Source: an optimization exercise on an open RTL-to-GDS flow (aim: a short achievable clock period and few clock cycles). Production flows keep margins and buffers that such runs may drop.
The RTL was checked by simulation tests, not by an equivalence proof against the original design.
Not every run is shown, and edits may drop behaviour that the tests do not exercise.
No activity file was given, so power comes from the tool's default toggle rates.

--- flow/design.v ---
module ALU(in1, in2, out, sign, funct);
input [31:0] in1;
input [31:0] in2;
input sign;
input [5:0] funct;
output reg [31:0] out;
wire [31:0]in2_2;
wire [31:0]out_1;
wire [32:0]out_2;
wire [32:0]in1_ext;
wire [32:0]in2_ext;
wire [32:0]in2_ext_2;
reg [63:0] out_ext;
wire [32:0] out_ext_;
wire Z, V, N;
assign in1_ext[31:0] = in1;
assign in2_ext[31:0] = in2;
assign in1_ext[32] = 0;
assign in2_ext[32] = 0;
assign in2_ext_2 = ~in2_ext + 1; 
assign out_ext_ = in1_ext + in2_ext_2;  
assign in2_2 = ~in2 + 1; 
assign out_1 = in1 + in2; 
assign out_2 = in1 + in2_2;  
assign Z = (in1 == in2);
assign N = sign ? ((in1[31] ^ in2[31]) ? in1[31] : out_2[31]) : out_ext_[32];
assign V = (sign&&(in1[31]&&in2_2[31]&&(out_2[31]==0)||(in1[31]==0)&&(in2_2[31]==0)&&out_2[31]))||((~sign)&&out_ext_[32]);
always @(*)
begin
out_ext = 64'd0;
case (funct)
    6'b000000: out = in1 + in2;
    6'b000001: out = in1 + in2_2;
    6'b011000: out = in1 & in2;
    6'b011110: out = in1 | in2;
    6'b010110: out = in1 ^ in2;
    6'b010001: out = ~(in1|in2);
    6'b011010: out = in2;
    6'b100000: begin
            out_ext = {32'b0, in2};
            if (in1[0]) out_ext = out_ext << 1;
            if (in1[1]) out_ext = out_ext << 2;
            if (in1[2]) out_ext = out_ext << 4;
            if (in1[3]) out_ext = out_ext << 8;
            if (in1[4]) out_ext = out_ext << 16;
            out = out_ext[31:0];
    end
    6'b100001: begin
            out_ext = {32'b0, in2};
            if (in1[0]) out_ext = out_ext >> 1;
            if (in1[1]) out_ext = out_ext >> 2;
            if (in1[2]) out_ext = out_ext >> 4;
            if (in1[3]) out_ext = out_ext >> 8;
            if (in1[4]) out_ext = out_ext >> 16;
            out = out_ext[31:0];
    end
    6'b100011: begin
            out_ext = {{32{in2[31]}}, in2};
            if (in1[0]) out_ext = out_ext >> 1;
            if (in1[1]) out_ext = out_ext >> 2;
            if (in1[2]) out_ext = out_ext >> 4;
            if (in1[3]) out_ext = out_ext >> 8;
            if (in1[4]) out_ext = out_ext >> 16;
            out = out_ext[31:0];
    end
    6'b110011: out = (Z==1)?1:0;
    6'b110001: out = (Z==1)?0:1;
    6'b110101: out = (N==1)?1:0;
    6'b111101: out = (in1[31] == 1 || in1 == 32'b0)?1:0;
    6'b111011: out = (in1[31] == 0 && in1 != 32'b0)?1:0;
    6'b111111: out = (in1[31] == 1)?1:0;
    default: out = 32'd0;
endcase
end
endmodule
module Control(OpCode, Funct, ker, IRQ,
	PCSrc, RegWrite, RegDst, 
	MemRead, MemWrite, MemtoReg, 
	ALUSrc1, ALUSrc2, ExtOp, LuOp, ALUFun, sign, Interrupt);
	input wire[5:0] OpCode;
	input wire[5:0] Funct;
	input wire ker;
	input wire IRQ;
	output wire [2:0] PCSrc;
	output wire RegWrite;
	output wire [1:0] RegDst;
	output wire MemRead;
	output wire MemWrite;
	output wire [1:0] MemtoReg;
	output wire ALUSrc1;
	output wire ALUSrc2;
	output wire ExtOp;
	output wire LuOp;
	output wire [5:0] ALUFun;
	output wire sign;
	output wire Interrupt;
	wire Exception;
	assign Exception = ~((OpCode == 6'h0 &&(Funct == 6'h0 || (Funct >= 6'h20 && Funct <= 6'h27) || Funct == 6'h02 || Funct == 6'h03 || Funct == 6'h2a || Funct == 6'h08 || Funct == 6'h09)) || (OpCode >= 6'h01 && OpCode <= 6'h0c) || OpCode == 6'h0f || OpCode == 6'h23 || OpCode == 6'h2b);
	assign Interrupt = IRQ&&(~ker);
	assign PCSrc =  Interrupt?3'd4: Exception?3'd5: (OpCode == 6'h01 || (OpCode >= 6'h04 && OpCode <= 6'h07))?3'd1:
				   (OpCode >= 6'h02 && OpCode <= 6'h03)?3'd2:
				   (OpCode == 6'h00 && (Funct >= 6'h08 && Funct <= 6'h09))?3'd3:3'd0;
	assign RegWrite = (~Interrupt && (OpCode == 6'h2b || (OpCode >= 6'h04 && OpCode <= 6'h07) || OpCode == 6'h02 || OpCode == 6'h01 || (OpCode == 0 && Funct == 6'h08)))?0:1;
	assign RegDst = (Interrupt || Exception)?2'd3:
					(OpCode == 6'h03)?2'd2:
					(OpCode == 6'h00)?2'd0:2'd1;
	assign MemRead = (~Interrupt) && (OpCode == 6'h23);
	assign MemWrite = (~Interrupt) && (OpCode == 6'h2b);
	assign MemtoReg = (OpCode == 6'h03 || (OpCode == 6'h00 && Funct == 6'h09) || (Interrupt || Exception))?2'd2:
					  (OpCode == 6'h23)?2'd1:2'd0;
	assign ALUSrc1 = (OpCode == 6'h00 && (Funct == 6'h00||Funct == 6'h02||Funct == 6'h03));
	assign ALUSrc2 = ~(OpCode >= 6'h00 && OpCode <= 6'h07);
	assign ExtOp = (OpCode == 6'h23||OpCode == 6'h2b||OpCode == 6'h08||OpCode == 6'h09||OpCode == 6'h0a||OpCode == 6'h0b||(OpCode >= 6'h04 && OpCode <= 6'h07)||OpCode == 6'h01)?1:0;
	assign LuOp = (OpCode == 6'h0f)?1:0;
	assign ALUFun = (OpCode == 6'h00 && (Funct == 6'h22 || Funct == 6'h23))?6'b000001:
					((OpCode == 6'h00 && Funct == 6'h24) || OpCode == 6'h0c)?6'b011000:
					(OpCode == 6'h00 && Funct == 6'h25)?6'b011110:
					(OpCode == 6'h00 && Funct == 6'h26)?6'b010110:
					(OpCode == 6'h00 && Funct == 6'h27)?6'b010001:
					(OpCode == 6'h0f)?6'b011010:
					(Funct == 6'h00 && OpCode == 6'h00)?6'b100000:
					(OpCode == 6'h00 && Funct == 6'h02)?6'b100001:
					(OpCode == 6'h00 && Funct == 6'h03)?6'b100011:
					(OpCode == 6'h04)?6'b110011:
					(OpCode == 6'h05)?6'b110001:
					(OpCode == 6'h0a || OpCode == 6'h0b || (OpCode == 6'h00 && Funct == 6'h2a))?6'b110101:
					(OpCode == 6'h06)?6'b111101:
					(OpCode == 6'h07)?6'b111011:
					(OpCode == 6'h01)?6'b111111:6'b000000;
	assign sign = (OpCode == 6'h0b)?0:1;
endmodule
module RegFile (reset,clk,addr1,data1,addr2,data2,wr,addr3,data3);
input reset,clk;
input wr;
input [4:0] addr1,addr2,addr3;
output [31:0] data1,data2;
input [31:0] data3;
reg [31:0] RF_DATA[31:1];
integer i;
assign data1=(addr1==5'b0)?32'b0:RF_DATA[addr1];	 
assign data2=(addr2==5'b0)?32'b0:RF_DATA[addr2];
always@(posedge reset or posedge clk) begin
	if(reset) begin
		for(i=1;i<32;i=i+1) RF_DATA[i]<=32'b0;
	end
	else begin
		if(wr && addr3) RF_DATA[addr3] <= data3;
	end
end
endmodule
module CPU(reset, clk, imem_addr, imem_data, dmem_addr, dmem_wdata, dmem_we, dmem_re, dmem_rdata);
input reset, clk;
output [31:0] imem_addr;
input [31:0] imem_data;
output [31:0] dmem_addr;
output [31:0] dmem_wdata;
output dmem_we, dmem_re;
input [31:0] dmem_rdata;
reg [31:0] PC;
wire [31:0] PC_plus_4, PC_next, Instruction;
reg [31:0] IFID_PC, IFID_PC4, IFID_Instru;
wire IRQ, RegWrite, MemRead, MemWrite, ALUSrc1, ALUSrc2, ExtOp, LuOp, sign, interrupt;
wire [2:0] PCSrc;
wire [1:0] RegDst, MemtoReg;
wire [5:0] ALUFun;
wire [4:0] Write_register;
wire [31:0] Databus1, Databus2, Ext_out, LU_out;
wire Branch, Jump, Jr;
wire [31:0] Branch_target;
wire [31:0] Jump_target;
reg [2:0] IDEX_PCSrc;
reg [31:0] IDEX_PC, IDEX_Databus1, IDEX_Databus2, IDEX_LUout;
reg [4:0] IDEX_Writereg, IDEX_Rs, IDEX_Rt, IDEX_Shamt;
reg IDEX_ExtOp, IDEX_ALUSrc1, IDEX_ALUSrc2, IDEX_sign, IDEX_LuOp, IDEX_MemRead, IDEX_MemWrite, IDEX_RegWrite, IDEX_Jump;
reg [1:0] IDEX_MemtoReg;
reg [5:0] IDEX_ALUFun;
reg [31:0] IDEX_Brantar, IDEX_Jt;
wire Load_use;
wire [31:0] ALU_in1, ALU_in2, ALU_out;
reg [31:0] EXME_PC, EXME_ALUout, EXME_Databus2;
reg [4:0] EXME_Writereg;
reg EXME_MemRead, EXME_MemWrite, EXME_RegWrite;
reg [1:0] EXME_MemtoReg;
wire [31:0] rdata1, rdata2, Read_data, Databus3;
reg MEWB_RegWrite;
reg [31:0] MEWB_Databus3;
reg [4:0] MEWB_Writereg;
reg [1:0] MEWB_MemtoReg;
wire [31:0] Fwd_rs, Fwd_rt;
assign IRQ = 1'b0;
assign PC_plus_4 = PC + 32'd4;
always @(posedge clk or posedge reset)
	if(reset)
		PC <= 32'h00000000;
	else if(PCSrc == 3'd4 && ~Branch)
		PC <= 32'h80000004;
	else if(PCSrc == 3'd5 && ~Branch)
		PC <= 32'h80000008;
	else if(~Load_use)
		PC <= (Branch)? IDEX_Brantar: (Jump)? Jump_target: (Jr)?Fwd_rs: PC_plus_4;
assign imem_addr = PC;
assign Instruction = imem_data;
always @(posedge clk or posedge reset) begin
	if(reset) begin
		IFID_PC <= 32'h00000000;
		IFID_PC4 <= 32'h00000000;
		IFID_Instru <= 32'h0;
	end
	else if(interrupt) begin
		IFID_PC <= 32'h80000000;
		IFID_PC4 <= 32'h80000000;
		IFID_Instru <= 32'd0;
	end
	else if(Branch || ((Jump || Jr) && ~Load_use)) begin
		IFID_PC <= {IFID_PC[31], 31'd0};
		IFID_PC4 <= {IFID_PC4[31], 31'd0};
		IFID_Instru <= 32'd0;
	end
	else if(~Load_use) begin
		IFID_PC <= PC;
		IFID_PC4 <= PC_plus_4;
		IFID_Instru <= Instruction;
	end
end
Control control(
		.OpCode(IFID_Instru[31:26]), .Funct(IFID_Instru[5:0]), .ker(IFID_PC[31]), .IRQ(IRQ),   
		.PCSrc(PCSrc), .RegWrite(RegWrite), .RegDst(RegDst), 
		.MemRead(MemRead),	.MemWrite(MemWrite), .MemtoReg(MemtoReg),
		.ALUSrc1(ALUSrc1), .ALUSrc2(ALUSrc2), .ExtOp(ExtOp), .LuOp(LuOp), .ALUFun(ALUFun), .sign(sign), .Interrupt(interrupt));
assign Write_register = (RegDst == 2'b00)? IFID_Instru[15:11]: 
						(RegDst == 2'b01)? IFID_Instru[20:16]:
						(RegDst == 2'b10)? 5'd31: 5'd26;
RegFile regfile(.reset(reset), .clk(clk), .addr1(IFID_Instru[25:21]), .data1(Databus1), .addr2(IFID_Instru[20:16]),
				.data2(Databus2), .wr(MEWB_RegWrite), .addr3(MEWB_Writereg), .data3(MEWB_Databus3));
assign Ext_out = {ExtOp? {16{IFID_Instru[15]}}: 16'd0, IFID_Instru[15:0]};
assign LU_out = LuOp? {IFID_Instru[15:0], 16'd0}: Ext_out;
assign Jump = (PCSrc == 3'd2);
assign Jr = (PCSrc == 3'd3);
assign Jump_target = {IFID_PC4[31:28], IFID_Instru[25:0], 2'b00};
assign Branch_target = IFID_PC4 + {Ext_out[29:0], 2'b00};
assign Fwd_rs = (IFID_Instru[25:21] == 5'd0)?32'd0:
				(IDEX_RegWrite && IDEX_Writereg == IFID_Instru[25:21])?ALU_out:
				(EXME_RegWrite && EXME_Writereg == IFID_Instru[25:21])?Databus3:
				(MEWB_RegWrite && MEWB_Writereg == IFID_Instru[25:21])?MEWB_Databus3: Databus1;
assign Fwd_rt = (IFID_Instru[20:16] == 5'd0)?32'd0:
				(IDEX_RegWrite && IDEX_Writereg == IFID_Instru[20:16])?ALU_out:
				(EXME_RegWrite && EXME_Writereg == IFID_Instru[20:16])?Databus3:
				(MEWB_RegWrite && MEWB_Writereg == IFID_Instru[20:16])?MEWB_Databus3: Databus2;
always @(posedge clk or posedge reset) begin
	if (reset) begin
		IDEX_ALUFun <= 6'd0;
		IDEX_ALUSrc1 <= 1'b0;
		IDEX_ALUSrc2 <= 1'b0;
		IDEX_Databus1 <= 32'd0;
		IDEX_Databus2 <= 32'd0;
		IDEX_ExtOp <= 1'b0;
		IDEX_LUout <= 32'd0;
		IDEX_LuOp <= 1'b0;
		IDEX_MemRead <= 1'b0;
		IDEX_MemWrite <= 1'b0;
		IDEX_MemtoReg <= 2'd0;
		IDEX_PC <= 32'd0;
		IDEX_PCSrc <= 3'd0;
		IDEX_RegWrite <= 1'b0;
		IDEX_Rs <= 5'd0;
		IDEX_Rt <= 5'd0;
		IDEX_Shamt <= 5'd0;
		IDEX_Writereg <= 5'd0;
		IDEX_sign <= 1'b0;
		IDEX_Brantar <= 32'd0;
		IDEX_Jump <= 1'b0;
		IDEX_Jt <= 1'b0;
	end
	else begin
		IDEX_ALUFun <= ALUFun;
		IDEX_ALUSrc1 <= ALUSrc1;
		IDEX_ALUSrc2 <= ALUSrc2;
		IDEX_Databus1 <= Fwd_rs;
		IDEX_Databus2 <= Fwd_rt;
		IDEX_ExtOp <= ExtOp;
		IDEX_LUout <= LU_out;
		IDEX_LuOp <= LuOp;
		IDEX_MemtoReg <= MemtoReg;
		IDEX_PC <= (IDEX_Jump)?IDEX_Jt: (Jump || Jr)?IFID_PC4: IFID_PC;
		IDEX_Rs <= IFID_Instru[25:21];
		IDEX_Rt <= IFID_Instru[20:16];
		IDEX_Shamt <= IFID_Instru[10:6];
		IDEX_Writereg <= Write_register;
		IDEX_sign <= sign;
		IDEX_Brantar <= Branch_target;
		if ((Branch || Load_use) && ~interrupt) begin
			IDEX_MemRead <= 1'b0;
			IDEX_MemWrite <= 1'b0;
			IDEX_RegWrite <= 1'b0;
			IDEX_Jump <= 1'b0;
			IDEX_Jt <= 32'd0; 
			IDEX_PCSrc <= 3'd0;
		end
		else begin
			IDEX_PCSrc <= PCSrc;
			IDEX_MemRead <= MemRead;
			IDEX_MemWrite <= MemWrite;
			IDEX_RegWrite <=RegWrite;
			IDEX_Jump <= Jump;
			IDEX_Jt <= Jump_target; 
		end
	end
end
assign Load_use = (IDEX_MemRead && (IDEX_Rt==IFID_Instru[20:16] || IDEX_Rt==IFID_Instru[25:21]));	
assign ALU_in1 = IDEX_ALUSrc1? {27'd0, IDEX_Shamt}: IDEX_Databus1;
assign ALU_in2 = IDEX_ALUSrc2? IDEX_LUout: IDEX_Databus2;		
ALU alu(.in1(ALU_in1), .in2(ALU_in2), .out(ALU_out), .sign(IDEX_sign), .funct(IDEX_ALUFun));
assign Branch = (IDEX_PCSrc == 3'd1 && ALU_out[0]);	
always @(posedge clk or posedge reset) begin
	if (reset) begin
			EXME_ALUout <= 32'd0;
			EXME_Databus2 <= 32'd0;
			EXME_MemRead <= 1'b0;
			EXME_MemWrite <= 1'b0;
			EXME_MemtoReg <= 2'd0;
			EXME_PC <= 32'd0;
			EXME_RegWrite <= 1'b0;
			EXME_Writereg <= 5'd0;
	end
	else begin
		EXME_ALUout <= ALU_out;
		EXME_Databus2 <= IDEX_Databus2;
		EXME_MemRead <= IDEX_MemRead;
		EXME_MemWrite <= IDEX_MemWrite;
		EXME_MemtoReg <= IDEX_MemtoReg;
		EXME_PC <= IDEX_PC;
		EXME_RegWrite <= IDEX_RegWrite;
		EXME_Writereg <= IDEX_Writereg;
	end
end
assign dmem_addr = EXME_ALUout;
assign dmem_wdata = EXME_Databus2;
assign dmem_we = EXME_MemWrite;
assign dmem_re = EXME_MemRead;
assign Read_data = dmem_rdata;
assign Databus3 = (EXME_MemtoReg == 2'b00)? EXME_ALUout: (EXME_MemtoReg == 2'b01)? Read_data: EXME_PC;
always @(posedge clk or posedge reset) begin
	if (reset) begin
		MEWB_Databus3 <= 32'd0;
		MEWB_RegWrite <= 1'b0;
		MEWB_Writereg <= 5'd0;
		MEWB_MemtoReg <= 2'd0;
	end
	else begin
		MEWB_Databus3 <= Databus3;
		MEWB_RegWrite <= EXME_RegWrite;
		MEWB_Writereg <= EXME_Writereg;
		MEWB_MemtoReg <= EXME_MemtoReg;
	end
end
endmodule
--- flow/run.sh ---
#!/bin/bash
# synth_recipe.tcl (not shown) runs the flow's synth.tcl, then flattens the netlist and writes it again
# the make line also repeats each setting of config.mk as NAME=value (left out here)
make -C /OpenROAD-flow-scripts/flow DESIGN_CONFIG=/design/flow/config.mk WORK_HOME=/design/flow/orfs CLKGATE_MAP_FILE= SYNTH_SCRIPT=/design/flow/synth_recipe.tcl finish
--- flow/config.mk ---
export PLATFORM = sky130hd
export DESIGN_NAME = CPU
export DESIGN_NICKNAME = CPU
export VERILOG_FILES = /design/flow/design.v
export SDC_FILE = /design/flow/constraint.sdc
export NUM_CORES = 4
export LEC_CHECK = 0
export CAP_MARGIN = 40
export CORE_MARGIN = 2
export CORE_UTILIZATION = 40
export SLEW_MARGIN = 30
--- flow/constraint.sdc ---
create_clock -name core_clock -period 9.5 [get_ports {clk}]
set_input_delay 1.9000 -clock core_clock [delete_from_list [all_inputs] [get_ports {clk}]]
set_output_delay 1.9000 -clock core_clock [all_outputs]
set_load 0.01 [all_outputs]
Run 1, finished layout with every layer on:
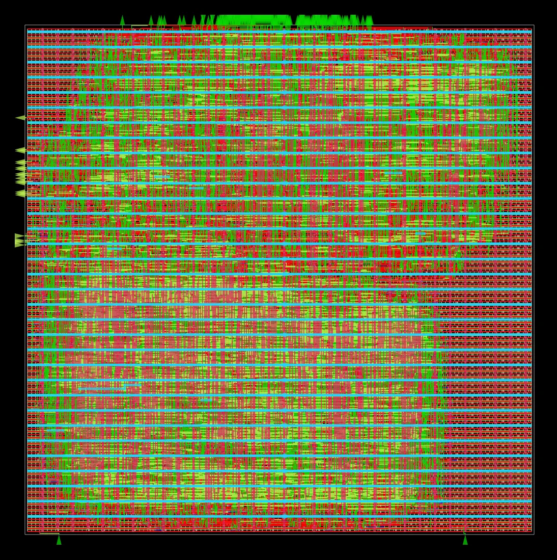
full die area: 0.209 mm2
io pins: 164

Run 1, port wiring:
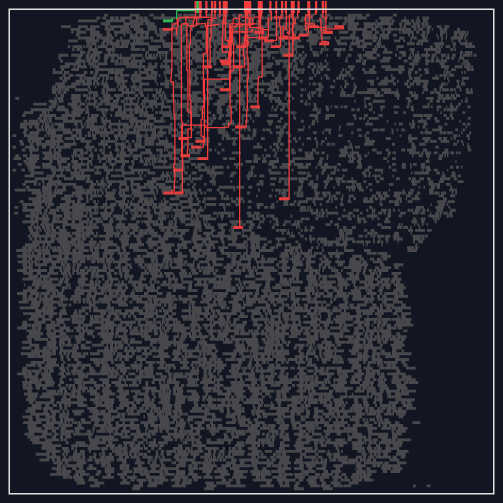
Red is dmem_addr, direction output, edge top, end cells 32, buffers 32, wire 3,030 um. Green is dmem_re, direction output, edge top, end cells 1, buffers 1, wire 32.1 um.
# port buffers: 163

Run 1, sequential cells grouped by signal name:
Bar = 100 um. Other sequential cells in the stronger grey, the rest of the logic in the fainter grey.
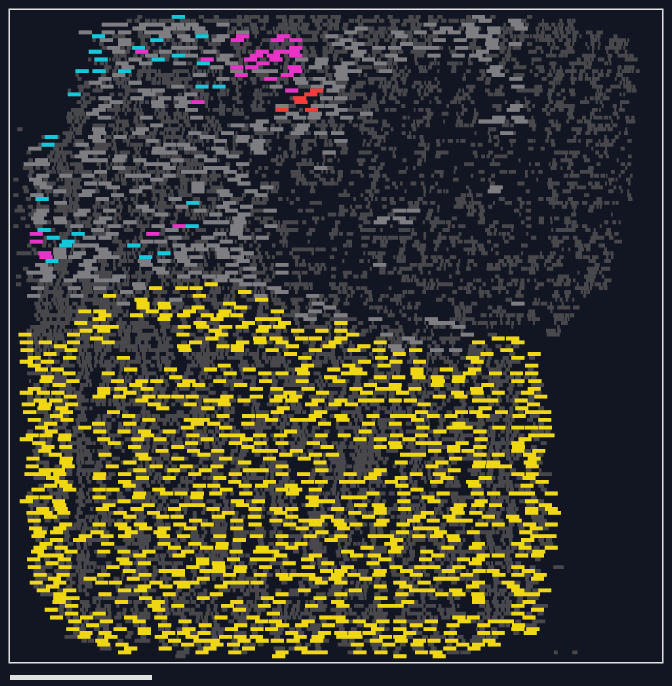
Cyan is IDEX_Jt, placed flops 30, where upper left. Red is IDEX_ALUFun, placed flops 6, where top centre. Magenta is IFID_Instru, placed flops 32. Yellow is regfile.RF_DATA, placed flops 992.
Another 425 sequential cells are not coloured.
flip-flop and latch share of the layout cell area: 39.1%
sequential cell area in the final layout: 0.0372 mm2
fraction of the core area covered by cells at the end of the flow: 46.5%
sequential logic power: 8.99 mW

==> flow_results.org, run 1 <==
** Layout
- Filler Cell Count :: 18,900
- Clk cell area share :: 5.91%
- Non-clock inverters in the final layout number 116.
- With fillers left out, the area of the finished cells amounts to 0.0950 mm2.
- Biggest register :: regfile.RF_DATA
- Signal buffers :: 545
- The final layout contains 8,105 nets.
- In the final layout, multi-input gates take up 45.2% of the cell area.
- The number of antenna diodes in the final layout is 26.

** Global route
- Via count of the first global-routing pass :: 73,800
- For met1 alone, demand over resource in global routing was 55.4%.

** Clocking
- Number of hold-repair buffers added at the cts stage :: 0
- Clock buffer depth :: 3
- TritonCTS created 159 clock buffers.
- Buffer count from post-CTS setup fixing :: 0
- CTS saw 1,485 sinks.
- Maximum level of the CTS H-tree :: 4

** Drt
- The highest layer touched by signal routing is met5.
- Detailed routing placed a total of 176,000 um of wire on met2.
- After the first detailed-routing iteration, the DRC count stood at 15,000.
- The detailed router put a total of 172,000 um of wire on met1.
- Wire segments on met3 add up to 63,400 um in the final route.

** Worst setup path
- Critical path's slowest cell :: dfrtp_2
- The cell that appears most often on the critical path is buf_4.
- Counting cells, the worst reg-to-reg path comes to 20.
- The startpoint identified for the worst register-to-register timing path is IDEX_ALUSrc2.
- End of the critical path :: IFID_Instru[22]
- Cell Chain, Critical Path :: buf_4 > mux2i_2 > clkinv_1 > nor3_1 > nand4_1 > nor2_1 > xnor2_1 > ha_1 > a21oi_1 > o21a_1 > o21a_1 > nor2_1 > nor3_1 > a211oi_1 > a2111o_1 > and2_1 > buf_4 > nor3_4 > buf_4 > a22o_1
- The critical path crosses 20 cells after its start point.

** Timing
- Setup repair after global routing missed its margin :: false
- For the final routed database, the setup TNS stands at 0 ns.
- In the finished design, the share of the clock period the worst path needs comes to 79.4%.

** Yosys
- The synthesized netlist devotes 18.2% of its cell area to compound gates.
- The top cell type by area accounts for 45.1% of the synthesized area.
- The portion of synthesized area spent on multiplexers is 17.3%.
- Counting every net in the synthesized netlist gives 8,085.
- By area, the combinational part of the netlist is dominated by compound AO/OA/AOI/OAI gates.
- The cell area that synthesis handed to floorplanning was 0.0823 mm2.
- Xor and xnor fraction of the mapped netlist area :: 1.72%
- The synthesized design contains 0 enable-type register cells.
- Most area-hungry cell type in the Yosys netlist :: dfrtp_1

** Die
- Measured along the y axis, the die boundary spans 458 um.
- The flow inserted 2,688 tap cells.

** Power and ir drop
- For this design the total switching power over the nets is 12.0 mW.
- Sequential cells burn 33.6% of the power.
- Pwr Density :: 282 mW/mm2
- The completed layout was analyzed and its total power is 26.8 mW.
- Clock distribution power :: 6.75 mW

** Placed design
- Cell total after placement :: 10,400
- Half-perimeter wire length after placement :: 302,000 um
- In this run the cell area measured after placement is 0.0890 mm2.

** Min path
- Path category of the worst min-delay check :: flip-flop to flip-flop

** Status
- Outcome :: complete, no violations
Testbench counts for the RTL of run 1, summed over its fixed seeds: cycles 26,904.
==> run 2: a larger rewrite; changed files in full <==
==> flow/design.v <==
module ALU(A, B, Sh, SelAdd, Sub, SelLog, LogOp, SelSlt, SltSigned, SelSh, ShOp, SelPass, Out);
	input  [31:0] A, B;
	input  [4:0] Sh;
	input  SelAdd, Sub, SelLog, SelSlt, SltSigned, SelSh, SelPass;
	input  [1:0] LogOp, ShOp;
	output [31:0] Out;
	wire [31:0] sum = Sub ? (A - B) : (A + B);
	wire ltu = (A < B);
	wire lt = (SltSigned && (A[31] ^ B[31])) ? A[31] : ltu;
	reg [31:0] lg;
	always @(*)
		case (LogOp)
			2'd0: lg = A & B;
			2'd1: lg = A | B;
			2'd2: lg = A ^ B;
			default: lg = ~(A | B);
		endcase
	wire fill = ShOp[0] && B[31];
	wire [31:0] sh = ShOp[1] ? (((B ^ {32{fill}}) >> Sh) ^ {32{fill}}) : (B << Sh);
	assign Out = ({32{SelAdd}} & sum) | ({32{SelLog}} & lg) | {31'd0, SelSlt & lt} |
	             ({32{SelSh}} & sh) | ({32{SelPass}} & B);
endmodule
module Control(Instr, IsBr, BrEq, BrNe, BrLtz, BrLez, BrGtz, IsJ, IsJr, IsLink,
	IsLoad, IsStore, RegWr, WrReg, UseImm, Imm, Shamt,
	SelAdd, Sub, SelLog, LogOp, SelSlt, SltSigned, SelSh, ShOp, SelPass);
	input  [31:0] Instr;
	output IsBr, BrEq, BrNe, BrLtz, BrLez, BrGtz, IsJ, IsJr, IsLink;
	output IsLoad, IsStore, RegWr;
	output [4:0] WrReg;
	output UseImm;
	output [31:0] Imm;
	output [4:0] Shamt;
	output SelAdd, Sub, SelLog, SelSlt, SltSigned, SelSh, SelPass;
	output [1:0] LogOp;    
	output [1:0] ShOp;     
	wire [5:0] op = Instr[31:26];
	wire [5:0] fn = Instr[5:0];
	wire [4:0] rt = Instr[20:16];
	wire [4:0] rd = Instr[15:11];
	wire rtype = (op == 6'h00);
	wire r_sh  = rtype && (fn[5:2] == 4'b0000);           
	wire r_jr  = rtype && (fn[5:1] == 5'b00100);          
	wire r_add = rtype && (fn[5:1] == 5'b10000);          
	wire r_sub = rtype && (fn[5:1] == 5'b10001);          
	wire r_log = rtype && (fn[5:2] == 4'b1001);           
	wire r_slt = rtype && (fn == 6'h2a);
	wire i_add = (op[5:1] == 5'b00100);                   
	wire i_slt = (op == 6'h0a);
	wire i_sltu = (op == 6'h0b);
	wire i_and = (op == 6'h0c);
	wire i_lui = (op == 6'h0f);
	wire jal   = (op == 6'h03);
	assign IsBr  = (op == 6'h01) || (op[5:2] == 4'b0001);
	assign BrEq  = (op == 6'h04);
	assign BrNe  = (op == 6'h05);
	assign BrLtz = (op == 6'h01);
	assign BrLez = (op == 6'h06);
	assign BrGtz = (op == 6'h07);
	assign IsJ   = (op[5:1] == 5'b00001);
	assign IsJr  = r_jr;
	assign IsLink = jal || (r_jr && fn[0]);
	assign IsLoad  = (op == 6'h23);
	assign IsStore = (op == 6'h2b);
	wire wr_rd = r_sh || r_add || r_sub || r_log || r_slt || (r_jr && fn[0]);
	wire wr_rt = i_add || i_slt || i_sltu || i_and || i_lui || IsLoad;
	assign WrReg = jal ? 5'd31 : wr_rd ? rd : rt;
	assign RegWr = (jal || wr_rd || wr_rt) && (WrReg != 5'd0);
	assign UseImm = i_add || i_slt || i_sltu || i_and || i_lui;
	assign Imm = i_lui ? {Instr[15:0], 16'd0} :
	             i_and ? {16'd0, Instr[15:0]} : {{16{Instr[15]}}, Instr[15:0]};
	assign Shamt = Instr[10:6];
	assign SelAdd = r_add || r_sub || i_add;
	assign Sub    = r_sub || r_slt || i_slt || i_sltu;
	assign SelLog = r_log || i_and;
	assign LogOp  = i_and ? 2'd0 : fn[1:0];
	assign SelSlt = r_slt || i_slt || i_sltu;
	assign SltSigned = !i_sltu;
	assign SelSh  = r_sh;
	assign ShOp   = fn[1:0];
	assign SelPass = i_lui || IsLink;
endmodule
module RegFile (reset, clk, addr1, data1, addr2, data2, wr, addr3, data3);
input reset, clk;
input wr;
input [4:0] addr1, addr2, addr3;
output [31:0] data1, data2;
input [31:0] data3;
reg [31:0] RF_DATA [31:1];
integer i;
assign data1 = (addr1 == 5'b0) ? 32'b0 : RF_DATA[addr1];
assign data2 = (addr2 == 5'b0) ? 32'b0 : RF_DATA[addr2];
always @(posedge reset or posedge clk) begin
	if (reset) begin
		for (i = 1; i < 32; i = i + 1) RF_DATA[i] <= 32'b0;
	end
	else begin
		if (wr && addr3 != 5'b0) RF_DATA[addr3] <= data3;
	end
end
endmodule
module CPU(reset, clk, imem_addr, imem_data, dmem_addr, dmem_wdata, dmem_we, dmem_re, dmem_rdata);
input reset, clk;
output [31:0] imem_addr;
input [31:0] imem_data;
output [31:0] dmem_addr;
output [31:0] dmem_wdata;
output dmem_we, dmem_re;
input [31:0] dmem_rdata;
localparam BI = 5;                
localparam BT = 5;                
localparam BN = 1 << BI;
reg [31:0] PC;
reg        IFID_valid;
reg [31:0] IFID_instr, IFID_pc4;
reg [BI+BT+1:2] IFID_pcb;
reg        IFID_hit, IFID_ptaken;
reg [1:0]  IFID_ctr;
reg [31:0] IFID_ptgt;
reg        IDEX_valid;
reg [31:0] IDEX_A, IDEX_B, IDEX_pc4, IDEX_ctgt, IDEX_ptgt;
reg [4:0]  IDEX_sh, IDEX_rd;
reg        IDEX_wr, IDEX_load, IDEX_isbr, IDEX_isj, IDEX_isjr;
reg        IDEX_beq, IDEX_bne, IDEX_bltz, IDEX_blez, IDEX_bgtz;
reg        IDEX_seladd, IDEX_sub, IDEX_sellog, IDEX_selslt, IDEX_sltsigned, IDEX_selsh, IDEX_selpass;
reg [1:0]  IDEX_logop, IDEX_shop;
reg [BI+BT+1:2] IDEX_pcb;
reg        IDEX_hit, IDEX_ptaken;
reg [1:0]  IDEX_ctr;
reg [31:0] dmem_addr_r, dmem_wdata_r;
reg        dmem_we_r, dmem_re_r;
reg        WB_we;
reg [4:0]  WB_rd;
reg [31:0] WB_val;
reg [BN-1:0] btb_v;
reg [BT-1:0] btb_tag [0:BN-1];
reg [31:0]   btb_tgt [0:BN-1];
reg [1:0]    btb_ctr [0:BN-1];
reg          U_we, U_v;
reg [BI-1:0] U_idx;
reg [BT-1:0] U_tag;
reg [31:0]   U_tgt;
reg [1:0]    U_ctr;
wire [31:0] pc4_if = PC + 32'd4;
wire [BI-1:0] f_idx = PC[BI+1:2];
wire f_hit = btb_v[f_idx] && (btb_tag[f_idx] == PC[BI+BT+1:BI+2]);
wire [1:0] f_ctr = btb_ctr[f_idx];
wire [31:0] f_tgt = btb_tgt[f_idx];
wire f_ptaken = f_hit && f_ctr[1];
assign imem_addr = PC;
wire d_isbr, d_beq, d_bne, d_bltz, d_blez, d_bgtz, d_isj, d_isjr, d_link;
wire d_load, d_store, d_wr, d_useimm;
wire [4:0] d_wrreg, d_shamt;
wire [31:0] d_imm;
wire d_seladd, d_sub, d_sellog, d_selslt, d_sltsigned, d_selsh, d_selpass;
wire [1:0] d_logop, d_shop;
Control control(.Instr(IFID_instr), .IsBr(d_isbr), .BrEq(d_beq), .BrNe(d_bne), .BrLtz(d_bltz),
	.BrLez(d_blez), .BrGtz(d_bgtz), .IsJ(d_isj), .IsJr(d_isjr), .IsLink(d_link),
	.IsLoad(d_load), .IsStore(d_store), .RegWr(d_wr), .WrReg(d_wrreg), .UseImm(d_useimm),
	.Imm(d_imm), .Shamt(d_shamt), .SelAdd(d_seladd), .Sub(d_sub), .SelLog(d_sellog),
	.LogOp(d_logop), .SelSlt(d_selslt), .SltSigned(d_sltsigned), .SelSh(d_selsh),
	.ShOp(d_shop), .SelPass(d_selpass));
wire [4:0] rs = IFID_instr[25:21];
wire [4:0] rt = IFID_instr[20:16];
wire [31:0] rf_rs, rf_rt;
RegFile regfile(.reset(reset), .clk(clk), .addr1(rs), .data1(rf_rs), .addr2(rt), .data2(rf_rt),
	.wr(WB_we), .addr3(WB_rd), .data3(WB_val));
wire [31:0] alu_out;
wire [31:0] ex_result = IDEX_load ? dmem_rdata : alu_out;
wire ex_w = IDEX_valid && IDEX_wr;
wire hit_ex_rs = ex_w && (IDEX_rd == rs);
wire hit_ex_rt = ex_w && (IDEX_rd == rt);
wire hit_wb_rs = WB_we && (WB_rd == rs) && (rs != 5'd0);
wire hit_wb_rt = WB_we && (WB_rd == rt) && (rt != 5'd0);
wire [31:0] old_rs = hit_wb_rs ? WB_val : rf_rs;
wire [31:0] old_rt = hit_wb_rt ? WB_val : rf_rt;
wire [31:0] fwd_rs = hit_ex_rs ? ex_result : old_rs;
wire [31:0] fwd_rt = hit_ex_rt ? ex_result : old_rt;
wire stall = IFID_valid && (d_load || d_store) && hit_ex_rs;
wire [31:0] d_btgt = IFID_pc4 + {d_imm[29:0], 2'b00};
wire [31:0] d_jtgt = {IFID_pc4[31:28], IFID_instr[25:0], 2'b00};
wire fix_j = d_isj && !(IFID_ptaken && IFID_ptgt == d_jtgt);
wire fix_other = !d_isbr && !d_isj && !d_isjr && IFID_ptaken;
wire static_bt = d_isbr && !IFID_hit && IFID_instr[15];
wire id_redirect = IFID_valid && !stall && (fix_j || fix_other || static_bt);
wire [31:0] id_target = d_isj ? d_jtgt : d_isbr ? d_btgt : IFID_pc4;
wire d_ptaken = d_isj || (d_isbr && (IFID_ptaken || static_bt)) || (d_isjr && IFID_ptaken);
wire [31:0] d_ptgt = d_isj ? d_jtgt : static_bt ? d_btgt : IFID_ptgt;
ALU alu(.A(IDEX_A), .B(IDEX_B), .Sh(IDEX_sh), .SelAdd(IDEX_seladd), .Sub(IDEX_sub),
	.SelLog(IDEX_sellog), .LogOp(IDEX_logop), .SelSlt(IDEX_selslt), .SltSigned(IDEX_sltsigned),
	.SelSh(IDEX_selsh), .ShOp(IDEX_shop), .SelPass(IDEX_selpass), .Out(alu_out));
wire eq = (IDEX_A == IDEX_B);
wire taken = (IDEX_beq && eq) || (IDEX_bne && !eq) || (IDEX_bltz && IDEX_A[31]) ||
             (IDEX_blez && (IDEX_A[31] || eq)) || (IDEX_bgtz && !IDEX_A[31] && !eq);
wire ctgt_ok = (IDEX_ptgt == IDEX_ctgt);
wire jr_ok = (IDEX_ptgt == IDEX_A);
wire mis_br = taken ? !(IDEX_ptaken && ctgt_ok) : IDEX_ptaken;
wire mis_jr = !(IDEX_ptaken && jr_ok);
wire ex_redirect = IDEX_valid && ((IDEX_isbr && mis_br) || (IDEX_isjr && mis_jr));
wire [31:0] ex_target = IDEX_isjr ? IDEX_A : taken ? IDEX_ctgt : IDEX_pc4;
assign dmem_addr = dmem_addr_r;
assign dmem_wdata = dmem_wdata_r;
assign dmem_we = dmem_we_r;
assign dmem_re = dmem_re_r;
always @(posedge clk or posedge reset)
	if (reset)
		PC <= 32'd0;
	else if (ex_redirect)
		PC <= ex_target;
	else if (id_redirect)
		PC <= id_target;
	else if (!stall)
		PC <= f_ptaken ? f_tgt : pc4_if;
always @(posedge clk or posedge reset)
	if (reset)
		IFID_valid <= 1'b0;
	else if (ex_redirect || id_redirect)
		IFID_valid <= 1'b0;
	else if (!stall)
		IFID_valid <= 1'b1;
always @(posedge clk)
	if (!stall) begin
		IFID_instr <= imem_data;
		IFID_pc4 <= pc4_if;
		IFID_pcb <= PC[BI+BT+1:2];
		IFID_hit <= f_hit;
		IFID_ptaken <= f_ptaken;
		IFID_ctr <= f_ctr;
		IFID_ptgt <= f_tgt;
	end
always @(posedge clk or posedge reset)
	if (reset) begin
		IDEX_valid <= 1'b0;
		dmem_we_r <= 1'b0;
		dmem_re_r <= 1'b0;
	end else begin
		IDEX_valid <= IFID_valid && !stall && !ex_redirect;
		dmem_we_r <= IFID_valid && !stall && !ex_redirect && d_store;
		dmem_re_r <= IFID_valid && !stall && !ex_redirect && d_load;
	end
always @(posedge clk) begin
	IDEX_A <= fwd_rs;
	IDEX_B <= d_useimm ? d_imm : d_link ? IFID_pc4 : fwd_rt;
	IDEX_pc4 <= IFID_pc4;
	IDEX_ctgt <= d_isj ? d_jtgt : d_btgt;
	IDEX_ptgt <= d_ptgt;
	IDEX_ptaken <= d_ptaken;
	IDEX_hit <= IFID_hit;
	IDEX_ctr <= IFID_ctr;
	IDEX_pcb <= IFID_pcb;
	IDEX_sh <= d_shamt;
	IDEX_rd <= d_wrreg;
	IDEX_wr <= d_wr;
	IDEX_load <= d_load;
	IDEX_isbr <= d_isbr;
	IDEX_isj <= d_isj;
	IDEX_isjr <= d_isjr;
	IDEX_beq <= d_beq;
	IDEX_bne <= d_bne;
	IDEX_bltz <= d_bltz;
	IDEX_blez <= d_blez;
	IDEX_bgtz <= d_bgtz;
	IDEX_seladd <= d_seladd;
	IDEX_sub <= d_sub;
	IDEX_sellog <= d_sellog;
	IDEX_logop <= d_logop;
	IDEX_selslt <= d_selslt;
	IDEX_sltsigned <= d_sltsigned;
	IDEX_selsh <= d_selsh;
	IDEX_shop <= d_shop;
	IDEX_selpass <= d_selpass;
	dmem_addr_r <= old_rs + d_imm;
	dmem_wdata_r <= fwd_rt;
end
always @(posedge clk or posedge reset)
	if (reset)
		WB_we <= 1'b0;
	else
		WB_we <= ex_w;
always @(posedge clk) begin
	WB_rd <= IDEX_rd;
	WB_val <= ex_result;
end
wire [1:0] ctr_inc = (IDEX_ctr == 2'b11) ? 2'b11 : IDEX_ctr + 2'b01;
wire [1:0] ctr_dec = (IDEX_ctr == 2'b00) ? 2'b00 : IDEX_ctr - 2'b01;
always @(posedge clk or posedge reset)
	if (reset)
		U_we <= 1'b0;
	else
		U_we <= IDEX_valid && (IDEX_isbr ? (taken || IDEX_hit) : (IDEX_isj || IDEX_isjr || IDEX_hit));
always @(posedge clk) begin
	U_v <= IDEX_isbr || IDEX_isj || IDEX_isjr;
	U_idx <= IDEX_pcb[BI+1:2];
	U_tag <= IDEX_pcb[BI+BT+1:BI+2];
	U_tgt <= IDEX_isjr ? IDEX_A : IDEX_ctgt;
	U_ctr <= !IDEX_isbr ? 2'b11 : taken ? (IDEX_hit ? ctr_inc : 2'b11) : ctr_dec;
end
always @(posedge clk or posedge reset)
	if (reset)
		btb_v <= {BN{1'b0}};
	else if (U_we)
		btb_v[U_idx] <= U_v;
always @(posedge clk)
	if (U_we) begin
		btb_tag[U_idx] <= U_tag;
		btb_tgt[U_idx] <= U_tgt;
		btb_ctr[U_idx] <= U_ctr;
	end
endmodule
==> flow/config.mk <==
export PLATFORM = sky130hd
export DESIGN_NAME = CPU
export DESIGN_NICKNAME = CPU
export VERILOG_FILES = /design/flow/design.v
export SDC_FILE = /design/flow/constraint.sdc
export NUM_CORES = 4
export LEC_CHECK = 0
export ABC_CLOCK_PERIOD_IN_PS = 3500
export CAP_MARGIN = 40
export CORE_MARGIN = 2
export CORE_UTILIZATION = 40
export SETUP_SLACK_MARGIN = 5
export SLEW_MARGIN = 30
Run 2, finished layout with every layer on:
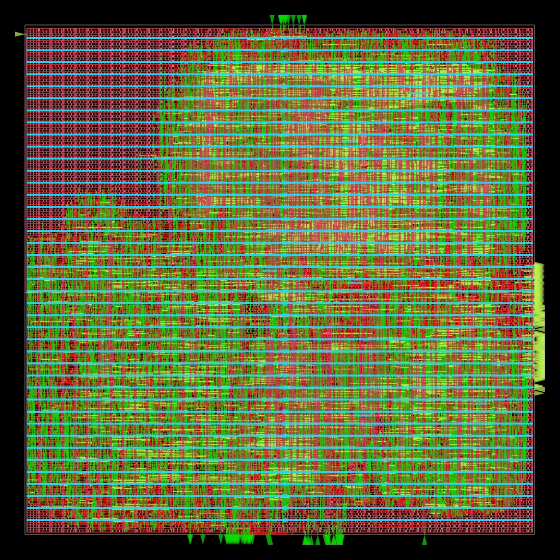
floorplan die width: 575 um
Finished Layout Cells: 15,200
fraction of the core area covered by cells at the end of the flow: 47.5%

Run 2, track usage over the die:
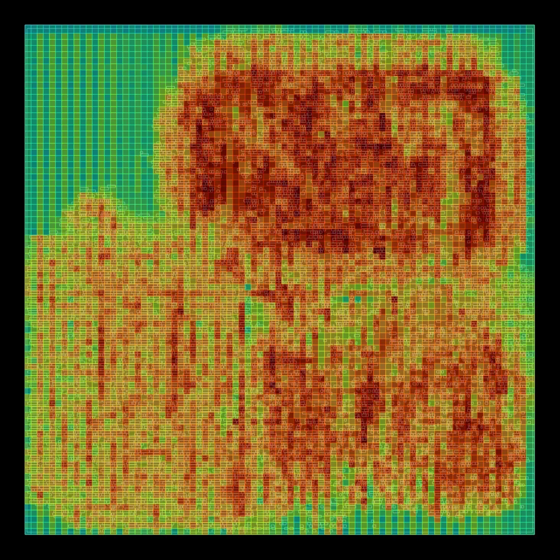
post-detailed-route wirelength per cell: 39.6 um
most used routing layer: met2
GR met3 Demand/Resource: 8.05%
GR met2 Demand/Resource: 52.5%

==> run 2 against run 1 <==
Effect of this change: still clean on timing, DRC and antenna; die area is 58% higher; synthesized cell count is 31% higher; flip-flop and latch count is 1286 higher; clock skew is 0.071 ns higher; critical path depth is 1 lower; utilization is 1.0 points higher; non-clock buffer count is 235 higher; first-iteration DRC count is 5.8% higher; hold slack better by 0.0014 ns; sequential power is 71% higher; critical endpoint is now dmem_addr_r[30]; largest power group is now sequential cells; highest routed layer unchanged.
==> flow_results.org, run 2 <==
** Layout
- Flip-flop and latch share of the layout cell area :: 48.4%
- N_diodes :: 21
- Counting plain and timing-repair buffers in the layout gives 780.
- The finished cells cover 0.154 mm2.
- Of all the cell area in the finished design, the clock network holds 6.77%.
- Registers take 0.0745 mm2.
- Biggest register :: btb_tgt

** Timing
- Final worst-path cycle share :: 52.7%
- After routing, the total negative slack on setup checks comes to 0 ns.
- Setup repair after global routing missed its margin :: true

** Power and ir drop
- NetSw :: 12.0 mW
- Per report_power, the Sequential row totals 15.4 mW.
- The design draws 36.6 mW.
- For this design the ratio of total power to cell area is 238 mW/mm2.

** Placed design
- Summed over all nets, the half-perimeter wirelength after detailed placement is 382,000 um.
- Including well taps, the total number of placed cells is 14,400.
- # port buffers :: 163

** Yosys
- Most area-hungry cell type in the Yosys netlist :: edfxtp_1
- EDFF count, synth :: 1,358
- Area of the mapped netlist :: 0.130 mm2

** Drt
- Starting DRC count in detailed routing :: 15,900
- Detailed routing placed a total of 260,000 um of wire on met2.
- The detailed router put a total of 236,000 um of wire on met1.

** Worst setup path
- The critical path ends at dmem_addr_r[30].
- Cell Chain, Critical Path :: buf_6 > buf_16 > or3b_4 > nor2_4 > buf_4 > bufbuf_16 > a221oi_2 > nand3_1 > nor4_4 > o31ai_4 > ha_4 > nand3_4 > nor3_4 > a21oi_4 > o41a_1 > a311oi_2 > a211o_1 > a21oi_2 > xnor2_1
- The worst register-to-register path begins at IFID_instr[21].
- The critical path runs through a total of 19 cells.
- Among all stages on the critical path, the largest delay is contributed by nor4_4.
- FF-to-FF path depth :: 19

** Status
- The run finished with no timing, DRC or antenna violations.

** Die
- N_taps :: 4,325
- Io pins :: 164

** Min path
- The worst hold path belongs to the class flip-flop to flip-flop.

** Clocking
- TritonCTS created 307 clock buffers.
- The H-tree generated during clock tree synthesis spans 5 levels.

** Global route
- Global routing usage on met1 :: 46.8%
- The number of global-route vias before repair came to 98,400.
Testbench counts for the RTL of run 2, summed over its fixed seeds: cycles 22,910.
Run 2, sequential cells grouped by signal name:
Bar = 200 um. Other sequential cells in the stronger grey, the rest of the logic in the fainter grey.
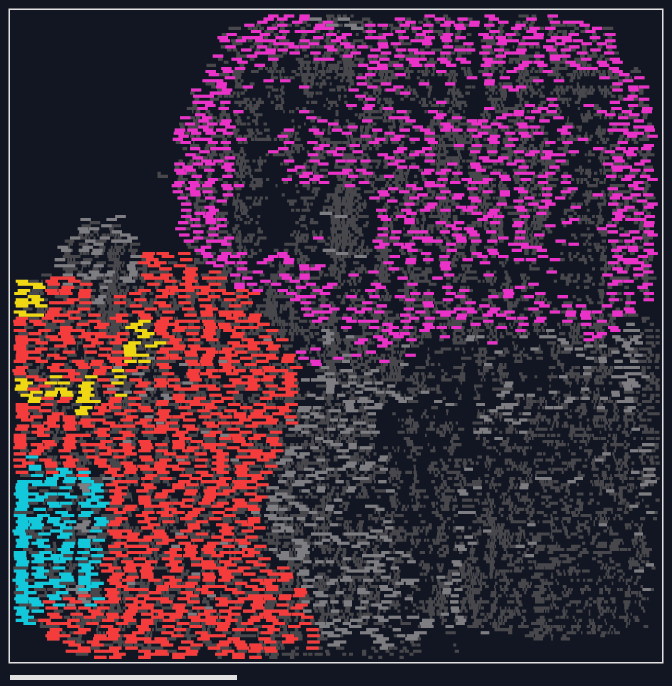
Magenta is regfile.RF_DATA, placed flops 992. Yellow is btb_ctr, placed flops 64, where middle left. Red is btb_tgt, placed flops 1,024. Cyan is btb_tag, placed flops 160, where lower left.
Another 531 sequential cells are not coloured.

Run 2, port wiring:
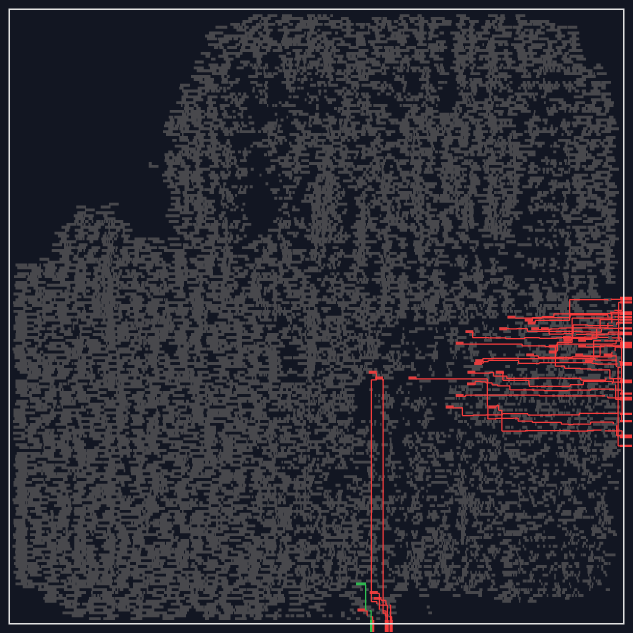
Green is dmem_re, direction output, edge bottom, end cells 1, buffers 1, wire 36.4 um. Red is dmem_addr, direction output, edge 27 right, 5 bottom, end cells 32, buffers 32, wire 3,630 um.

## Run 3: files that changed since run 2, shown whole
removed: flow/run.sh
==> flow/design.v <==
module ALU(A, B, Sh, SelAdd, Sub, SelLog, LogOp, SelSlt, SltSigned, SelSh, ShOp, SelPass, Out);
	input  [31:0] A, B;
	input  [4:0] Sh;
	input  SelAdd, Sub, SelLog, SelSlt, SltSigned, SelSh, SelPass;
	input  [1:0] LogOp, ShOp;
	output [31:0] Out;
	wire [31:0] sum = Sub ? (A - B) : (A + B);
	wire ltu = (A < B);
	wire lt = (SltSigned && (A[31] ^ B[31])) ? A[31] : ltu;
	reg [31:0] lg;
	always @(*)
		case (LogOp)
			2'd0: lg = A & B;
			2'd1: lg = A | B;
			2'd2: lg = A ^ B;
			default: lg = ~(A | B);
		endcase
	wire fill = ShOp[0] && B[31];
	wire [31:0] sh = ShOp[1] ? (((B ^ {32{fill}}) >> Sh) ^ {32{fill}}) : (B << Sh);
	assign Out = ({32{SelAdd}} & sum) | ({32{SelLog}} & lg) | {31'd0, SelSlt & lt} |
	             ({32{SelSh}} & sh) | ({32{SelPass}} & B);
endmodule
module PAdd #(parameter W = 32, parameter L = 6) (a, b, ci, s, co);   
	input  [W-1:0] a, b;
	input  ci;
	output [W-1:0] s;
	output co;
	wire [W:0] g [0:L];
	wire [W:0] p [0:L];
	assign g[0] = {a & b, ci};
	assign p[0] = {a ^ b, 1'b0};
	genvar k, i;
	generate
		for (k = 0; k < L; k = k + 1) begin : lvl
			for (i = 0; i <= W; i = i + 1) begin : bt
				if (i >= (1 << k)) begin : m
					assign g[k+1][i] = g[k][i] | (p[k][i] & g[k][i-(1<<k)]);
					assign p[k+1][i] = p[k][i] & p[k][i-(1<<k)];
				end else begin : pass
					assign g[k+1][i] = g[k][i];
					assign p[k+1][i] = p[k][i];
				end
			end
		end
	endgenerate
	assign s = p[0][W:1] ^ g[L][W-1:0];
	assign co = g[L][W];
endmodule
module Control(Instr, IsBr, BrEq, BrNe, BrLtz, BrLez, BrGtz, IsJ, IsJr, IsLink,
	IsLoad, IsStore, RegWr, WrReg, UseImm, Imm, Shamt,
	SelAdd, Sub, SelLog, LogOp, SelSlt, SltSigned, SelSh, ShOp, SelPass);
	input  [31:0] Instr;
	output IsBr, BrEq, BrNe, BrLtz, BrLez, BrGtz, IsJ, IsJr, IsLink;
	output IsLoad, IsStore, RegWr;
	output [4:0] WrReg;
	output UseImm;
	output [31:0] Imm;
	output [4:0] Shamt;
	output SelAdd, Sub, SelLog, SelSlt, SltSigned, SelSh, SelPass;
	output [1:0] LogOp;    
	output [1:0] ShOp;     
	wire [5:0] op = Instr[31:26];
	wire [5:0] fn = Instr[5:0];
	wire [4:0] rt = Instr[20:16];
	wire [4:0] rd = Instr[15:11];
	wire rtype = (op == 6'h00);
	wire r_sh  = rtype && (fn[5:2] == 4'b0000);           
	wire r_jr  = rtype && (fn[5:1] == 5'b00100);          
	wire r_add = rtype && (fn[5:1] == 5'b10000);          
	wire r_sub = rtype && (fn[5:1] == 5'b10001);          
	wire r_log = rtype && (fn[5:2] == 4'b1001);           
	wire r_slt = rtype && (fn == 6'h2a);
	wire i_add = (op[5:1] == 5'b00100);                   
	wire i_slt = (op == 6'h0a);
	wire i_sltu = (op == 6'h0b);
	wire i_and = (op == 6'h0c);
	wire i_lui = (op == 6'h0f);
	wire jal   = (op == 6'h03);
	assign IsBr  = (op == 6'h01) || (op[5:2] == 4'b0001);
	assign BrEq  = (op == 6'h04);
	assign BrNe  = (op == 6'h05);
	assign BrLtz = (op == 6'h01);
	assign BrLez = (op == 6'h06);
	assign BrGtz = (op == 6'h07);
	assign IsJ   = (op[5:1] == 5'b00001);
	assign IsJr  = r_jr;
	assign IsLink = jal || (r_jr && fn[0]);
	assign IsLoad  = (op == 6'h23);
	assign IsStore = (op == 6'h2b);
	wire wr_rd = r_sh || r_add || r_sub || r_log || r_slt || (r_jr && fn[0]);
	wire wr_rt = i_add || i_slt || i_sltu || i_and || i_lui || IsLoad;
	assign WrReg = jal ? 5'd31 : wr_rd ? rd : rt;
	assign RegWr = (jal || wr_rd || wr_rt) && (WrReg != 5'd0);
	assign UseImm = i_add || i_slt || i_sltu || i_and || i_lui;
	assign Imm = i_lui ? {Instr[15:0], 16'd0} :
	             i_and ? {16'd0, Instr[15:0]} : {{16{Instr[15]}}, Instr[15:0]};
	assign Shamt = Instr[10:6];
	assign SelAdd = r_add || r_sub || i_add;
	assign Sub    = r_sub || r_slt || i_slt || i_sltu;
	assign SelLog = r_log || i_and;
	assign LogOp  = i_and ? 2'd0 : fn[1:0];
	assign SelSlt = r_slt || i_slt || i_sltu;
	assign SltSigned = !i_sltu;
	assign SelSh  = r_sh;
	assign ShOp   = fn[1:0];
	assign SelPass = i_lui || IsLink;
endmodule
module RegFile (reset, clk, addr1, data1, addr2, data2, wr, addr3, data3);
input reset, clk;
input wr;
input [4:0] addr1, addr2, addr3;
output [31:0] data1, data2;
input [31:0] data3;
reg [31:0] RF_DATA [31:1];
integer i;
assign data1 = (addr1 == 5'b0) ? 32'b0 : RF_DATA[addr1];
assign data2 = (addr2 == 5'b0) ? 32'b0 : RF_DATA[addr2];
always @(posedge reset or posedge clk) begin
	if (reset) begin
		for (i = 1; i < 32; i = i + 1) RF_DATA[i] <= 32'b0;
	end
	else begin
		if (wr && addr3 != 5'b0) RF_DATA[addr3] <= data3;
	end
end
endmodule
module CPU(reset, clk, imem_addr, imem_data, dmem_addr, dmem_wdata, dmem_we, dmem_re, dmem_rdata);
input reset, clk;
output [31:0] imem_addr;
input [31:0] imem_data;
output [31:0] dmem_addr;
output [31:0] dmem_wdata;
output dmem_we, dmem_re;
input [31:0] dmem_rdata;
localparam BI = 6;                
localparam BT = 4;                
localparam BN = 1 << BI;
reg [31:0] PC;
reg        IFID_valid;
reg [31:0] IFID_instr, IFID_pc4, IFID_ptgt;
reg [31:0] IFID_rsraw, IFID_rtraw;
reg [BI+BT+1:2] IFID_pcb;
reg        IFID_hit, IFID_ptaken;
reg [1:0]  IFID_ctr;
reg        IDEX_valid;
reg [31:0] IDEX_A, IDEX_B, IDEX_pc4, IDEX_btgt, IDEX_ptgt;
reg [4:0]  IDEX_sh, IDEX_rd;
reg        IDEX_wr, IDEX_load, IDEX_isbr, IDEX_isjr, IDEX_jrchk;
reg        IDEX_beq, IDEX_bne, IDEX_bltz, IDEX_blez, IDEX_bgtz;
reg        IDEX_seladd, IDEX_sub, IDEX_sellog, IDEX_selslt, IDEX_sltsigned, IDEX_selsh, IDEX_selpass;
reg [1:0]  IDEX_logop, IDEX_shop;
reg [BI+BT+1:2] IDEX_pcb;
reg        IDEX_hit, IDEX_ptaken;
reg [1:0]  IDEX_ctr;
reg [31:0] dmem_addr_r, dmem_wdata_r;
reg        dmem_we_r, dmem_re_r;
reg        WB_we, WB2_we, WB3_we;
reg [4:0]  WB_rd, WB2_rd, WB3_rd;
reg [31:0] WB_val, WB2_val, WB3_val;
reg [BN-1:0] btb_v;
reg [BT-1:0] btb_tag [0:BN-1];
reg [31:0]   btb_tgt [0:BN-1];
reg [1:0]    btb_ctr [0:BN-1];
reg          btb_jr  [0:BN-1];
reg          U_we, U_jr;
reg [BI-1:0] U_idx;
reg [BT-1:0] U_tag;
reg [31:0]   U_tgt;
reg [1:0]    U_ctr;
reg [31:0] ras0, ras1, ras2, ras3;
wire stall, ex_redirect, id_redirect;
assign imem_addr = PC;
wire [31:0] pc4_if = PC + 32'd4;
wire [5:0] f_op = imem_data[31:26];
wire pd_j = (f_op[5:1] == 5'b00001);
wire pd_ret = (imem_data == 32'h03e00008);
wire pd_br = (f_op == 6'h01) || (f_op[5:2] == 4'b0001);
wire pd_jr = (f_op == 6'h00) && (imem_data[5:1] == 5'b00100);
wire [31:0] pd_jtgt = {pc4_if[31:28], imem_data[25:0], 2'b00};
wire [BI-1:0] f_idx = PC[BI+1:2];
wire f_hit = btb_v[f_idx] && (btb_tag[f_idx] == PC[BI+BT+1:BI+2]);
wire [1:0] f_ctr = btb_ctr[f_idx];
wire [31:0] f_btgt = btb_tgt[f_idx];
wire f_btb_taken = f_hit && (btb_jr[f_idx] ? (pd_jr && !pd_ret) : (pd_br && f_ctr[1]));
wire f_ptaken = pd_j || pd_ret || f_btb_taken;
wire [31:0] f_ptgt = pd_j ? pd_jtgt : pd_ret ? ras0 : f_btgt;
wire [31:0] rf_rs, rf_rt;
RegFile regfile(.reset(reset), .clk(clk), .addr1(imem_data[25:21]), .data1(rf_rs), .addr2(imem_data[20:16]), .data2(rf_rt),
	.wr(WB_we), .addr3(WB_rd), .data3(WB_val));
wire d_isbr, d_beq, d_bne, d_bltz, d_blez, d_bgtz, d_isj, d_isjr, d_link;
wire d_load, d_store, d_wr, d_useimm;
wire [4:0] d_wrreg, d_shamt;
wire [31:0] d_imm;
wire d_seladd, d_sub, d_sellog, d_selslt, d_sltsigned, d_selsh, d_selpass;
wire [1:0] d_logop, d_shop;
Control control(.Instr(IFID_instr), .IsBr(d_isbr), .BrEq(d_beq), .BrNe(d_bne), .BrLtz(d_bltz),
	.BrLez(d_blez), .BrGtz(d_bgtz), .IsJ(d_isj), .IsJr(d_isjr), .IsLink(d_link),
	.IsLoad(d_load), .IsStore(d_store), .RegWr(d_wr), .WrReg(d_wrreg), .UseImm(d_useimm),
	.Imm(d_imm), .Shamt(d_shamt), .SelAdd(d_seladd), .Sub(d_sub), .SelLog(d_sellog),
	.LogOp(d_logop), .SelSlt(d_selslt), .SltSigned(d_sltsigned), .SelSh(d_selsh),
	.ShOp(d_shop), .SelPass(d_selpass));
wire [4:0] rs = IFID_instr[25:21];
wire [4:0] rt = IFID_instr[20:16];
wire [31:0] alu_out;
wire [31:0] ex_result = IDEX_load ? dmem_rdata : alu_out;
wire ex_w = IDEX_valid && IDEX_wr;
reg sx_rs, sx_rt, s1_rs, s1_rt, s2_rs, s2_rt, s3_rs, s3_rt;
wire hit_ex_rs = IDEX_valid && sx_rs;
wire hit_ex_rt = IDEX_valid && sx_rt;
wire [31:0] old_rs = s1_rs ? WB_val : s2_rs ? WB2_val : s3_rs ? WB3_val : IFID_rsraw;
wire [31:0] old_rt = s1_rt ? WB_val : s2_rt ? WB2_val : s3_rt ? WB3_val : IFID_rtraw;
wire [31:0] fwd_rs = hit_ex_rs ? ex_result : old_rs;
wire [31:0] fwd_rt = hit_ex_rt ? ex_result : old_rt;
assign stall = IFID_valid && (d_load || d_store) && hit_ex_rs;
wire [31:0] d_btgt = IFID_pc4 + {d_imm[29:0], 2'b00};
wire static_bt = d_isbr && !IFID_hit && (IFID_instr[15] || (d_beq && rs == rt));
wire jr_id = d_isjr && !IFID_ptaken;
assign id_redirect = IFID_valid && !stall && (static_bt || jr_id);
ALU alu(.A(IDEX_A), .B(IDEX_B), .Sh(IDEX_sh), .SelAdd(IDEX_seladd), .Sub(IDEX_sub),
	.SelLog(IDEX_sellog), .LogOp(IDEX_logop), .SelSlt(IDEX_selslt), .SltSigned(IDEX_sltsigned),
	.SelSh(IDEX_selsh), .ShOp(IDEX_shop), .SelPass(IDEX_selpass), .Out(alu_out));
wire eq = (IDEX_A == IDEX_B);
wire taken = (IDEX_beq && eq) || (IDEX_bne && !eq) || (IDEX_bltz && IDEX_A[31]) ||
             (IDEX_blez && (IDEX_A[31] || eq)) || (IDEX_bgtz && !IDEX_A[31] && !eq);
wire tgt_ok = (IDEX_ptgt == IDEX_btgt);
wire mis_br = taken ? !(IDEX_ptaken && tgt_ok) : IDEX_ptaken;
wire mis_jr = IDEX_ptgt != IDEX_A;
assign ex_redirect = IDEX_valid && ((IDEX_isbr && mis_br) || (IDEX_jrchk && mis_jr));
wire [31:0] ex_target = IDEX_isjr ? IDEX_A : taken ? IDEX_btgt : IDEX_pc4;
assign dmem_addr = dmem_addr_r;
assign dmem_wdata = dmem_wdata_r;
assign dmem_we = dmem_we_r;
assign dmem_re = dmem_re_r;
always @(posedge clk or posedge reset)
	if (reset)
		PC <= 32'd0;
	else if (ex_redirect)
		PC <= ex_target;
	else if (id_redirect)
		PC <= jr_id ? fwd_rs : d_btgt;
	else if (!stall)
		PC <= f_ptaken ? f_ptgt : pc4_if;
always @(posedge clk or posedge reset)
	if (reset)
		IFID_valid <= 1'b0;
	else if (ex_redirect || id_redirect)
		IFID_valid <= 1'b0;
	else if (!stall)
		IFID_valid <= 1'b1;
wire [4:0] n_rs = stall ? rs : imem_data[25:21];
wire [4:0] n_rt = stall ? rt : imem_data[20:16];
always @(posedge clk) begin
	sx_rs <= d_wr && !stall && (d_wrreg == n_rs);
	sx_rt <= d_wr && !stall && (d_wrreg == n_rt);
	s1_rs <= ex_w && (IDEX_rd == n_rs);
	s1_rt <= ex_w && (IDEX_rd == n_rt);
	s2_rs <= WB_we && (WB_rd == n_rs);
	s2_rt <= WB_we && (WB_rd == n_rt);
	s3_rs <= stall && WB2_we && (WB2_rd == n_rs);
	s3_rt <= stall && WB2_we && (WB2_rd == n_rt);
	if (!stall) begin
		IFID_rsraw <= rf_rs;
		IFID_rtraw <= rf_rt;
		IFID_instr <= imem_data;
		IFID_pc4 <= pc4_if;
		IFID_ptgt <= f_ptgt;
		IFID_ptaken <= f_ptaken;
		IFID_pcb <= PC[BI+BT+1:2];
		IFID_hit <= f_hit;
		IFID_ctr <= f_ctr;
	end
end
wire id_go = IFID_valid && !stall && !ex_redirect;
always @(posedge clk or posedge reset)
	if (reset) begin
		IDEX_valid <= 1'b0;
		dmem_we_r <= 1'b0;
		dmem_re_r <= 1'b0;
	end else begin
		IDEX_valid <= id_go;
		dmem_we_r <= id_go && d_store;
		dmem_re_r <= id_go && d_load;
	end
always @(posedge clk) begin
	IDEX_A <= fwd_rs;
	IDEX_B <= d_useimm ? d_imm : d_link ? IFID_pc4 : fwd_rt;
	IDEX_pc4 <= IFID_pc4;
	IDEX_btgt <= d_btgt;
	IDEX_ptgt <= static_bt ? d_btgt : IFID_ptgt;
	IDEX_ptaken <= IFID_ptaken || static_bt;
	IDEX_jrchk <= d_isjr && IFID_ptaken;
	IDEX_hit <= IFID_hit;
	IDEX_ctr <= IFID_ctr;
	IDEX_pcb <= IFID_pcb;
	IDEX_sh <= d_shamt;
	IDEX_rd <= d_wrreg;
	IDEX_wr <= d_wr;
	IDEX_load <= d_load;
	IDEX_isbr <= d_isbr;
	IDEX_isjr <= d_isjr;
	IDEX_beq <= d_beq;
	IDEX_bne <= d_bne;
	IDEX_bltz <= d_bltz;
	IDEX_blez <= d_blez;
	IDEX_bgtz <= d_bgtz;
	IDEX_seladd <= d_seladd;
	IDEX_sub <= d_sub;
	IDEX_sellog <= d_sellog;
	IDEX_logop <= d_logop;
	IDEX_selslt <= d_selslt;
	IDEX_sltsigned <= d_sltsigned;
	IDEX_selsh <= d_selsh;
	IDEX_shop <= d_shop;
	IDEX_selpass <= d_selpass;
	dmem_addr_r <= old_rs + d_imm;
	dmem_wdata_r <= fwd_rt;
end
wire push = IFID_valid && d_link;
wire pop = IFID_valid && d_isjr && (rs == 5'd31) && !d_link;
always @(posedge clk)
	if (push) begin
		ras0 <= IFID_pc4; ras1 <= ras0; ras2 <= ras1; ras3 <= ras2;
	end else if (pop) begin
		ras0 <= ras1; ras1 <= ras2; ras2 <= ras3;
	end
always @(posedge clk or posedge reset)
	if (reset) begin
		WB_we <= 1'b0;
		WB2_we <= 1'b0;
		WB3_we <= 1'b0;
	end else begin
		WB_we <= ex_w;
		WB2_we <= WB_we;
		WB3_we <= WB2_we;
	end
always @(posedge clk) begin
	WB_rd <= IDEX_rd;
	WB_val <= ex_result;
	WB2_rd <= WB_rd;
	WB2_val <= WB_val;
	WB3_rd <= WB2_rd;
	WB3_val <= WB2_val;
end
wire [1:0] ctr_inc = (IDEX_ctr == 2'b11) ? 2'b11 : IDEX_ctr + 2'b01;
wire [1:0] ctr_dec = (IDEX_ctr == 2'b00) ? 2'b00 : IDEX_ctr - 2'b01;
wire ex_ret = IDEX_isjr && IDEX_jrchk && !IDEX_hit;    
always @(posedge clk or posedge reset)
	if (reset)
		U_we <= 1'b0;
	else
		U_we <= IDEX_valid && (IDEX_isbr ? (taken || IDEX_hit) : (IDEX_isjr && !ex_ret));
always @(posedge clk) begin
	U_jr <= !IDEX_isbr;
	U_idx <= IDEX_pcb[BI+1:2];
	U_tag <= IDEX_pcb[BI+BT+1:BI+2];
	U_tgt <= IDEX_isjr ? IDEX_A : IDEX_btgt;
	U_ctr <= taken ? (IDEX_hit ? ctr_inc : 2'b11) : ctr_dec;
end
always @(posedge clk or posedge reset)
	if (reset)
		btb_v <= {BN{1'b0}};
	else if (U_we)
		btb_v[U_idx] <= 1'b1;
always @(posedge clk)
	if (U_we) begin
		btb_tag[U_idx] <= U_tag;
		btb_tgt[U_idx] <= U_tgt;
		btb_ctr[U_idx] <= U_ctr;
		btb_jr[U_idx] <= U_jr;
	end
endmodule
==> flow/flow/run.sh <==
#!/bin/bash
# The standard layout (standard.sh, unchanged synthesis) with three changes to
# how it is made:
#  - the port buffers are plain buffers (buf_4) rather than the delay cells
#    buffer_ports picks on its own;
#  - the resizer may change a cell's footprint (MATCH_CELL_FOOTPRINT=0);
#  - timing repair aims at 6.5 ns of setup slack instead of config.mk's 5.
# The clock, constraints and everything else are the standard flow's.
set -euo pipefail
cd "$(dirname "$0")/.."
export BUFFER_PORTS_ARGS="-buffer_cell sky130_fd_sc_hd__buf_4"
bash standard.sh MATCH_CELL_FOOTPRINT=0 SETUP_SLACK_MARGIN=6.5 finish > standard_flow.log 2>&1
==> flow/standard.sh <==
#!/bin/bash
# synth_recipe.tcl (not shown) runs the flow's synth.tcl, then flattens the netlist and writes it again
# the make line also repeats each setting of config.mk as NAME=value (left out here)
make -C /OpenROAD-flow-scripts/flow DESIGN_CONFIG=/design/flow/config.mk WORK_HOME=/design/flow/orfs CLKGATE_MAP_FILE= SYNTH_SCRIPT=/design/flow/synth_recipe.tcl "${@:-finish}"
==> flow/config.mk <==
export PLATFORM = sky130hd
export DESIGN_NAME = CPU
export DESIGN_NICKNAME = CPU
export VERILOG_FILES = /design/flow/design.v
export SDC_FILE = /design/flow/constraint.sdc
export NUM_CORES = 4
export LEC_CHECK = 0
export CAP_MARGIN = 40
export CORE_MARGIN = 2
export CORE_UTILIZATION = 40
export SETUP_SLACK_MARGIN = 5
export SLEW_MARGIN = 30
==> run 3 against run 2 <==
Effect of this change: sequential power up 58%; first-iteration DRC count up 54%; die area up 45%; power up 68%; hold slack about the same; via count up 35%; sequential share of layout area up 0.96 points; combinational power up 120%; critical path type unchanged; largest cell class unchanged; highest routed layer unchanged.
==> flow_results.org, run 3 <==
** Drt
- Highest routing layer actually used :: met5
- The detailed router put a total of 291,000 um of wire on met1.

** Worst setup path
- FF-to-FF path depth :: 17
- Critical Path Stages :: 17
- Among all stages on the critical path, the largest delay is contributed by edfxtp_1.
- The critical path ends at PC[28].

** Layout
- Net count, final :: 14,300
- In the final layout, flip-flops and latches take up 49.3% of the cell area.
- N_diodes :: 45
- Fill cells in the final layout number 38,000.
- Non-clock buffers in the final layout number 2,127.
- More flip-flops sit in one register than any other, and that register is btb_tgt.

** Die
- N_taps :: 6,223

** Power and ir drop
- Sequential logic power :: 24.4 mW
- Pwr Density :: 252 mW/mm2
- NetSw :: 20.3 mW

** Placed design
- During placement, the flow inserted port buffers numbering 163.
- After detailed placement, the total cell area comes to 0.201 mm2.
- Half-perimeter wire length after placement :: 460,000 um
- After detailed placement, the design holds a cell count of 18,400.

** Clocking
- The number of setup buffers added after CTS is 887.
- Number of hold-repair buffers added at the cts stage :: 0

** Status
- The flow ran to the end and the layout has no timing, DRC or antenna violations.

** Yosys
- Syn Nets :: 12,600
- The synthesized design spends more area on one cell type than any other, namely edfxtp_1.
- The synthesized design devotes to its leading area cell type 44.4% of total area.

** Global route
- Global routing consumed, on the met3 layer, 11.1% of the routing resources.
- After global routing, the most crowded layer is met2.

** Timing
- Final worst-path cycle share :: 45.5%
Testbench counts for the RTL of run 3, summed over its fixed seeds: cycles 22,391.
Run 3, track usage over the die:
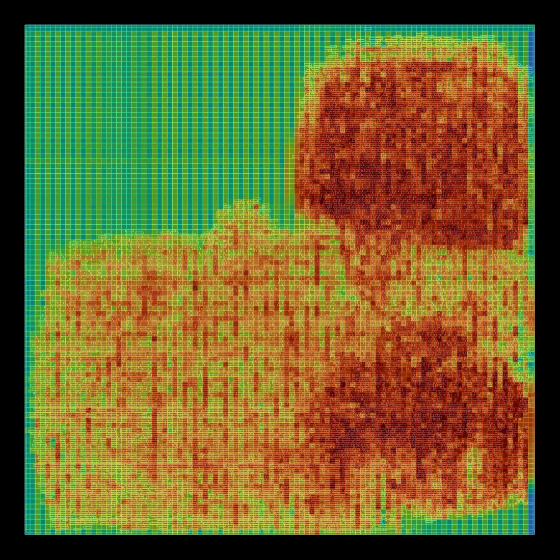
GR Util All Layers: 32.9%
post-detailed-route wirelength per cell: 39.7 um
global routing usage on met1: 42.0%

Run 3, finished layout with every layer on:
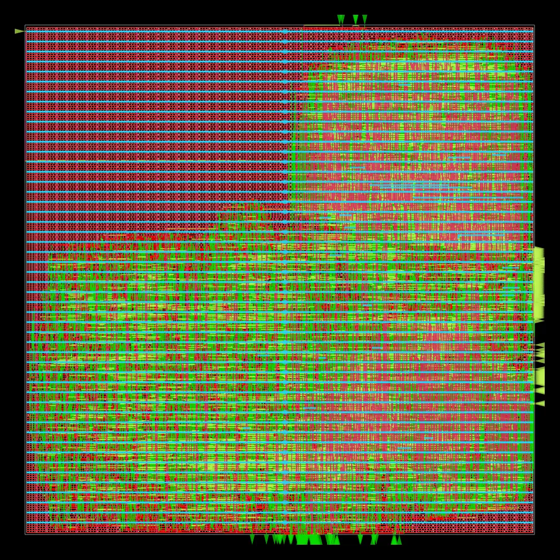
full die area: 0.478 mm2
floorplan die width: 692 um
vertical die dimension: 692 um

Run 3, sequential cells grouped by signal name:
Bar = 200 um. Other sequential cells in the stronger grey, the rest of the logic in the fainter grey.
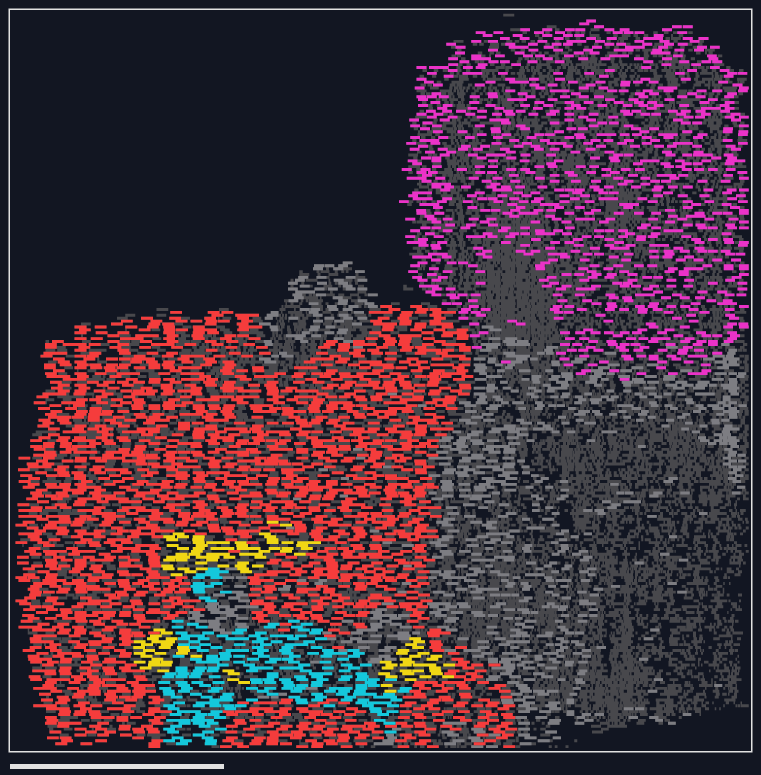
fraction of the core area covered by cells at the end of the flow: 51.8%
sequential cell area in the final layout: 0.120 mm2

Run 3, met2 routing:
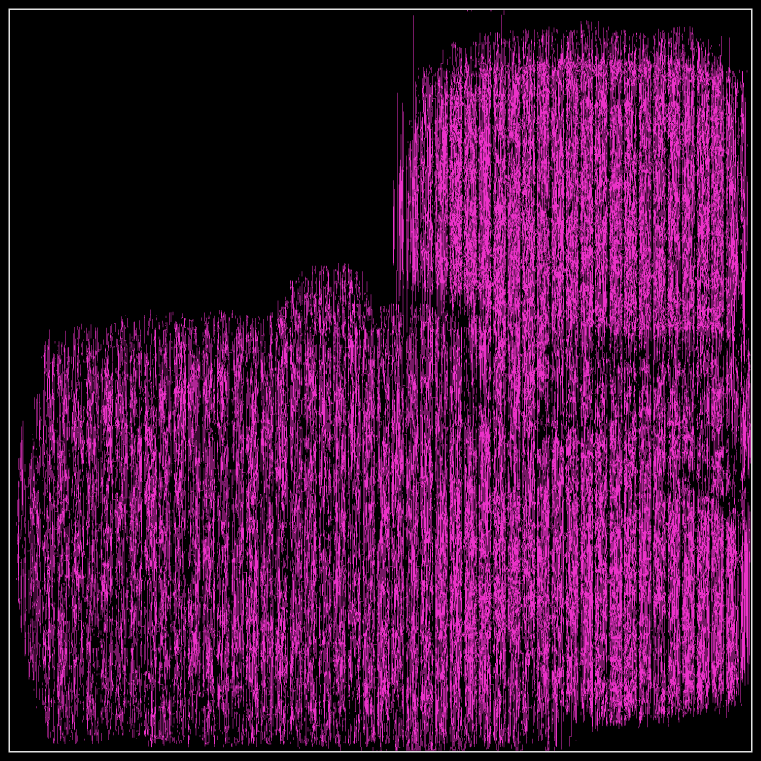
The layer carries 347 mm of wire. The longest straight run is 257 um. The wires run mostly vertical. The layer holds 42% of the routed length. 12,844 nets have wire on it.
count of vias placed by the detailed router: 139,000
Total Routed Length: 821,000 um
GR met2 Demand/Resource: 47.6%

--- run 4 (diff from run 3) ---
--- a/flow/design.v
+++ b/flow/design.v
@@ -1,11 +1,13 @@
-module ALU(A, B, Sh, SelAdd, Sub, SelLog, LogOp, SelSlt, SltSigned, SelSh, ShOp, SelPass, Out);
+module ALU(A, B, Bx, Sh, SelAdd, Sub, SelLog, LogOp, SelSlt, SltSigned, SelSh, ShOp, SelPass, Out);
 	input  [31:0] A, B;
+	input  [31:0] Bx;      
 	input  [4:0] Sh;
 	input  SelAdd, Sub, SelLog, SelSlt, SltSigned, SelSh, SelPass;
 	input  [1:0] LogOp, ShOp;
 	output [31:0] Out;
-	wire [31:0] sum = Sub ? (A - B) : (A + B);
-	wire ltu = (A < B);
-	wire lt = (SltSigned && (A[31] ^ B[31])) ? A[31] : ltu;
+	wire [31:0] sum;
+	wire co;
+	PAdd #(32, 6) add(.a(A), .b(Bx), .ci(Sub), .s(sum), .co(co));
+	wire lt = (A[31] ^ B[31]) ? (SltSigned ? A[31] : B[31]) : (A < B);
 	reg [31:0] lg;
 	always @(*)
@@ -133,8 +135,9 @@
 output dmem_we, dmem_re;
 input [31:0] dmem_rdata;
-localparam BI = 6;                
-localparam BT = 4;                
+localparam BI = 4;                
+localparam BT = 3;                
 localparam BN = 1 << BI;
-reg [31:0] PC;
+reg [31:0] PCn;                   
+reg [31:0] pc_i;                  
 reg        IFID_valid;
 reg [31:0] IFID_instr, IFID_pc4, IFID_ptgt;
@@ -144,5 +147,5 @@
 reg [1:0]  IFID_ctr;
 reg        IDEX_valid;
-reg [31:0] IDEX_A, IDEX_B, IDEX_pc4, IDEX_btgt, IDEX_ptgt;
+reg [31:0] IDEX_A, IDEX_B, IDEX_Bx, IDEX_pc4, IDEX_btgt, IDEX_ptgt;
 reg [4:0]  IDEX_sh, IDEX_rd;
 reg        IDEX_wr, IDEX_load, IDEX_isbr, IDEX_isjr, IDEX_jrchk;
@@ -160,5 +163,5 @@
 reg [BN-1:0] btb_v;
 reg [BT-1:0] btb_tag [0:BN-1];
-reg [31:0]   btb_tgt [0:BN-1];
+reg [15:0]   btb_tgt [0:BN-1];
 reg [1:0]    btb_ctr [0:BN-1];
 reg          btb_jr  [0:BN-1];
@@ -166,10 +169,10 @@
 reg [BI-1:0] U_idx;
 reg [BT-1:0] U_tag;
-reg [31:0]   U_tgt;
+reg [15:0]   U_tgt;
 reg [1:0]    U_ctr;
 reg [31:0] ras0, ras1, ras2, ras3;
 wire stall, ex_redirect, id_redirect;
-assign imem_addr = PC;
-wire [31:0] pc4_if = PC + 32'd4;
+assign imem_addr = ~PCn;
+wire [31:0] pc4_if = pc_i + 32'd4;
 wire [5:0] f_op = imem_data[31:26];
 wire pd_j = (f_op[5:1] == 5'b00001);
@@ -178,9 +181,13 @@
 wire pd_jr = (f_op == 6'h00) && (imem_data[5:1] == 5'b00100);
 wire [31:0] pd_jtgt = {pc4_if[31:28], imem_data[25:0], 2'b00};
-wire [BI-1:0] f_idx = PC[BI+1:2];
-wire f_hit = btb_v[f_idx] && (btb_tag[f_idx] == PC[BI+BT+1:BI+2]);
-wire [1:0] f_ctr = btb_ctr[f_idx];
-wire [31:0] f_btgt = btb_tgt[f_idx];
-wire f_btb_taken = f_hit && (btb_jr[f_idx] ? (pd_jr && !pd_ret) : (pd_br && f_ctr[1]));
+wire [BI-1:0] s_idx = pc4_if[BI+1:2];
+wire s_hit = btb_v[s_idx] && (btb_tag[s_idx] == pc4_if[BI+BT+1:BI+2]);
+reg P_ok, P_hit, P_jr;
+reg [1:0] P_ctr;
+reg [15:0] P_tgt;
+wire f_hit = P_ok && P_hit;
+wire [1:0] f_ctr = P_ctr;
+wire [31:0] f_btgt = {pc_i[31:18], P_tgt, 2'b00};
+wire f_btb_taken = f_hit && (P_jr ? (pd_jr && !pd_ret) : (pd_br && f_ctr[1]));
 wire f_ptaken = pd_j || pd_ret || f_btb_taken;
 wire [31:0] f_ptgt = pd_j ? pd_jtgt : pd_ret ? ras0 : f_btgt;
@@ -201,21 +208,32 @@
 	.ShOp(d_shop), .SelPass(d_selpass));
 wire [4:0] rs = IFID_instr[25:21];
+wire [31:0] d_simm = {{16{IFID_instr[15]}}, IFID_instr[15:0]};
 wire [4:0] rt = IFID_instr[20:16];
 wire [31:0] alu_out;
 wire [31:0] ex_result = IDEX_load ? dmem_rdata : alu_out;
 wire ex_w = IDEX_valid && IDEX_wr;
-reg sx_rs, sx_rt, s1_rs, s1_rt, s2_rs, s2_rt, s3_rs, s3_rt;
-wire hit_ex_rs = IDEX_valid && sx_rs;
-wire hit_ex_rt = IDEX_valid && sx_rt;
+reg hxa_rs, hxa_rt, hxl_rs, hxl_rt, s1_rs, s1_rt, s2_rs, s2_rt, s3_rs, s3_rt;
+wire hit_ex_rs = hxa_rs || hxl_rs;
 wire [31:0] old_rs = s1_rs ? WB_val : s2_rs ? WB2_val : s3_rs ? WB3_val : IFID_rsraw;
 wire [31:0] old_rt = s1_rt ? WB_val : s2_rt ? WB2_val : s3_rt ? WB3_val : IFID_rtraw;
-wire [31:0] fwd_rs = hit_ex_rs ? ex_result : old_rs;
-wire [31:0] fwd_rt = hit_ex_rt ? ex_result : old_rt;
+wire [31:0] fwd_rs = hxa_rs ? alu_out : hxl_rs ? dmem_rdata : old_rs;
+wire [31:0] fwd_rt = hxa_rt ? alu_out : hxl_rt ? dmem_rdata : old_rt;
+wire b_reg = !d_useimm && !d_link;
+wire [31:0] b_next = (b_reg && hxa_rt) ? alu_out : (b_reg && hxl_rt) ? dmem_rdata :
+                     d_useimm ? d_imm : d_link ? IFID_pc4 : old_rt;
+wire [31:0] ag0, ag1, ag2, ag3;
+wire [3:0] agco;
+PAdd #(32, 6) agadd0(.a(IFID_rsraw), .b(d_simm), .ci(1'b0), .s(ag0), .co(agco[0]));
+PAdd #(32, 6) agadd1(.a(WB_val), .b(d_simm), .ci(1'b0), .s(ag1), .co(agco[1]));
+PAdd #(32, 6) agadd2(.a(WB2_val), .b(d_simm), .ci(1'b0), .s(ag2), .co(agco[2]));
+PAdd #(32, 6) agadd3(.a(WB3_val), .b(d_simm), .ci(1'b0), .s(ag3), .co(agco[3]));
 assign stall = IFID_valid && (d_load || d_store) && hit_ex_rs;
-wire [31:0] d_btgt = IFID_pc4 + {d_imm[29:0], 2'b00};
+wire [31:0] d_btgt;
+wire d_btco;
+PAdd #(32, 6) btadd(.a(IFID_pc4), .b({{14{IFID_instr[15]}}, IFID_instr[15:0], 2'b00}), .ci(1'b0), .s(d_btgt), .co(d_btco));
 wire static_bt = d_isbr && !IFID_hit && (IFID_instr[15] || (d_beq && rs == rt));
 wire jr_id = d_isjr && !IFID_ptaken;
 assign id_redirect = IFID_valid && !stall && (static_bt || jr_id);
-ALU alu(.A(IDEX_A), .B(IDEX_B), .Sh(IDEX_sh), .SelAdd(IDEX_seladd), .Sub(IDEX_sub),
+ALU alu(.A(IDEX_A), .B(IDEX_B), .Bx(IDEX_Bx), .Sh(IDEX_sh), .SelAdd(IDEX_seladd), .Sub(IDEX_sub),
 	.SelLog(IDEX_sellog), .LogOp(IDEX_logop), .SelSlt(IDEX_selslt), .SltSigned(IDEX_sltsigned),
 	.SelSh(IDEX_selsh), .ShOp(IDEX_shop), .SelPass(IDEX_selpass), .Out(alu_out));
@@ -225,5 +243,6 @@
 wire tgt_ok = (IDEX_ptgt == IDEX_btgt);
 wire mis_br = taken ? !(IDEX_ptaken && tgt_ok) : IDEX_ptaken;
-wire mis_jr = IDEX_ptgt != IDEX_A;
+wire jr_ok = (IDEX_ptgt == IDEX_A);
+wire mis_jr = !jr_ok;
 assign ex_redirect = IDEX_valid && ((IDEX_isbr && mis_br) || (IDEX_jrchk && mis_jr));
 wire [31:0] ex_target = IDEX_isjr ? IDEX_A : taken ? IDEX_btgt : IDEX_pc4;
@@ -232,13 +251,34 @@
 assign dmem_we = dmem_we_r;
 assign dmem_re = dmem_re_r;
+wire [31:0] normal_pc = id_redirect ? (jr_id ? fwd_rs : d_btgt) : stall ? pc_i :
+                        pd_j ? pd_jtgt : pd_ret ? ras0 : f_btb_taken ? f_btgt : pc4_if;
+wire br_ex = IDEX_valid && IDEX_isbr;
+wire br_ex_any = br_ex && (taken ? !(IDEX_ptaken && tgt_ok) : IDEX_ptaken);
+wire jr_ex = IDEX_valid && IDEX_jrchk;
+wire [31:0] pc_t = (IDEX_ptaken && tgt_ok) ? normal_pc : IDEX_btgt;
+wire [31:0] pc_n = IDEX_ptaken ? IDEX_pc4 : normal_pc;
+wire [31:0] next_pc = br_ex ? (taken ? pc_t : pc_n) : (jr_ex && !jr_ok) ? IDEX_A : normal_pc;
+wire pc_seq = !br_ex_any && !(jr_ex && !jr_ok) && !id_redirect && !stall && !pd_j && !pd_ret && !f_btb_taken;
+wire pc_hold = !br_ex_any && !(jr_ex && !jr_ok) && stall;
 always @(posedge clk or posedge reset)
 	if (reset)
-		PC <= 32'd0;
-	else if (ex_redirect)
-		PC <= ex_target;
-	else if (id_redirect)
-		PC <= jr_id ? fwd_rs : d_btgt;
-	else if (!stall)
-		PC <= f_ptaken ? f_ptgt : pc4_if;
+		P_ok <= 1'b0;
+	else
+		P_ok <= pc_seq || (pc_hold && P_ok);
+always @(posedge clk)
+	if (!pc_hold) begin
+		P_hit <= s_hit;
+		P_ctr <= btb_ctr[s_idx];
+		P_jr <= btb_jr[s_idx];
+		P_tgt <= btb_tgt[s_idx];
+	end
+always @(posedge clk or posedge reset)
+	if (reset) begin
+		pc_i <= 32'd0;
+		PCn <= 32'hffffffff;
+	end else begin
+		pc_i <= next_pc;
+		PCn <= ~next_pc;
+	end
 always @(posedge clk or posedge reset)
 	if (reset)
@@ -248,9 +288,12 @@
 	else if (!stall)
 		IFID_valid <= 1'b1;
+wire id_go = IFID_valid && !stall && !ex_redirect;
 wire [4:0] n_rs = stall ? rs : imem_data[25:21];
 wire [4:0] n_rt = stall ? rt : imem_data[20:16];
 always @(posedge clk) begin
-	sx_rs <= d_wr && !stall && (d_wrreg == n_rs);
-	sx_rt <= d_wr && !stall && (d_wrreg == n_rt);
+	hxa_rs <= IFID_valid && !stall && d_wr && !d_load && (d_wrreg == n_rs);
+	hxa_rt <= IFID_valid && !stall && d_wr && !d_load && (d_wrreg == n_rt);
+	hxl_rs <= IFID_valid && !stall && d_wr && d_load && (d_wrreg == n_rs);
+	hxl_rt <= IFID_valid && !stall && d_wr && d_load && (d_wrreg == n_rt);
 	s1_rs <= ex_w && (IDEX_rd == n_rs);
 	s1_rt <= ex_w && (IDEX_rd == n_rt);
@@ -266,10 +309,9 @@
 		IFID_ptgt <= f_ptgt;
 		IFID_ptaken <= f_ptaken;
-		IFID_pcb <= PC[BI+BT+1:2];
+		IFID_pcb <= pc_i[BI+BT+1:2];
 		IFID_hit <= f_hit;
 		IFID_ctr <= f_ctr;
 	end
 end
-wire id_go = IFID_valid && !stall && !ex_redirect;
 always @(posedge clk or posedge reset)
 	if (reset) begin
@@ -284,5 +326,6 @@
 always @(posedge clk) begin
 	IDEX_A <= fwd_rs;
-	IDEX_B <= d_useimm ? d_imm : d_link ? IFID_pc4 : fwd_rt;
+	IDEX_B <= b_next;
+	IDEX_Bx <= b_next ^ {32{d_sub}};
 	IDEX_pc4 <= IFID_pc4;
 	IDEX_btgt <= d_btgt;
@@ -313,5 +356,5 @@
 	IDEX_shop <= d_shop;
 	IDEX_selpass <= d_selpass;
-	dmem_addr_r <= old_rs + d_imm;
+	dmem_addr_r <= s1_rs ? ag1 : s2_rs ? ag2 : s3_rs ? ag3 : ag0;
 	dmem_wdata_r <= fwd_rt;
 end
@@ -354,5 +397,5 @@
 	U_idx <= IDEX_pcb[BI+1:2];
 	U_tag <= IDEX_pcb[BI+BT+1:BI+2];
-	U_tgt <= IDEX_isjr ? IDEX_A : IDEX_btgt;
+	U_tgt <= IDEX_isjr ? IDEX_A[17:2] : IDEX_btgt[17:2];
 	U_ctr <= taken ? (IDEX_hit ? ctr_inc : 2'b11) : ctr_dec;
 end
Run 4, sequential cells grouped by signal name:
Bar = 200 um. Other sequential cells in the stronger grey, the rest of the logic in the fainter grey.
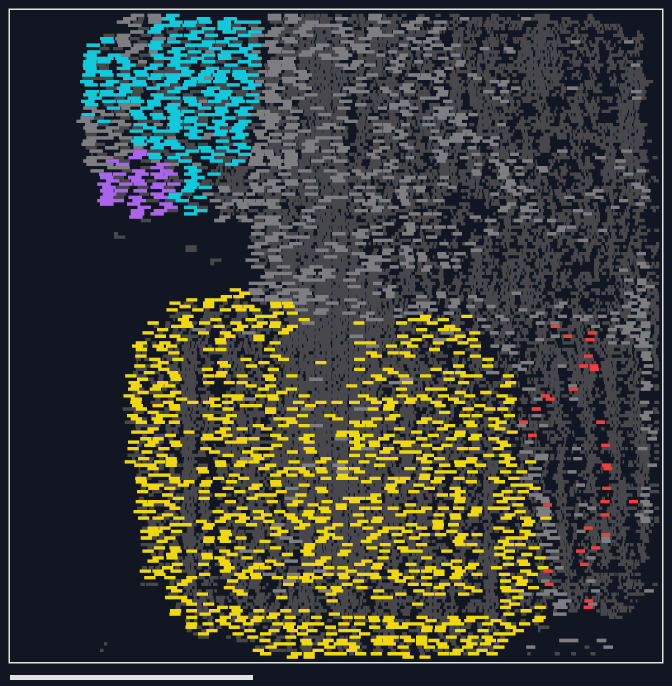
Red is WB2_val, placed flops 32. Yellow is regfile.RF_DATA, placed flops 992. Cyan is btb_tgt, placed flops 256, where upper left. Purple is btb_tag, placed flops 48, where upper left.
Another 861 sequential cells are not coloured.

Run 4, track usage over the die:
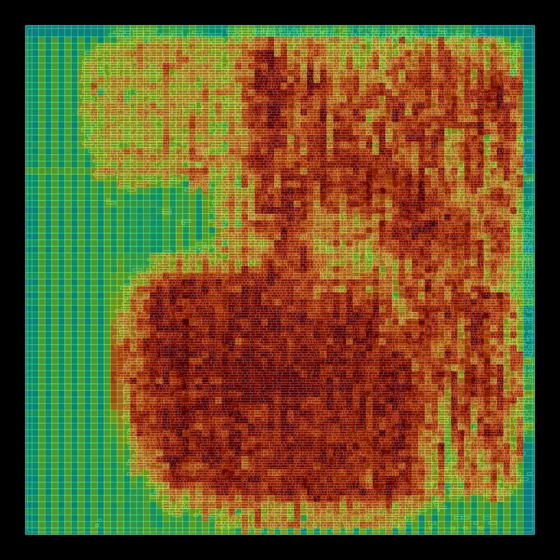
GR Util All Layers: 39.3%
GR met3 Demand/Resource: 20.5%
post-detailed-route wirelength per cell: 40.0 um
fraction of the core area covered by cells at the end of the flow: 54.4%

Run 4, port wiring:
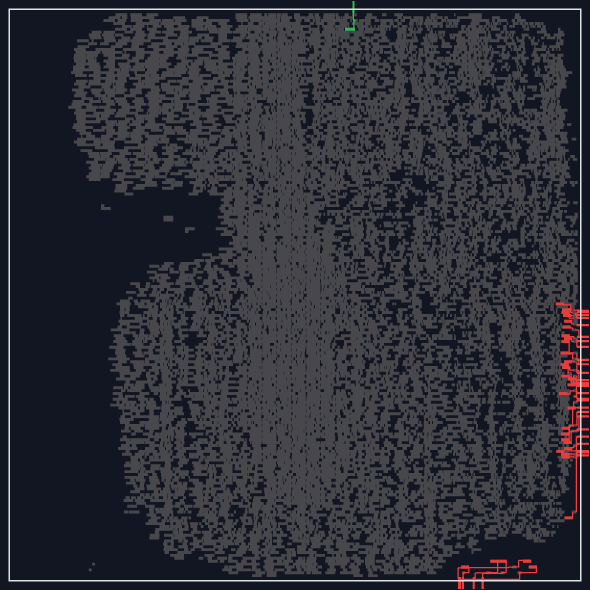

Run 4, met2 routing:
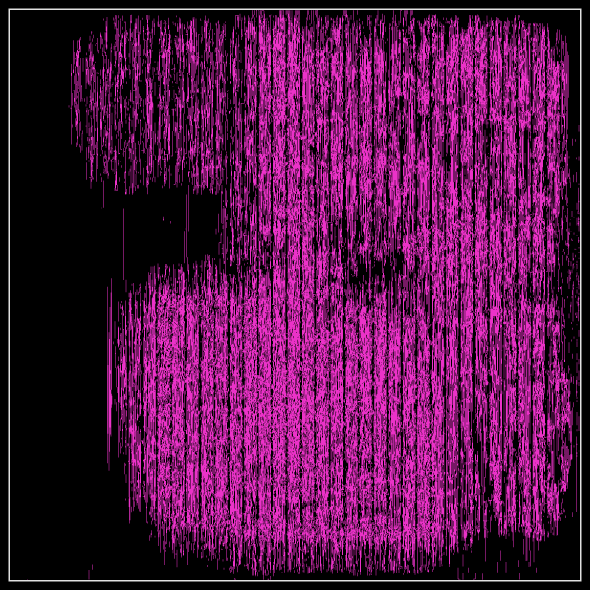
The longest straight run is 166 um. The layer carries 231 mm of wire.

==> run 4 against run 3 <==
Effect of this change: still clean; non-clock buffer count down 419; routed wire length shrank 26%; global-route usage grew 6.4 points; register-to-register slack gained 0.54 ns; fmax rose by 10%; flip-flop and latch count decreased by 2130; hold slack better by 0.017 ns; critical path depth shrank 1; die area shrank 40%; first-iteration DRC count is 6.6% lower; synthesized cell count is 20% lower; critical path type is now input pin to flip-flop; critical endpoint is now pc_i[28].
==> flow_results.org, run 4 <==
** Placed design
- The placed instances occupy a cell area of 0.120 mm2.
- # port buffers :: 163
- Cell total after placement :: 13,400

** Power and ir drop
- Overall power consumption after layout is estimated at 28.9 mW.
- In this run the power spent charging and discharging nets is 9.39 mW.
- Of the total power, registers draw 42.1%.
- Summed over all sequential cells, the power is 12.1 mW.

** Clocking
- Maximum level of the CTS H-tree :: 4
- Buffer count from post-CTS setup fixing :: 763
- Clock buffer depth :: 4
- The tree built by TritonCTS fans out to 2,189 sinks.
- Number of hold-repair buffers added at the cts stage :: 0
- TritonCTS created 232 clock buffers.

** Layout
- Non-clock inverters in the final layout number 245.
- In the final design database the tool counted 11,400 nets.
- Clk cell area share :: 5.16%
- Sequential cell count :: 2,189
- Of the total standard cell area in the layout, the multi-input combinational portion is 40.8%.
- Once layout is complete, the cells apart from fillers number 15,100.
- Counting plain and timing-repair buffers in the layout gives 1,708.
- In the final layout, flip-flops and latches occupy 0.0563 mm2.
- 80 antenna diodes ended up in the layout.

** Drt
- After the first detailed-routing iteration, the DRC count stood at 22,800.
- In the detailed route, the total length drawn on met2 is 231,000 um.
- In the routed design, unresolved DRC markers number 0.
- After detailed routing, no signal wire sits above met5.
- The detailed router placed 107,000 vias in this run.
- Length of routed met3 wiring :: 98,800 um
- In the final routing, the length of wire on met1 measures 207,000 um.
- In the routed layout, each cell is associated on average with a via count of 7.12.

** Timing
- After routing, the total negative slack on setup checks comes to 0 ns.
- Setup repair after global routing could not meet its margin everywhere.
- In the finished design, the share of the clock period the worst path needs comes to 41.3%.

** Die
- N_taps :: 3,743
- The die is 536 um tall.
- The die covers 0.288 mm2.
- Io pins :: 164
- In this run the horizontal extent of the chip is 536 um.

** Min path
- Path category of the worst min-delay check :: flip-flop to flip-flop
- In this run the most critical hold path is launched from IDEX_pcb[3].

** Worst setup path
- On the critical path, the stage with the largest delay is an instance of a221oi_4.
- Critical Path Stages :: 16
- Among the stages of the critical path, the cell type that occurs most often is buf_6.
- Worst EP arrival :: 4.75 ns
- Cell Chain, Critical Path :: buf_12 > nor4_4 > buf_6 > nand4_1 > buf_6 > buf_6 > buf_6 > o31ai_4 > buf_6 > nor2_4 > nor2_2 > o31ai_2 > a22o_1 > a221oi_4 > o41ai_2 > o221a_2
- The critical path ends at pc_i[28].

** Yosys
- Area of the mapped netlist :: 0.113 mm2
- Area share of the largest cell type after synthesis :: 23.1%
- Compound-Gate Fraction of Synth Area :: 16.0%
- In the synthesized netlist, mux cells make up 17.4% of the area.
- The largest total area in the synthesized netlist belongs to dfrtp_1.

** Global route
- Global routing usage on met1 :: 47.0%
- Via count of the first global-routing pass :: 98,300

** Status
- Outcome :: complete, no violations
Testbench counts for the RTL of run 4, summed over its fixed seeds: cycles 22,391.
Run 4, placement by cell class:
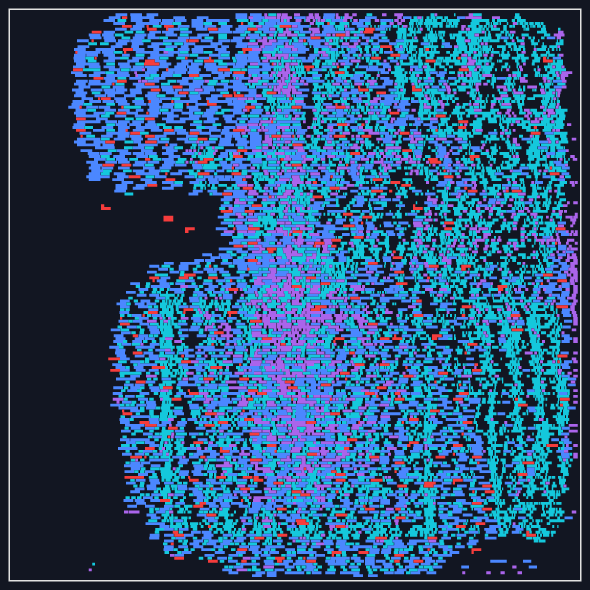

--- run 5 (diff from run 4) ---
--- a/flow/config.mk
+++ b/flow/config.mk
@@ -8,5 +8,6 @@
 export CAP_MARGIN = 40
 export CORE_MARGIN = 2
-export CORE_UTILIZATION = 40
+export CORE_UTILIZATION = 35
+export PLACE_DENSITY = 0.5
 export SETUP_SLACK_MARGIN = 5
 export SLEW_MARGIN = 30
Run 5, placement by cell class:
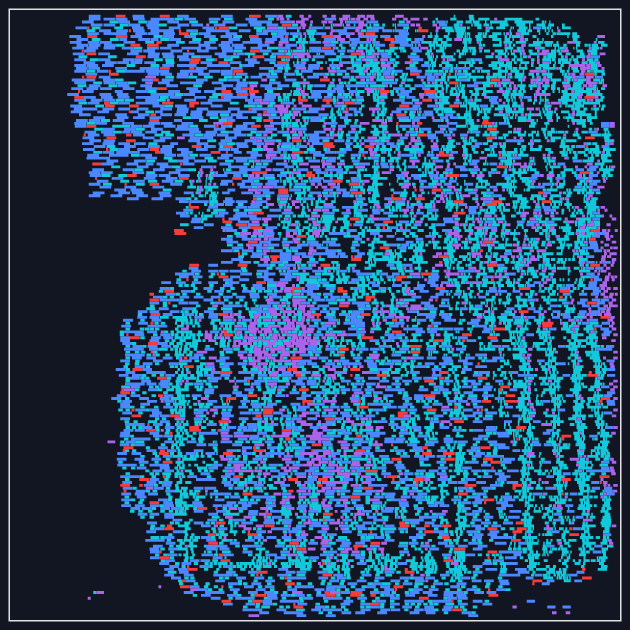
Cyan is combinational and other logic, cells 6,954. Purple is other buffers and delay cells, cells 1,593. Blue is flops, cells 2,189. Red is clock drivers and dummy loads, cells 446.
area of the core: 0.322 mm2
fraction of the core area covered by cells at the end of the flow: 47.5%
flip-flop and latch share of the layout cell area: 36.9%
Non-Filler Cell Area, Final: 0.153 mm2

Run 5, port wiring:
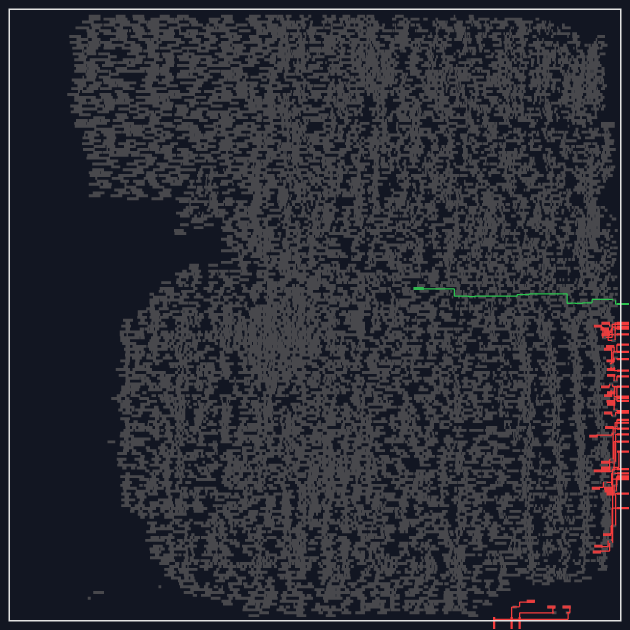
Green is dmem_re, direction output, edge right, end cells 1, buffers 1, wire 209 um. Red is dmem_addr, direction output, edge 29 right, 3 bottom, end cells 32, buffers 32, wire 865 um.

Run 5, met2 routing:
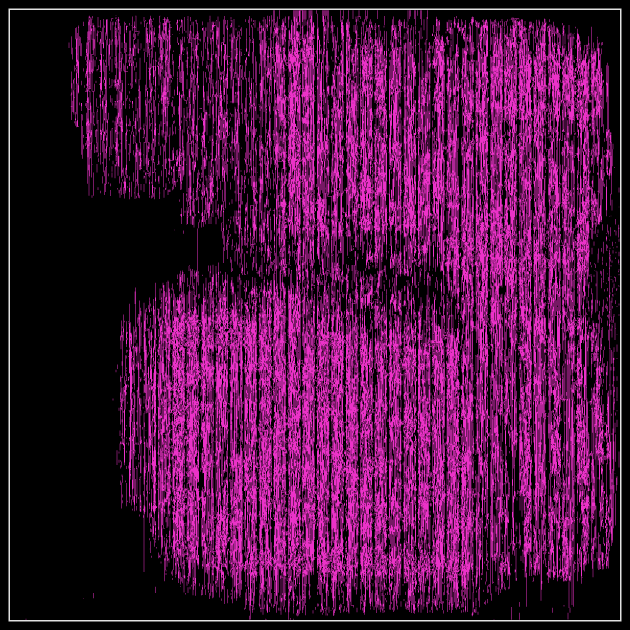
The wires run mostly vertical. The layer carries 242 mm of wire. 10,049 nets have wire on it. The layer holds 40% of the routed length. The longest straight run is 175 um.
count of vias placed by the detailed router: 103,000
GR met2 Demand/Resource: 48.9%

Run 5, finished layout with every layer on:
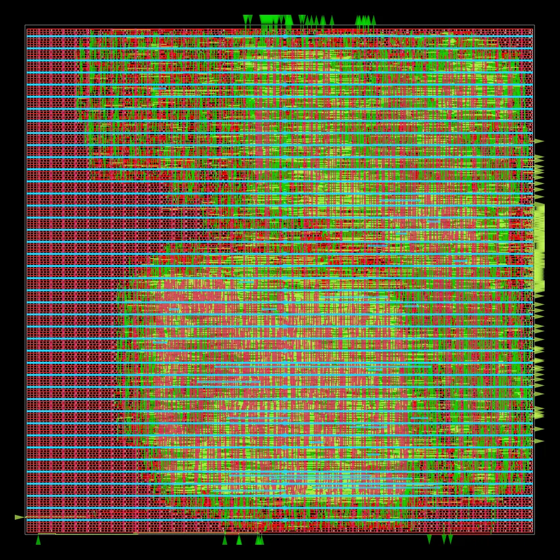
floorplan die width: 573 um
full die area: 0.328 mm2
Total Routed Length: 607,000 um
vertical die dimension: 573 um
number of cell rows: 208

==> run 5 against run 4 <==
Effect of this change: first-iteration DRC count decreased by 23%; hold slack got worse by 0.0082 ns; sequential power about the same; via count decreased by 4.0%; clock power increased by 2.4%; utilization decreased by 6.9 points; flip-flop and latch count unchanged; synthesized cell count unchanged; fmax increased by 3.2%; critical path depth decreased by 14; power increased by 0.41%.
==> flow_results.org, run 5 <==
** Yosys
- Area of the mapped netlist :: 0.113 mm2
- Area share of the largest cell type after synthesis :: 23.1%
- Most area-hungry cell type in the Yosys netlist :: dfrtp_1
- Compound-Gate Fraction of Synth Area :: 16.0%
- The synthesized netlist devotes 2.57% of its cell area to XOR and XNOR gates.
- Syn Nets :: 10,200

** Layout
- Counting flops per register, the top entry is regfile.RF_DATA.
- Finished Layout Cells :: 15,500
- The layout has 247 inverters outside the clock class.
- Multi-input gate share of total cell area :: 41.0%
- Of all the cell area in the finished design, the clock network holds 5.39%.
- The layout has 28,700 filler cells.
- N_diodes :: 44

** Drt
- DR vias/cell :: 6.64
- Highest routing layer actually used :: met5
- After detailed routing, the number of remaining DRC violations is 0.
- Post-detailed-route wirelength per cell :: 39.1 um
- Starting DRC count in detailed routing :: 17,600

** Placed design
- After detailed placement, the total cell area comes to 0.121 mm2.
- Half-perimeter wire length after placement :: 348,000 um

** Global route
- The number of global-route vias before repair came to 96,700.
- The layer flagged by global routing as most heavily used is met2.
- For met1 alone, demand over resource in global routing was 44.3%.
- GR Util All Layers :: 35.0%

** Status
- Outcome :: complete, no violations

** Die
- Io pins :: 164

** Clocking
- In this run the post-CTS setup repair buffer count came out at 730.
- Buffers inserted to repair hold after CTS numbered 0.
- Counting the buffers created by CTS gives 238.

** Timing
- Setup repair after global routing could not meet its margin everywhere.
- Sum of negative setup slack :: 0 ns

** Power and ir drop
- For the sequential group, total power comes out at 12.1 mW.
- In this run the power density over the cells is 190 mW/mm2.
- The analysis attributes to net switching a power of 9.40 mW.
- The design draws 29.0 mW.

** Min path
- Worst Min Path Start :: IDEX_pcb[3]
- The worst hold path belongs to the class flip-flop to flip-flop.

** Worst setup path
- The startpoint identified for the worst register-to-register timing path is IDEX_A[23].
- In this run the worst setup path terminates at imem_addr[25].
- The critical path goes through inv_1 > buf_4.
- The critical path crosses 2 cells after its start point.
- Worst EP arrival :: 1.90 ns
Run 5, track usage over the die:
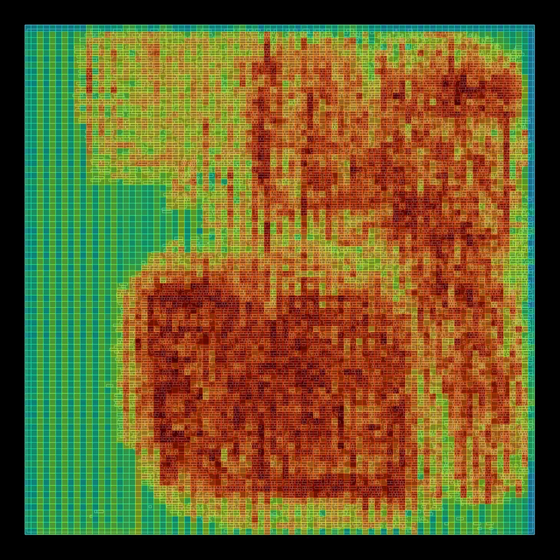

--- run 6 (diff from run 5) ---
--- a/flow/config.mk
+++ b/flow/config.mk
@@ -8,6 +8,6 @@
 export CAP_MARGIN = 40
 export CORE_MARGIN = 2
-export CORE_UTILIZATION = 35
-export PLACE_DENSITY = 0.5
+export CORE_UTILIZATION = 30
+export PLACE_DENSITY = 0.45
 export SETUP_SLACK_MARGIN = 5
 export SLEW_MARGIN = 30
Run 6, track usage over the die:
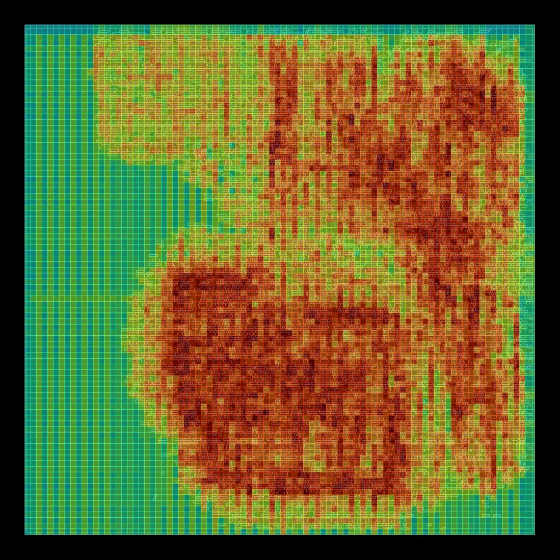
GR Util All Layers: 31.0%
post-detailed-route wirelength per cell: 38.2 um
GR met2 Demand/Resource: 44.3%
global routing usage on met1: 39.4%
fraction of the core area covered by cells at the end of the flow: 41.2%

Run 6, port wiring:
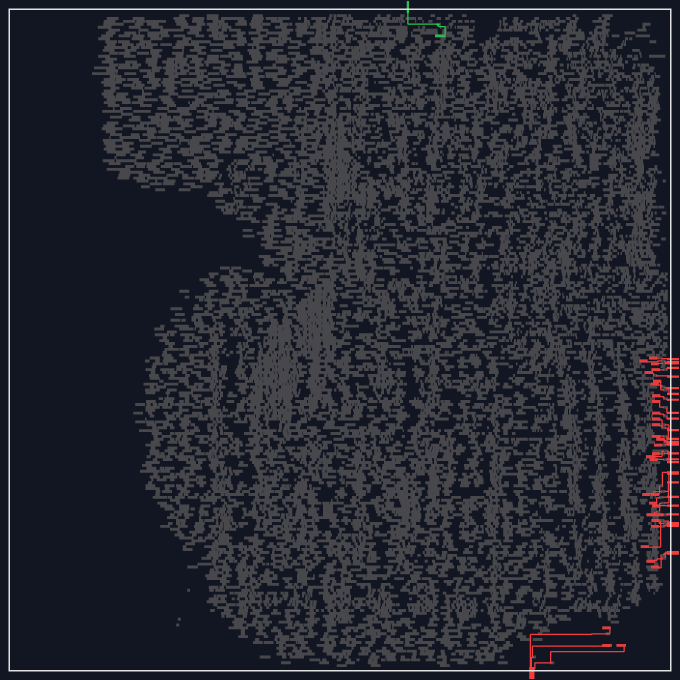
Green is dmem_re, direction output, edge top, end cells 1, buffers 1, wire 63.3 um. Red is dmem_addr, direction output, edge 29 right, 3 bottom, end cells 32, buffers 32, wire 784 um.

Run 6, finished layout with every layer on:
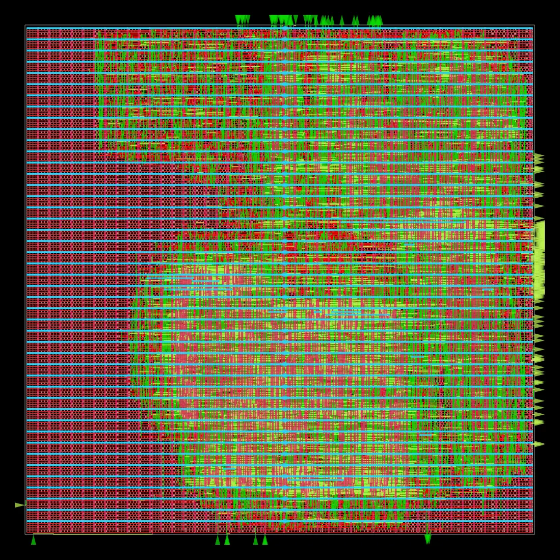
Non-Filler Cell Area, Final: 0.155 mm2
vertical die dimension: 619 um
floorplan die width: 619 um

Run 6, placement by cell class:
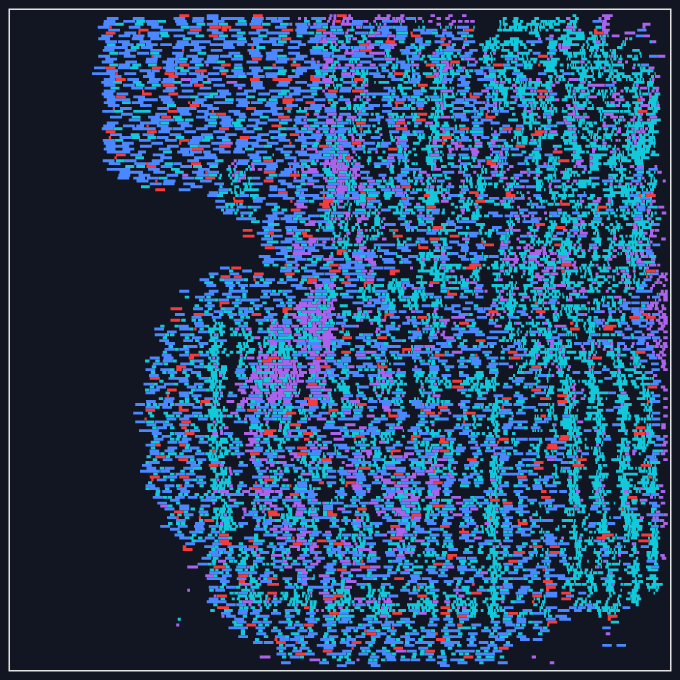
flip-flop and latch share of the layout cell area: 36.4%
number of cell rows: 225
area of the core: 0.376 mm2

==> run 6 against run 5 <==
Effect of this change: final cell count increased by 4.6%; clock skew decreased by 0.016 ns; sequential share of layout area shrank 0.50 points; fmax fell by 2.9%; flip-flop and latch count did not move; largest power group unchanged; critical endpoint is now pc_i[31]; worst setup slack worse by 0.11 ns.
==> flow_results.org, run 6 <==
** Status
- The run finished with no timing, DRC or antenna violations.

** Layout
- Net count, final :: 11,400
- Non-clock inverters in the final layout number 245.
- After filler insertion, the fill cell instance count of the layout stands at 35,000.
- Biggest register :: regfile.RF_DATA
- Sequential cell count :: 2,189
- Multi-input gate share of total cell area :: 40.4%

** Placed design
- Port buffering added 163 buffers.
- Cell total after placement :: 14,600

** Yosys
- Of the total synthesized cell area, the portion taken by XOR and XNOR cells is 2.57%.
- The synthesized netlist devotes 16.0% of its cell area to compound gates.
- Counting every net in the synthesized netlist gives 10,200.
- In the synthesized netlist, mux cells make up 17.4% of the area.
- After synthesis the cells add up to 0.113 mm2.
- The synthesized design devotes to its leading area cell type 23.1% of total area.

** Clocking
- Buffer count from post-CTS setup fixing :: 753
- Total clock buffers created by CTS :: 262
- The number of hold buffers added after CTS was 0.
- The clock net in this run drives a total of 2,189 sinks.

** Min path
- Path category of the worst min-delay check :: flip-flop to flip-flop

** Worst setup path
- Among all stages on the critical path, the largest delay is contributed by nor4_4.
- In this design, the critical path's most frequently occurring cell is buf_12.
- Cell Chain, Critical Path :: buf_8 > nor4_4 > nand4_1 > buf_4 > o21bai_4 > a21oi_4 > buf_12 > or4_4 > a32oi_4 > buf_12 > o31ai_2 > o21ai_1 > o311ai_2 > a31o_2
- End of the critical path :: pc_i[31]

** Die
- N_taps :: 4,994
- The die covers 0.383 mm2.

** Timing
- Sum of negative setup slack :: 0 ns
- The final critical path takes up 41.2% of the cycle.
- Setup repair after global routing could not meet its margin everywhere.

** Power and ir drop
- Sequential cells burn 40.1% of the power.
- Clock distribution power :: 11.1 mW
- Sequential logic power :: 12.1 mW
- Summed over all nets, the switching power comes to 9.67 mW.

** Drt
- Detailed routing placed a total of 254,000 um of wire on met2.
- Wires add up to 620,000 um.
- The highest metal layer carrying signal wires in the routed design is met5.
- Detailed-route wire length on metal 1 :: 240,000 um
- Length of routed met3 wiring :: 73,500 um

** Global route
- GR met3 Demand/Resource :: 10.3%
- The number of global-route vias before repair is 97,200.
--- run 7 (diff from run 6) ---
--- a/flow/design.v
+++ b/flow/design.v
@@ -149,5 +149,5 @@
 reg [31:0] IDEX_A, IDEX_B, IDEX_Bx, IDEX_pc4, IDEX_btgt, IDEX_ptgt;
 reg [4:0]  IDEX_sh, IDEX_rd;
-reg        IDEX_wr, IDEX_load, IDEX_isbr, IDEX_isjr, IDEX_jrchk;
+reg        IDEX_wr, IDEX_load, IDEX_isbr, IDEX_isjr, IDEX_jrchk, IDEX_ret;
 reg        IDEX_beq, IDEX_bne, IDEX_bltz, IDEX_blez, IDEX_bgtz;
 reg        IDEX_seladd, IDEX_sub, IDEX_sellog, IDEX_selslt, IDEX_sltsigned, IDEX_selsh, IDEX_selpass;
@@ -165,6 +165,7 @@
 reg [15:0]   btb_tgt [0:BN-1];
 reg [1:0]    btb_ctr [0:BN-1];
-reg          btb_jr  [0:BN-1];
-reg          U_we, U_jr;
+reg [1:0]    btb_ty  [0:BN-1];    
+reg          U_we;
+reg [1:0]    U_ty;
 reg [BI-1:0] U_idx;
 reg [BT-1:0] U_tag;
@@ -177,19 +178,18 @@
 wire [5:0] f_op = imem_data[31:26];
 wire pd_j = (f_op[5:1] == 5'b00001);
-wire pd_ret = (imem_data == 32'h03e00008);
-wire pd_br = (f_op == 6'h01) || (f_op[5:2] == 4'b0001);
-wire pd_jr = (f_op == 6'h00) && (imem_data[5:1] == 5'b00100);
 wire [31:0] pd_jtgt = {pc4_if[31:28], imem_data[25:0], 2'b00};
 wire [BI-1:0] s_idx = pc4_if[BI+1:2];
 wire s_hit = btb_v[s_idx] && (btb_tag[s_idx] == pc4_if[BI+BT+1:BI+2]);
-reg P_ok, P_hit, P_jr;
-reg [1:0] P_ctr;
+reg P_ok, P_hit;
+reg [1:0] P_ctr, P_ty;
 reg [15:0] P_tgt;
 wire f_hit = P_ok && P_hit;
 wire [1:0] f_ctr = P_ctr;
 wire [31:0] f_btgt = {pc_i[31:18], P_tgt, 2'b00};
-wire f_btb_taken = f_hit && (P_jr ? (pd_jr && !pd_ret) : (pd_br && f_ctr[1]));
-wire f_ptaken = pd_j || pd_ret || f_btb_taken;
-wire [31:0] f_ptgt = pd_j ? pd_jtgt : pd_ret ? ras0 : f_btgt;
+wire [1:0] f_ty = P_ty;
+wire f_btb_taken = f_hit && (f_ty != 2'd0 || f_ctr[1]);
+wire [31:0] f_bptgt = f_ty[1] ? ras0 : f_btgt;
+wire f_ptaken = pd_j || f_btb_taken;
+wire [31:0] f_ptgt = pd_j ? pd_jtgt : f_bptgt;
 wire [31:0] rf_rs, rf_rt;
 RegFile regfile(.reset(reset), .clk(clk), .addr1(imem_data[25:21]), .data1(rf_rs), .addr2(imem_data[20:16]), .data2(rf_rt),
@@ -233,6 +233,9 @@
 PAdd #(32, 6) btadd(.a(IFID_pc4), .b({{14{IFID_instr[15]}}, IFID_instr[15:0], 2'b00}), .ci(1'b0), .s(d_btgt), .co(d_btco));
 wire static_bt = d_isbr && !IFID_hit && (IFID_instr[15] || (d_beq && rs == rt));
-wire jr_id = d_isjr && !IFID_ptaken;
-assign id_redirect = IFID_valid && !stall && (static_bt || jr_id);
+wire d_ret = d_isjr && !d_link && (rs == 5'd31);
+wire ret_id = d_ret && !IFID_ptaken;
+wire jr_id = d_isjr && !d_ret && !IFID_ptaken;
+wire fix_other = IFID_ptaken && !d_isbr && !d_isj && !d_isjr;
+assign id_redirect = IFID_valid && !stall && (static_bt || jr_id || ret_id || fix_other);
 ALU alu(.A(IDEX_A), .B(IDEX_B), .Bx(IDEX_Bx), .Sh(IDEX_sh), .SelAdd(IDEX_seladd), .Sub(IDEX_sub),
 	.SelLog(IDEX_sellog), .LogOp(IDEX_logop), .SelSlt(IDEX_selslt), .SltSigned(IDEX_sltsigned),
@@ -251,6 +254,6 @@
 assign dmem_we = dmem_we_r;
 assign dmem_re = dmem_re_r;
-wire [31:0] normal_pc = id_redirect ? (jr_id ? fwd_rs : d_btgt) : stall ? pc_i :
-                        pd_j ? pd_jtgt : pd_ret ? ras0 : f_btb_taken ? f_btgt : pc4_if;
+wire [31:0] normal_pc = id_redirect ? (jr_id ? fwd_rs : ret_id ? ras0 : fix_other ? IFID_pc4 : d_btgt) : stall ? pc_i :
+                        pd_j ? pd_jtgt : f_btb_taken ? f_bptgt : pc4_if;
 wire br_ex = IDEX_valid && IDEX_isbr;
 wire br_ex_any = br_ex && (taken ? !(IDEX_ptaken && tgt_ok) : IDEX_ptaken);
@@ -259,5 +262,5 @@
 wire [31:0] pc_n = IDEX_ptaken ? IDEX_pc4 : normal_pc;
 wire [31:0] next_pc = br_ex ? (taken ? pc_t : pc_n) : (jr_ex && !jr_ok) ? IDEX_A : normal_pc;
-wire pc_seq = !br_ex_any && !(jr_ex && !jr_ok) && !id_redirect && !stall && !pd_j && !pd_ret && !f_btb_taken;
+wire pc_seq = !br_ex_any && !(jr_ex && !jr_ok) && !id_redirect && !stall && !pd_j && !f_btb_taken;
 wire pc_hold = !br_ex_any && !(jr_ex && !jr_ok) && stall;
 always @(posedge clk or posedge reset)
@@ -270,5 +273,5 @@
 		P_hit <= s_hit;
 		P_ctr <= btb_ctr[s_idx];
-		P_jr <= btb_jr[s_idx];
+		P_ty <= btb_ty[s_idx];
 		P_tgt <= btb_tgt[s_idx];
 	end
@@ -330,7 +333,8 @@
 	IDEX_pc4 <= IFID_pc4;
 	IDEX_btgt <= d_btgt;
-	IDEX_ptgt <= static_bt ? d_btgt : IFID_ptgt;
+	IDEX_ptgt <= static_bt ? d_btgt : ret_id ? ras0 : IFID_ptgt;
 	IDEX_ptaken <= IFID_ptaken || static_bt;
-	IDEX_jrchk <= d_isjr && IFID_ptaken;
+	IDEX_jrchk <= d_isjr && (IFID_ptaken || ret_id);
+	IDEX_ret <= d_ret;
 	IDEX_hit <= IFID_hit;
 	IDEX_ctr <= IFID_ctr;
@@ -387,12 +391,11 @@
 wire [1:0] ctr_inc = (IDEX_ctr == 2'b11) ? 2'b11 : IDEX_ctr + 2'b01;
 wire [1:0] ctr_dec = (IDEX_ctr == 2'b00) ? 2'b00 : IDEX_ctr - 2'b01;
-wire ex_ret = IDEX_isjr && IDEX_jrchk && !IDEX_hit;    
 always @(posedge clk or posedge reset)
 	if (reset)
 		U_we <= 1'b0;
 	else
-		U_we <= IDEX_valid && (IDEX_isbr ? (taken || IDEX_hit) : (IDEX_isjr && !ex_ret));
+		U_we <= IDEX_valid && (IDEX_isbr ? (taken || IDEX_hit) : IDEX_isjr);
 always @(posedge clk) begin
-	U_jr <= !IDEX_isbr;
+	U_ty <= IDEX_isbr ? 2'd0 : IDEX_ret ? 2'd2 : 2'd1;
 	U_idx <= IDEX_pcb[BI+1:2];
 	U_tag <= IDEX_pcb[BI+BT+1:BI+2];
@@ -410,5 +413,5 @@
 		btb_tgt[U_idx] <= U_tgt;
 		btb_ctr[U_idx] <= U_ctr;
-		btb_jr[U_idx] <= U_jr;
+		btb_ty[U_idx] <= U_ty;
 	end
 endmodule
--- a/flow/config.mk
+++ b/flow/config.mk
@@ -8,6 +8,6 @@
 export CAP_MARGIN = 40
 export CORE_MARGIN = 2
-export CORE_UTILIZATION = 30
-export PLACE_DENSITY = 0.45
+export CORE_UTILIZATION = 35
+export PLACE_DENSITY = 0.5
 export SETUP_SLACK_MARGIN = 5
 export SLEW_MARGIN = 30
==> run 7 against run 6 <==
Effect of this change: still clean; first-iteration DRC count is 3.4% higher; clock skew is 0.047 ns higher; hold slack worse by 0.00066 ns; final cell count is 2.3% lower; area after synthesis is 1.2% higher.
==> flow_results.org, run 7 <==
** Status
- The run finished with no timing, DRC or antenna violations.

** Worst setup path
- In this design, the critical path's most frequently occurring cell is buf_6.
- Critical Path Stages :: 13
- For the worst flop-to-flop path, the logic depth is 13.

** Layout
- Multi-input gate share of total cell area :: 40.8%
- Counting plain and timing-repair buffers in the layout gives 1,558.
- regfile.RF_DATA holds more flip-flops than any other register.
- The layout has 29,100 filler cells.

** Power and ir drop
- Relative contribution of sequential cells to total power :: 40.1%
- NetSw :: 10.0 mW

** Die
- Io pins :: 164
- After floorplanning, the core was sized to cover 0.327 mm2.
- Full die area :: 0.332 mm2
- Floorplan die width :: 576 um

** Min path
- The worst hold path begins at IDEX_pcb[3].

** Yosys
- Area share of the largest cell type after synthesis :: 22.9%
- Syn Nets :: 10,600

** Clocking
- The H-tree was split into 4 levels.
- TritonCTS Sinks :: 2,208

** Timing
- Sum of negative setup slack :: 0 ns
- Final worst-path cycle share :: 40.3%

** Placed design
- Input and output buffers added on the ports amount to 163.
- Including well taps, the total number of placed cells is 14,400.
- In this run the cell area measured after placement is 0.123 mm2.

** Drt
- For this run, design rule violations remaining after detail routing come to 0.

** Global route
- The global routing stage identified its most utilized layer as met2.
Testbench counts for the RTL of run 7, summed over its fixed seeds: cycles 22,584.
Run 7, met2 routing:
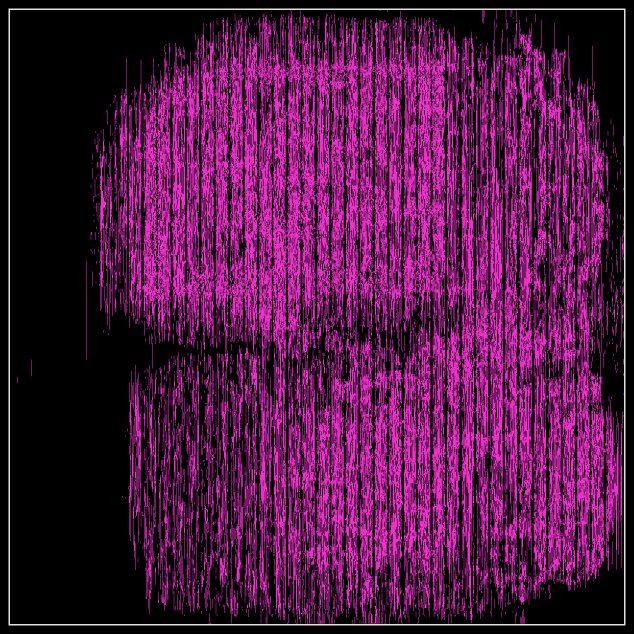
GR met2 Demand/Resource: 49.8%
count of vias placed by the detailed router: 106,000
Total Routed Length: 622,000 um

Run 7, finished layout with every layer on:
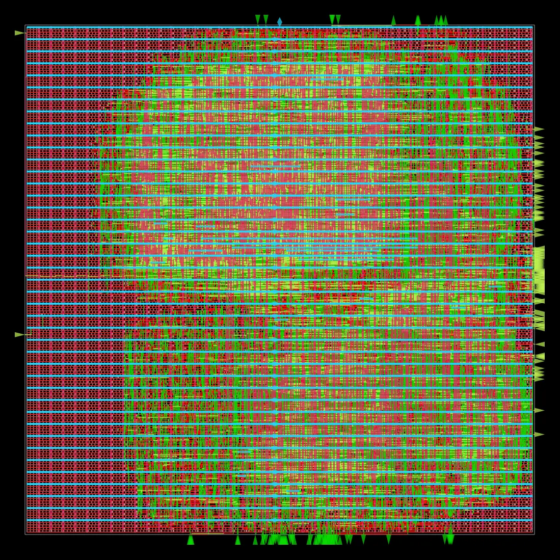
fraction of the core area covered by cells at the end of the flow: 46.7%
vertical die dimension: 576 um
number of cell rows: 210

Run 7, sequential cells grouped by signal name:
Bar = 200 um. Other sequential cells in the stronger grey, the rest of the logic in the fainter grey.
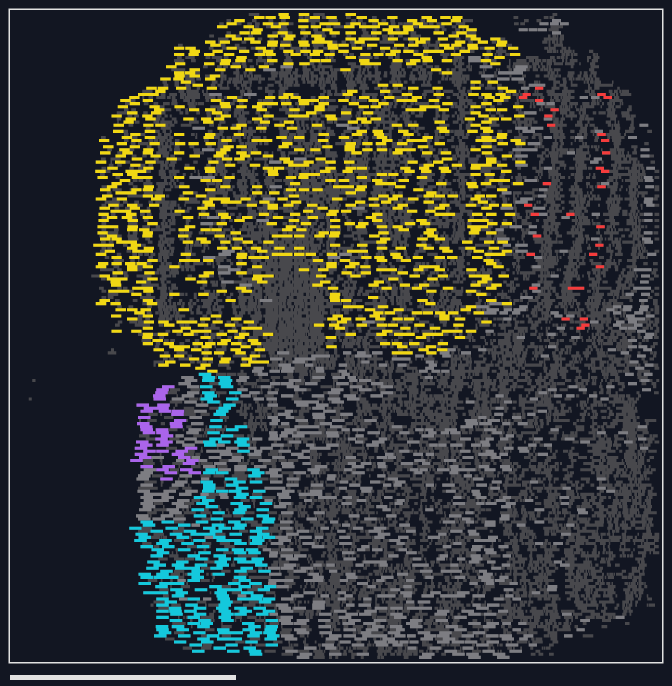
flip-flop and latch share of the layout cell area: 37.3%
sequential cell area in the final layout: 0.0569 mm2
sequential logic power: 12.1 mW

Run 7, port wiring:
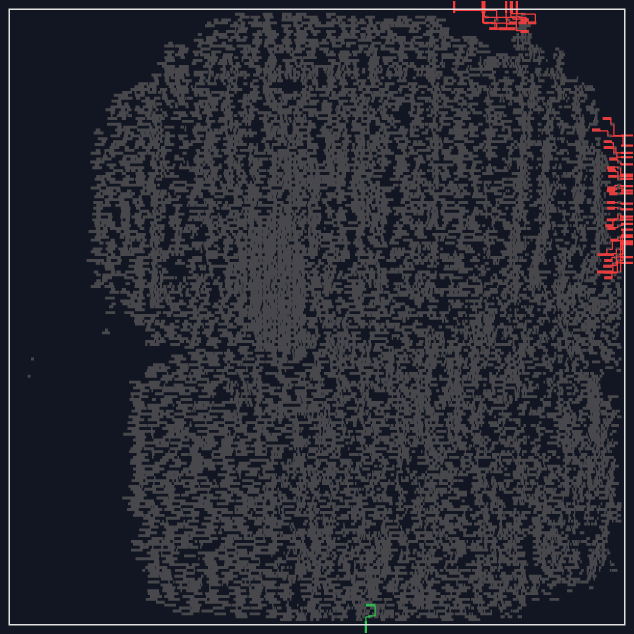
Red is dmem_addr, direction output, edge 24 right, 8 top, end cells 32, buffers 32, wire 727 um. Green is dmem_re, direction output, edge bottom, end cells 1, buffers 1, wire 26.3 um.


==> notes/layouts.md <==
Pictures saved along the way, in no particular order.

Placement by cell class.
panel A
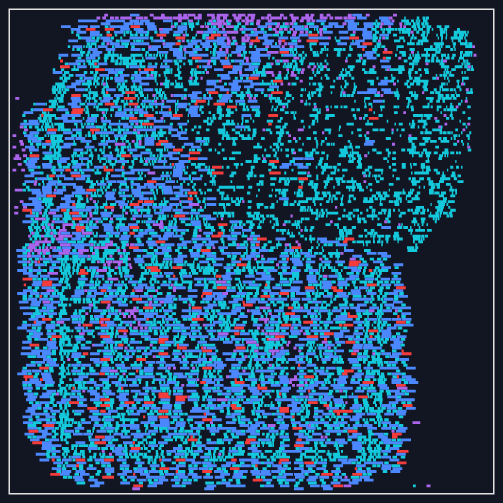
panel B
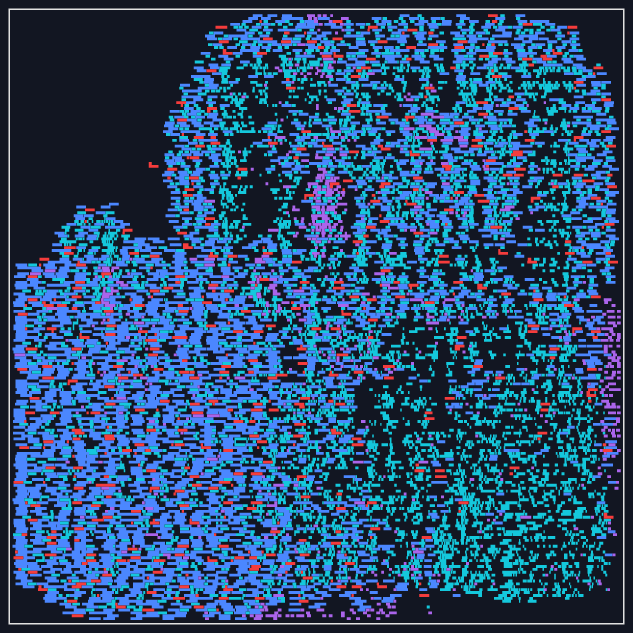
panel C
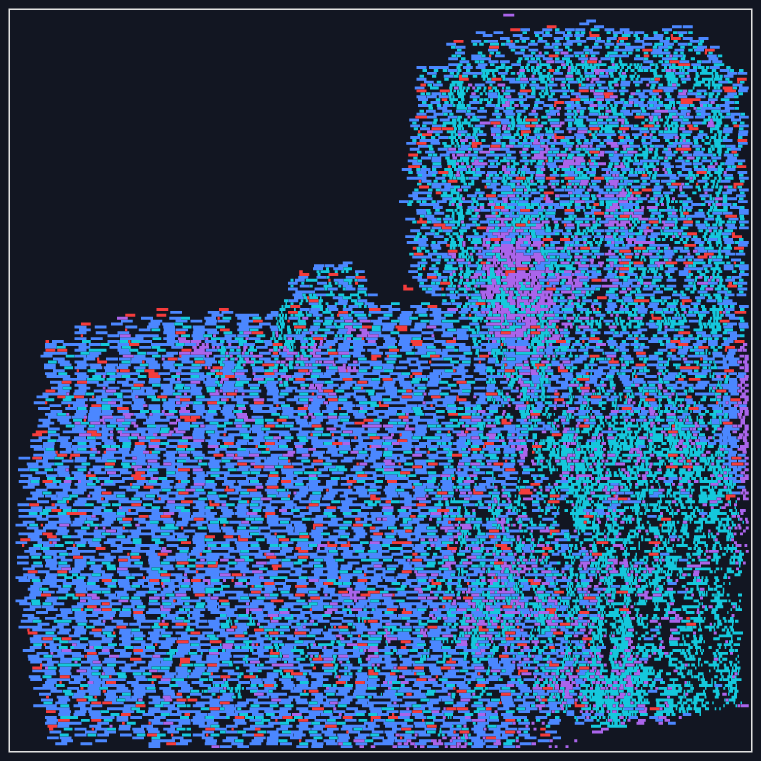
panel D
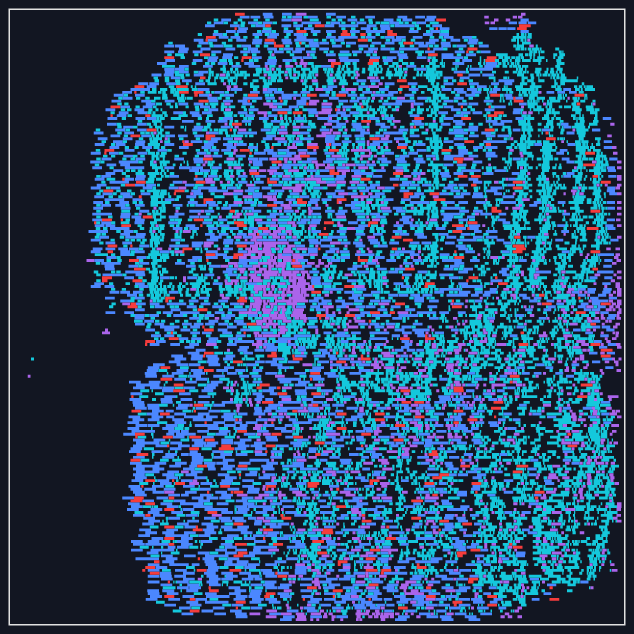
run 2 -> panel B
run 7 -> panel D
run 1 -> panel A
run 3 -> panel C
The one with the most sequential cells is panel C.
The one with the most cells is panel C.


==> screenshots <==
Met2 routing.
(a)
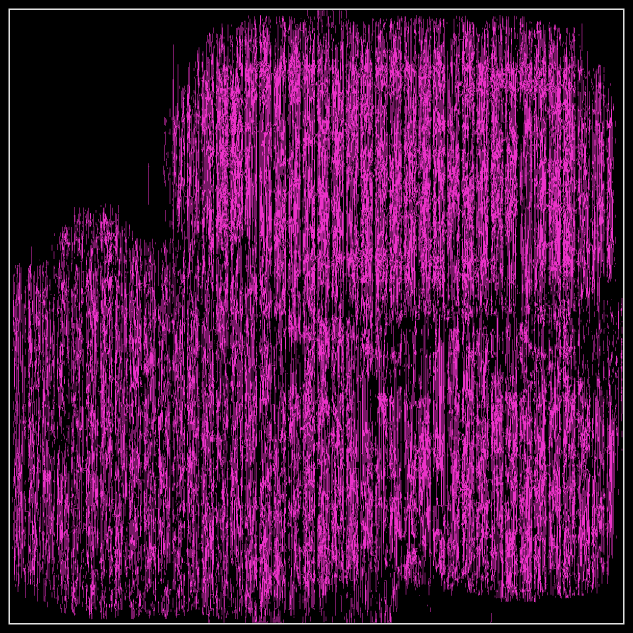
(b)
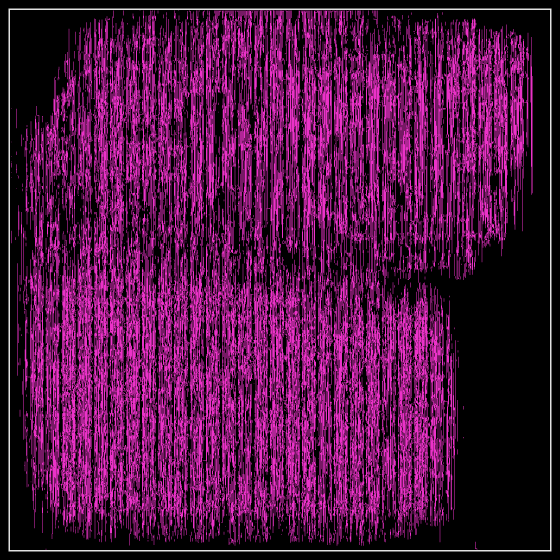
(c)
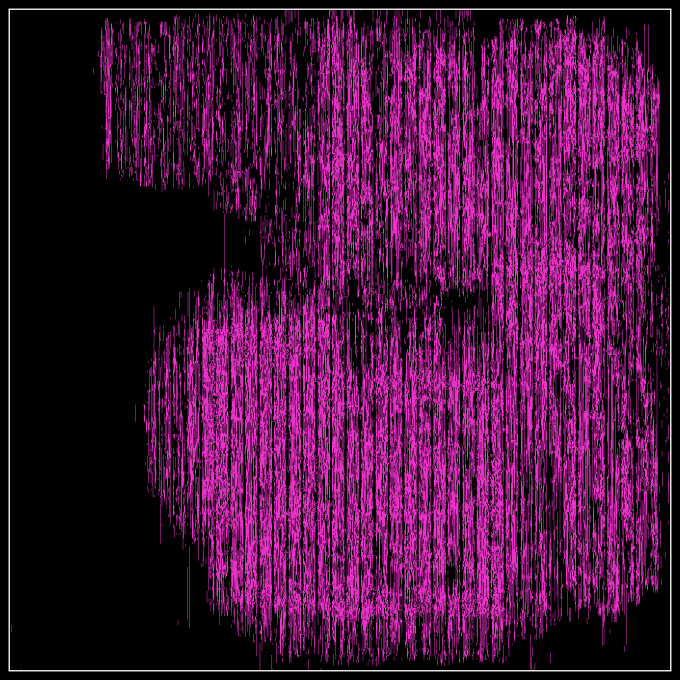
- run 2 = (a)
- run 6 = (c)
- run 1 = (b)

## re-timing with driven ports
No port has a modelled driver above. Below, the same layouts with a new extraction and two added sets of constraints.
Step 1: set_driving_cell puts a clkbuf_16 on clk and a buf_2 on each other input, an assumption about the parent block.
Step 2 times the ports against the registers' clock, not the clock port: input delays grow and output delays shrink by t, the midpoint of the rising clock arrivals with the driver on.
a / b / c = no drivers / after step 1 / after step 2; a / b = the first two.
run	t (ns)	setup slack, ns
run 1	0.928	1.953 / 1.953 / 1.953
run 2	1.026	4.492 / 4.492 / 4.492
run 3	1.145	5.179 / 5.179 / 4.291
run 4	1.058	5.579 / 5.407 / 4.349
run 5	1.077	5.702 / 5.583 / 4.603
run 6	1.032	5.589 / 5.585 / 4.552
run 7	1.058	5.672 / 5.672 / 4.908
After both steps every run listed still meets setup and hold.
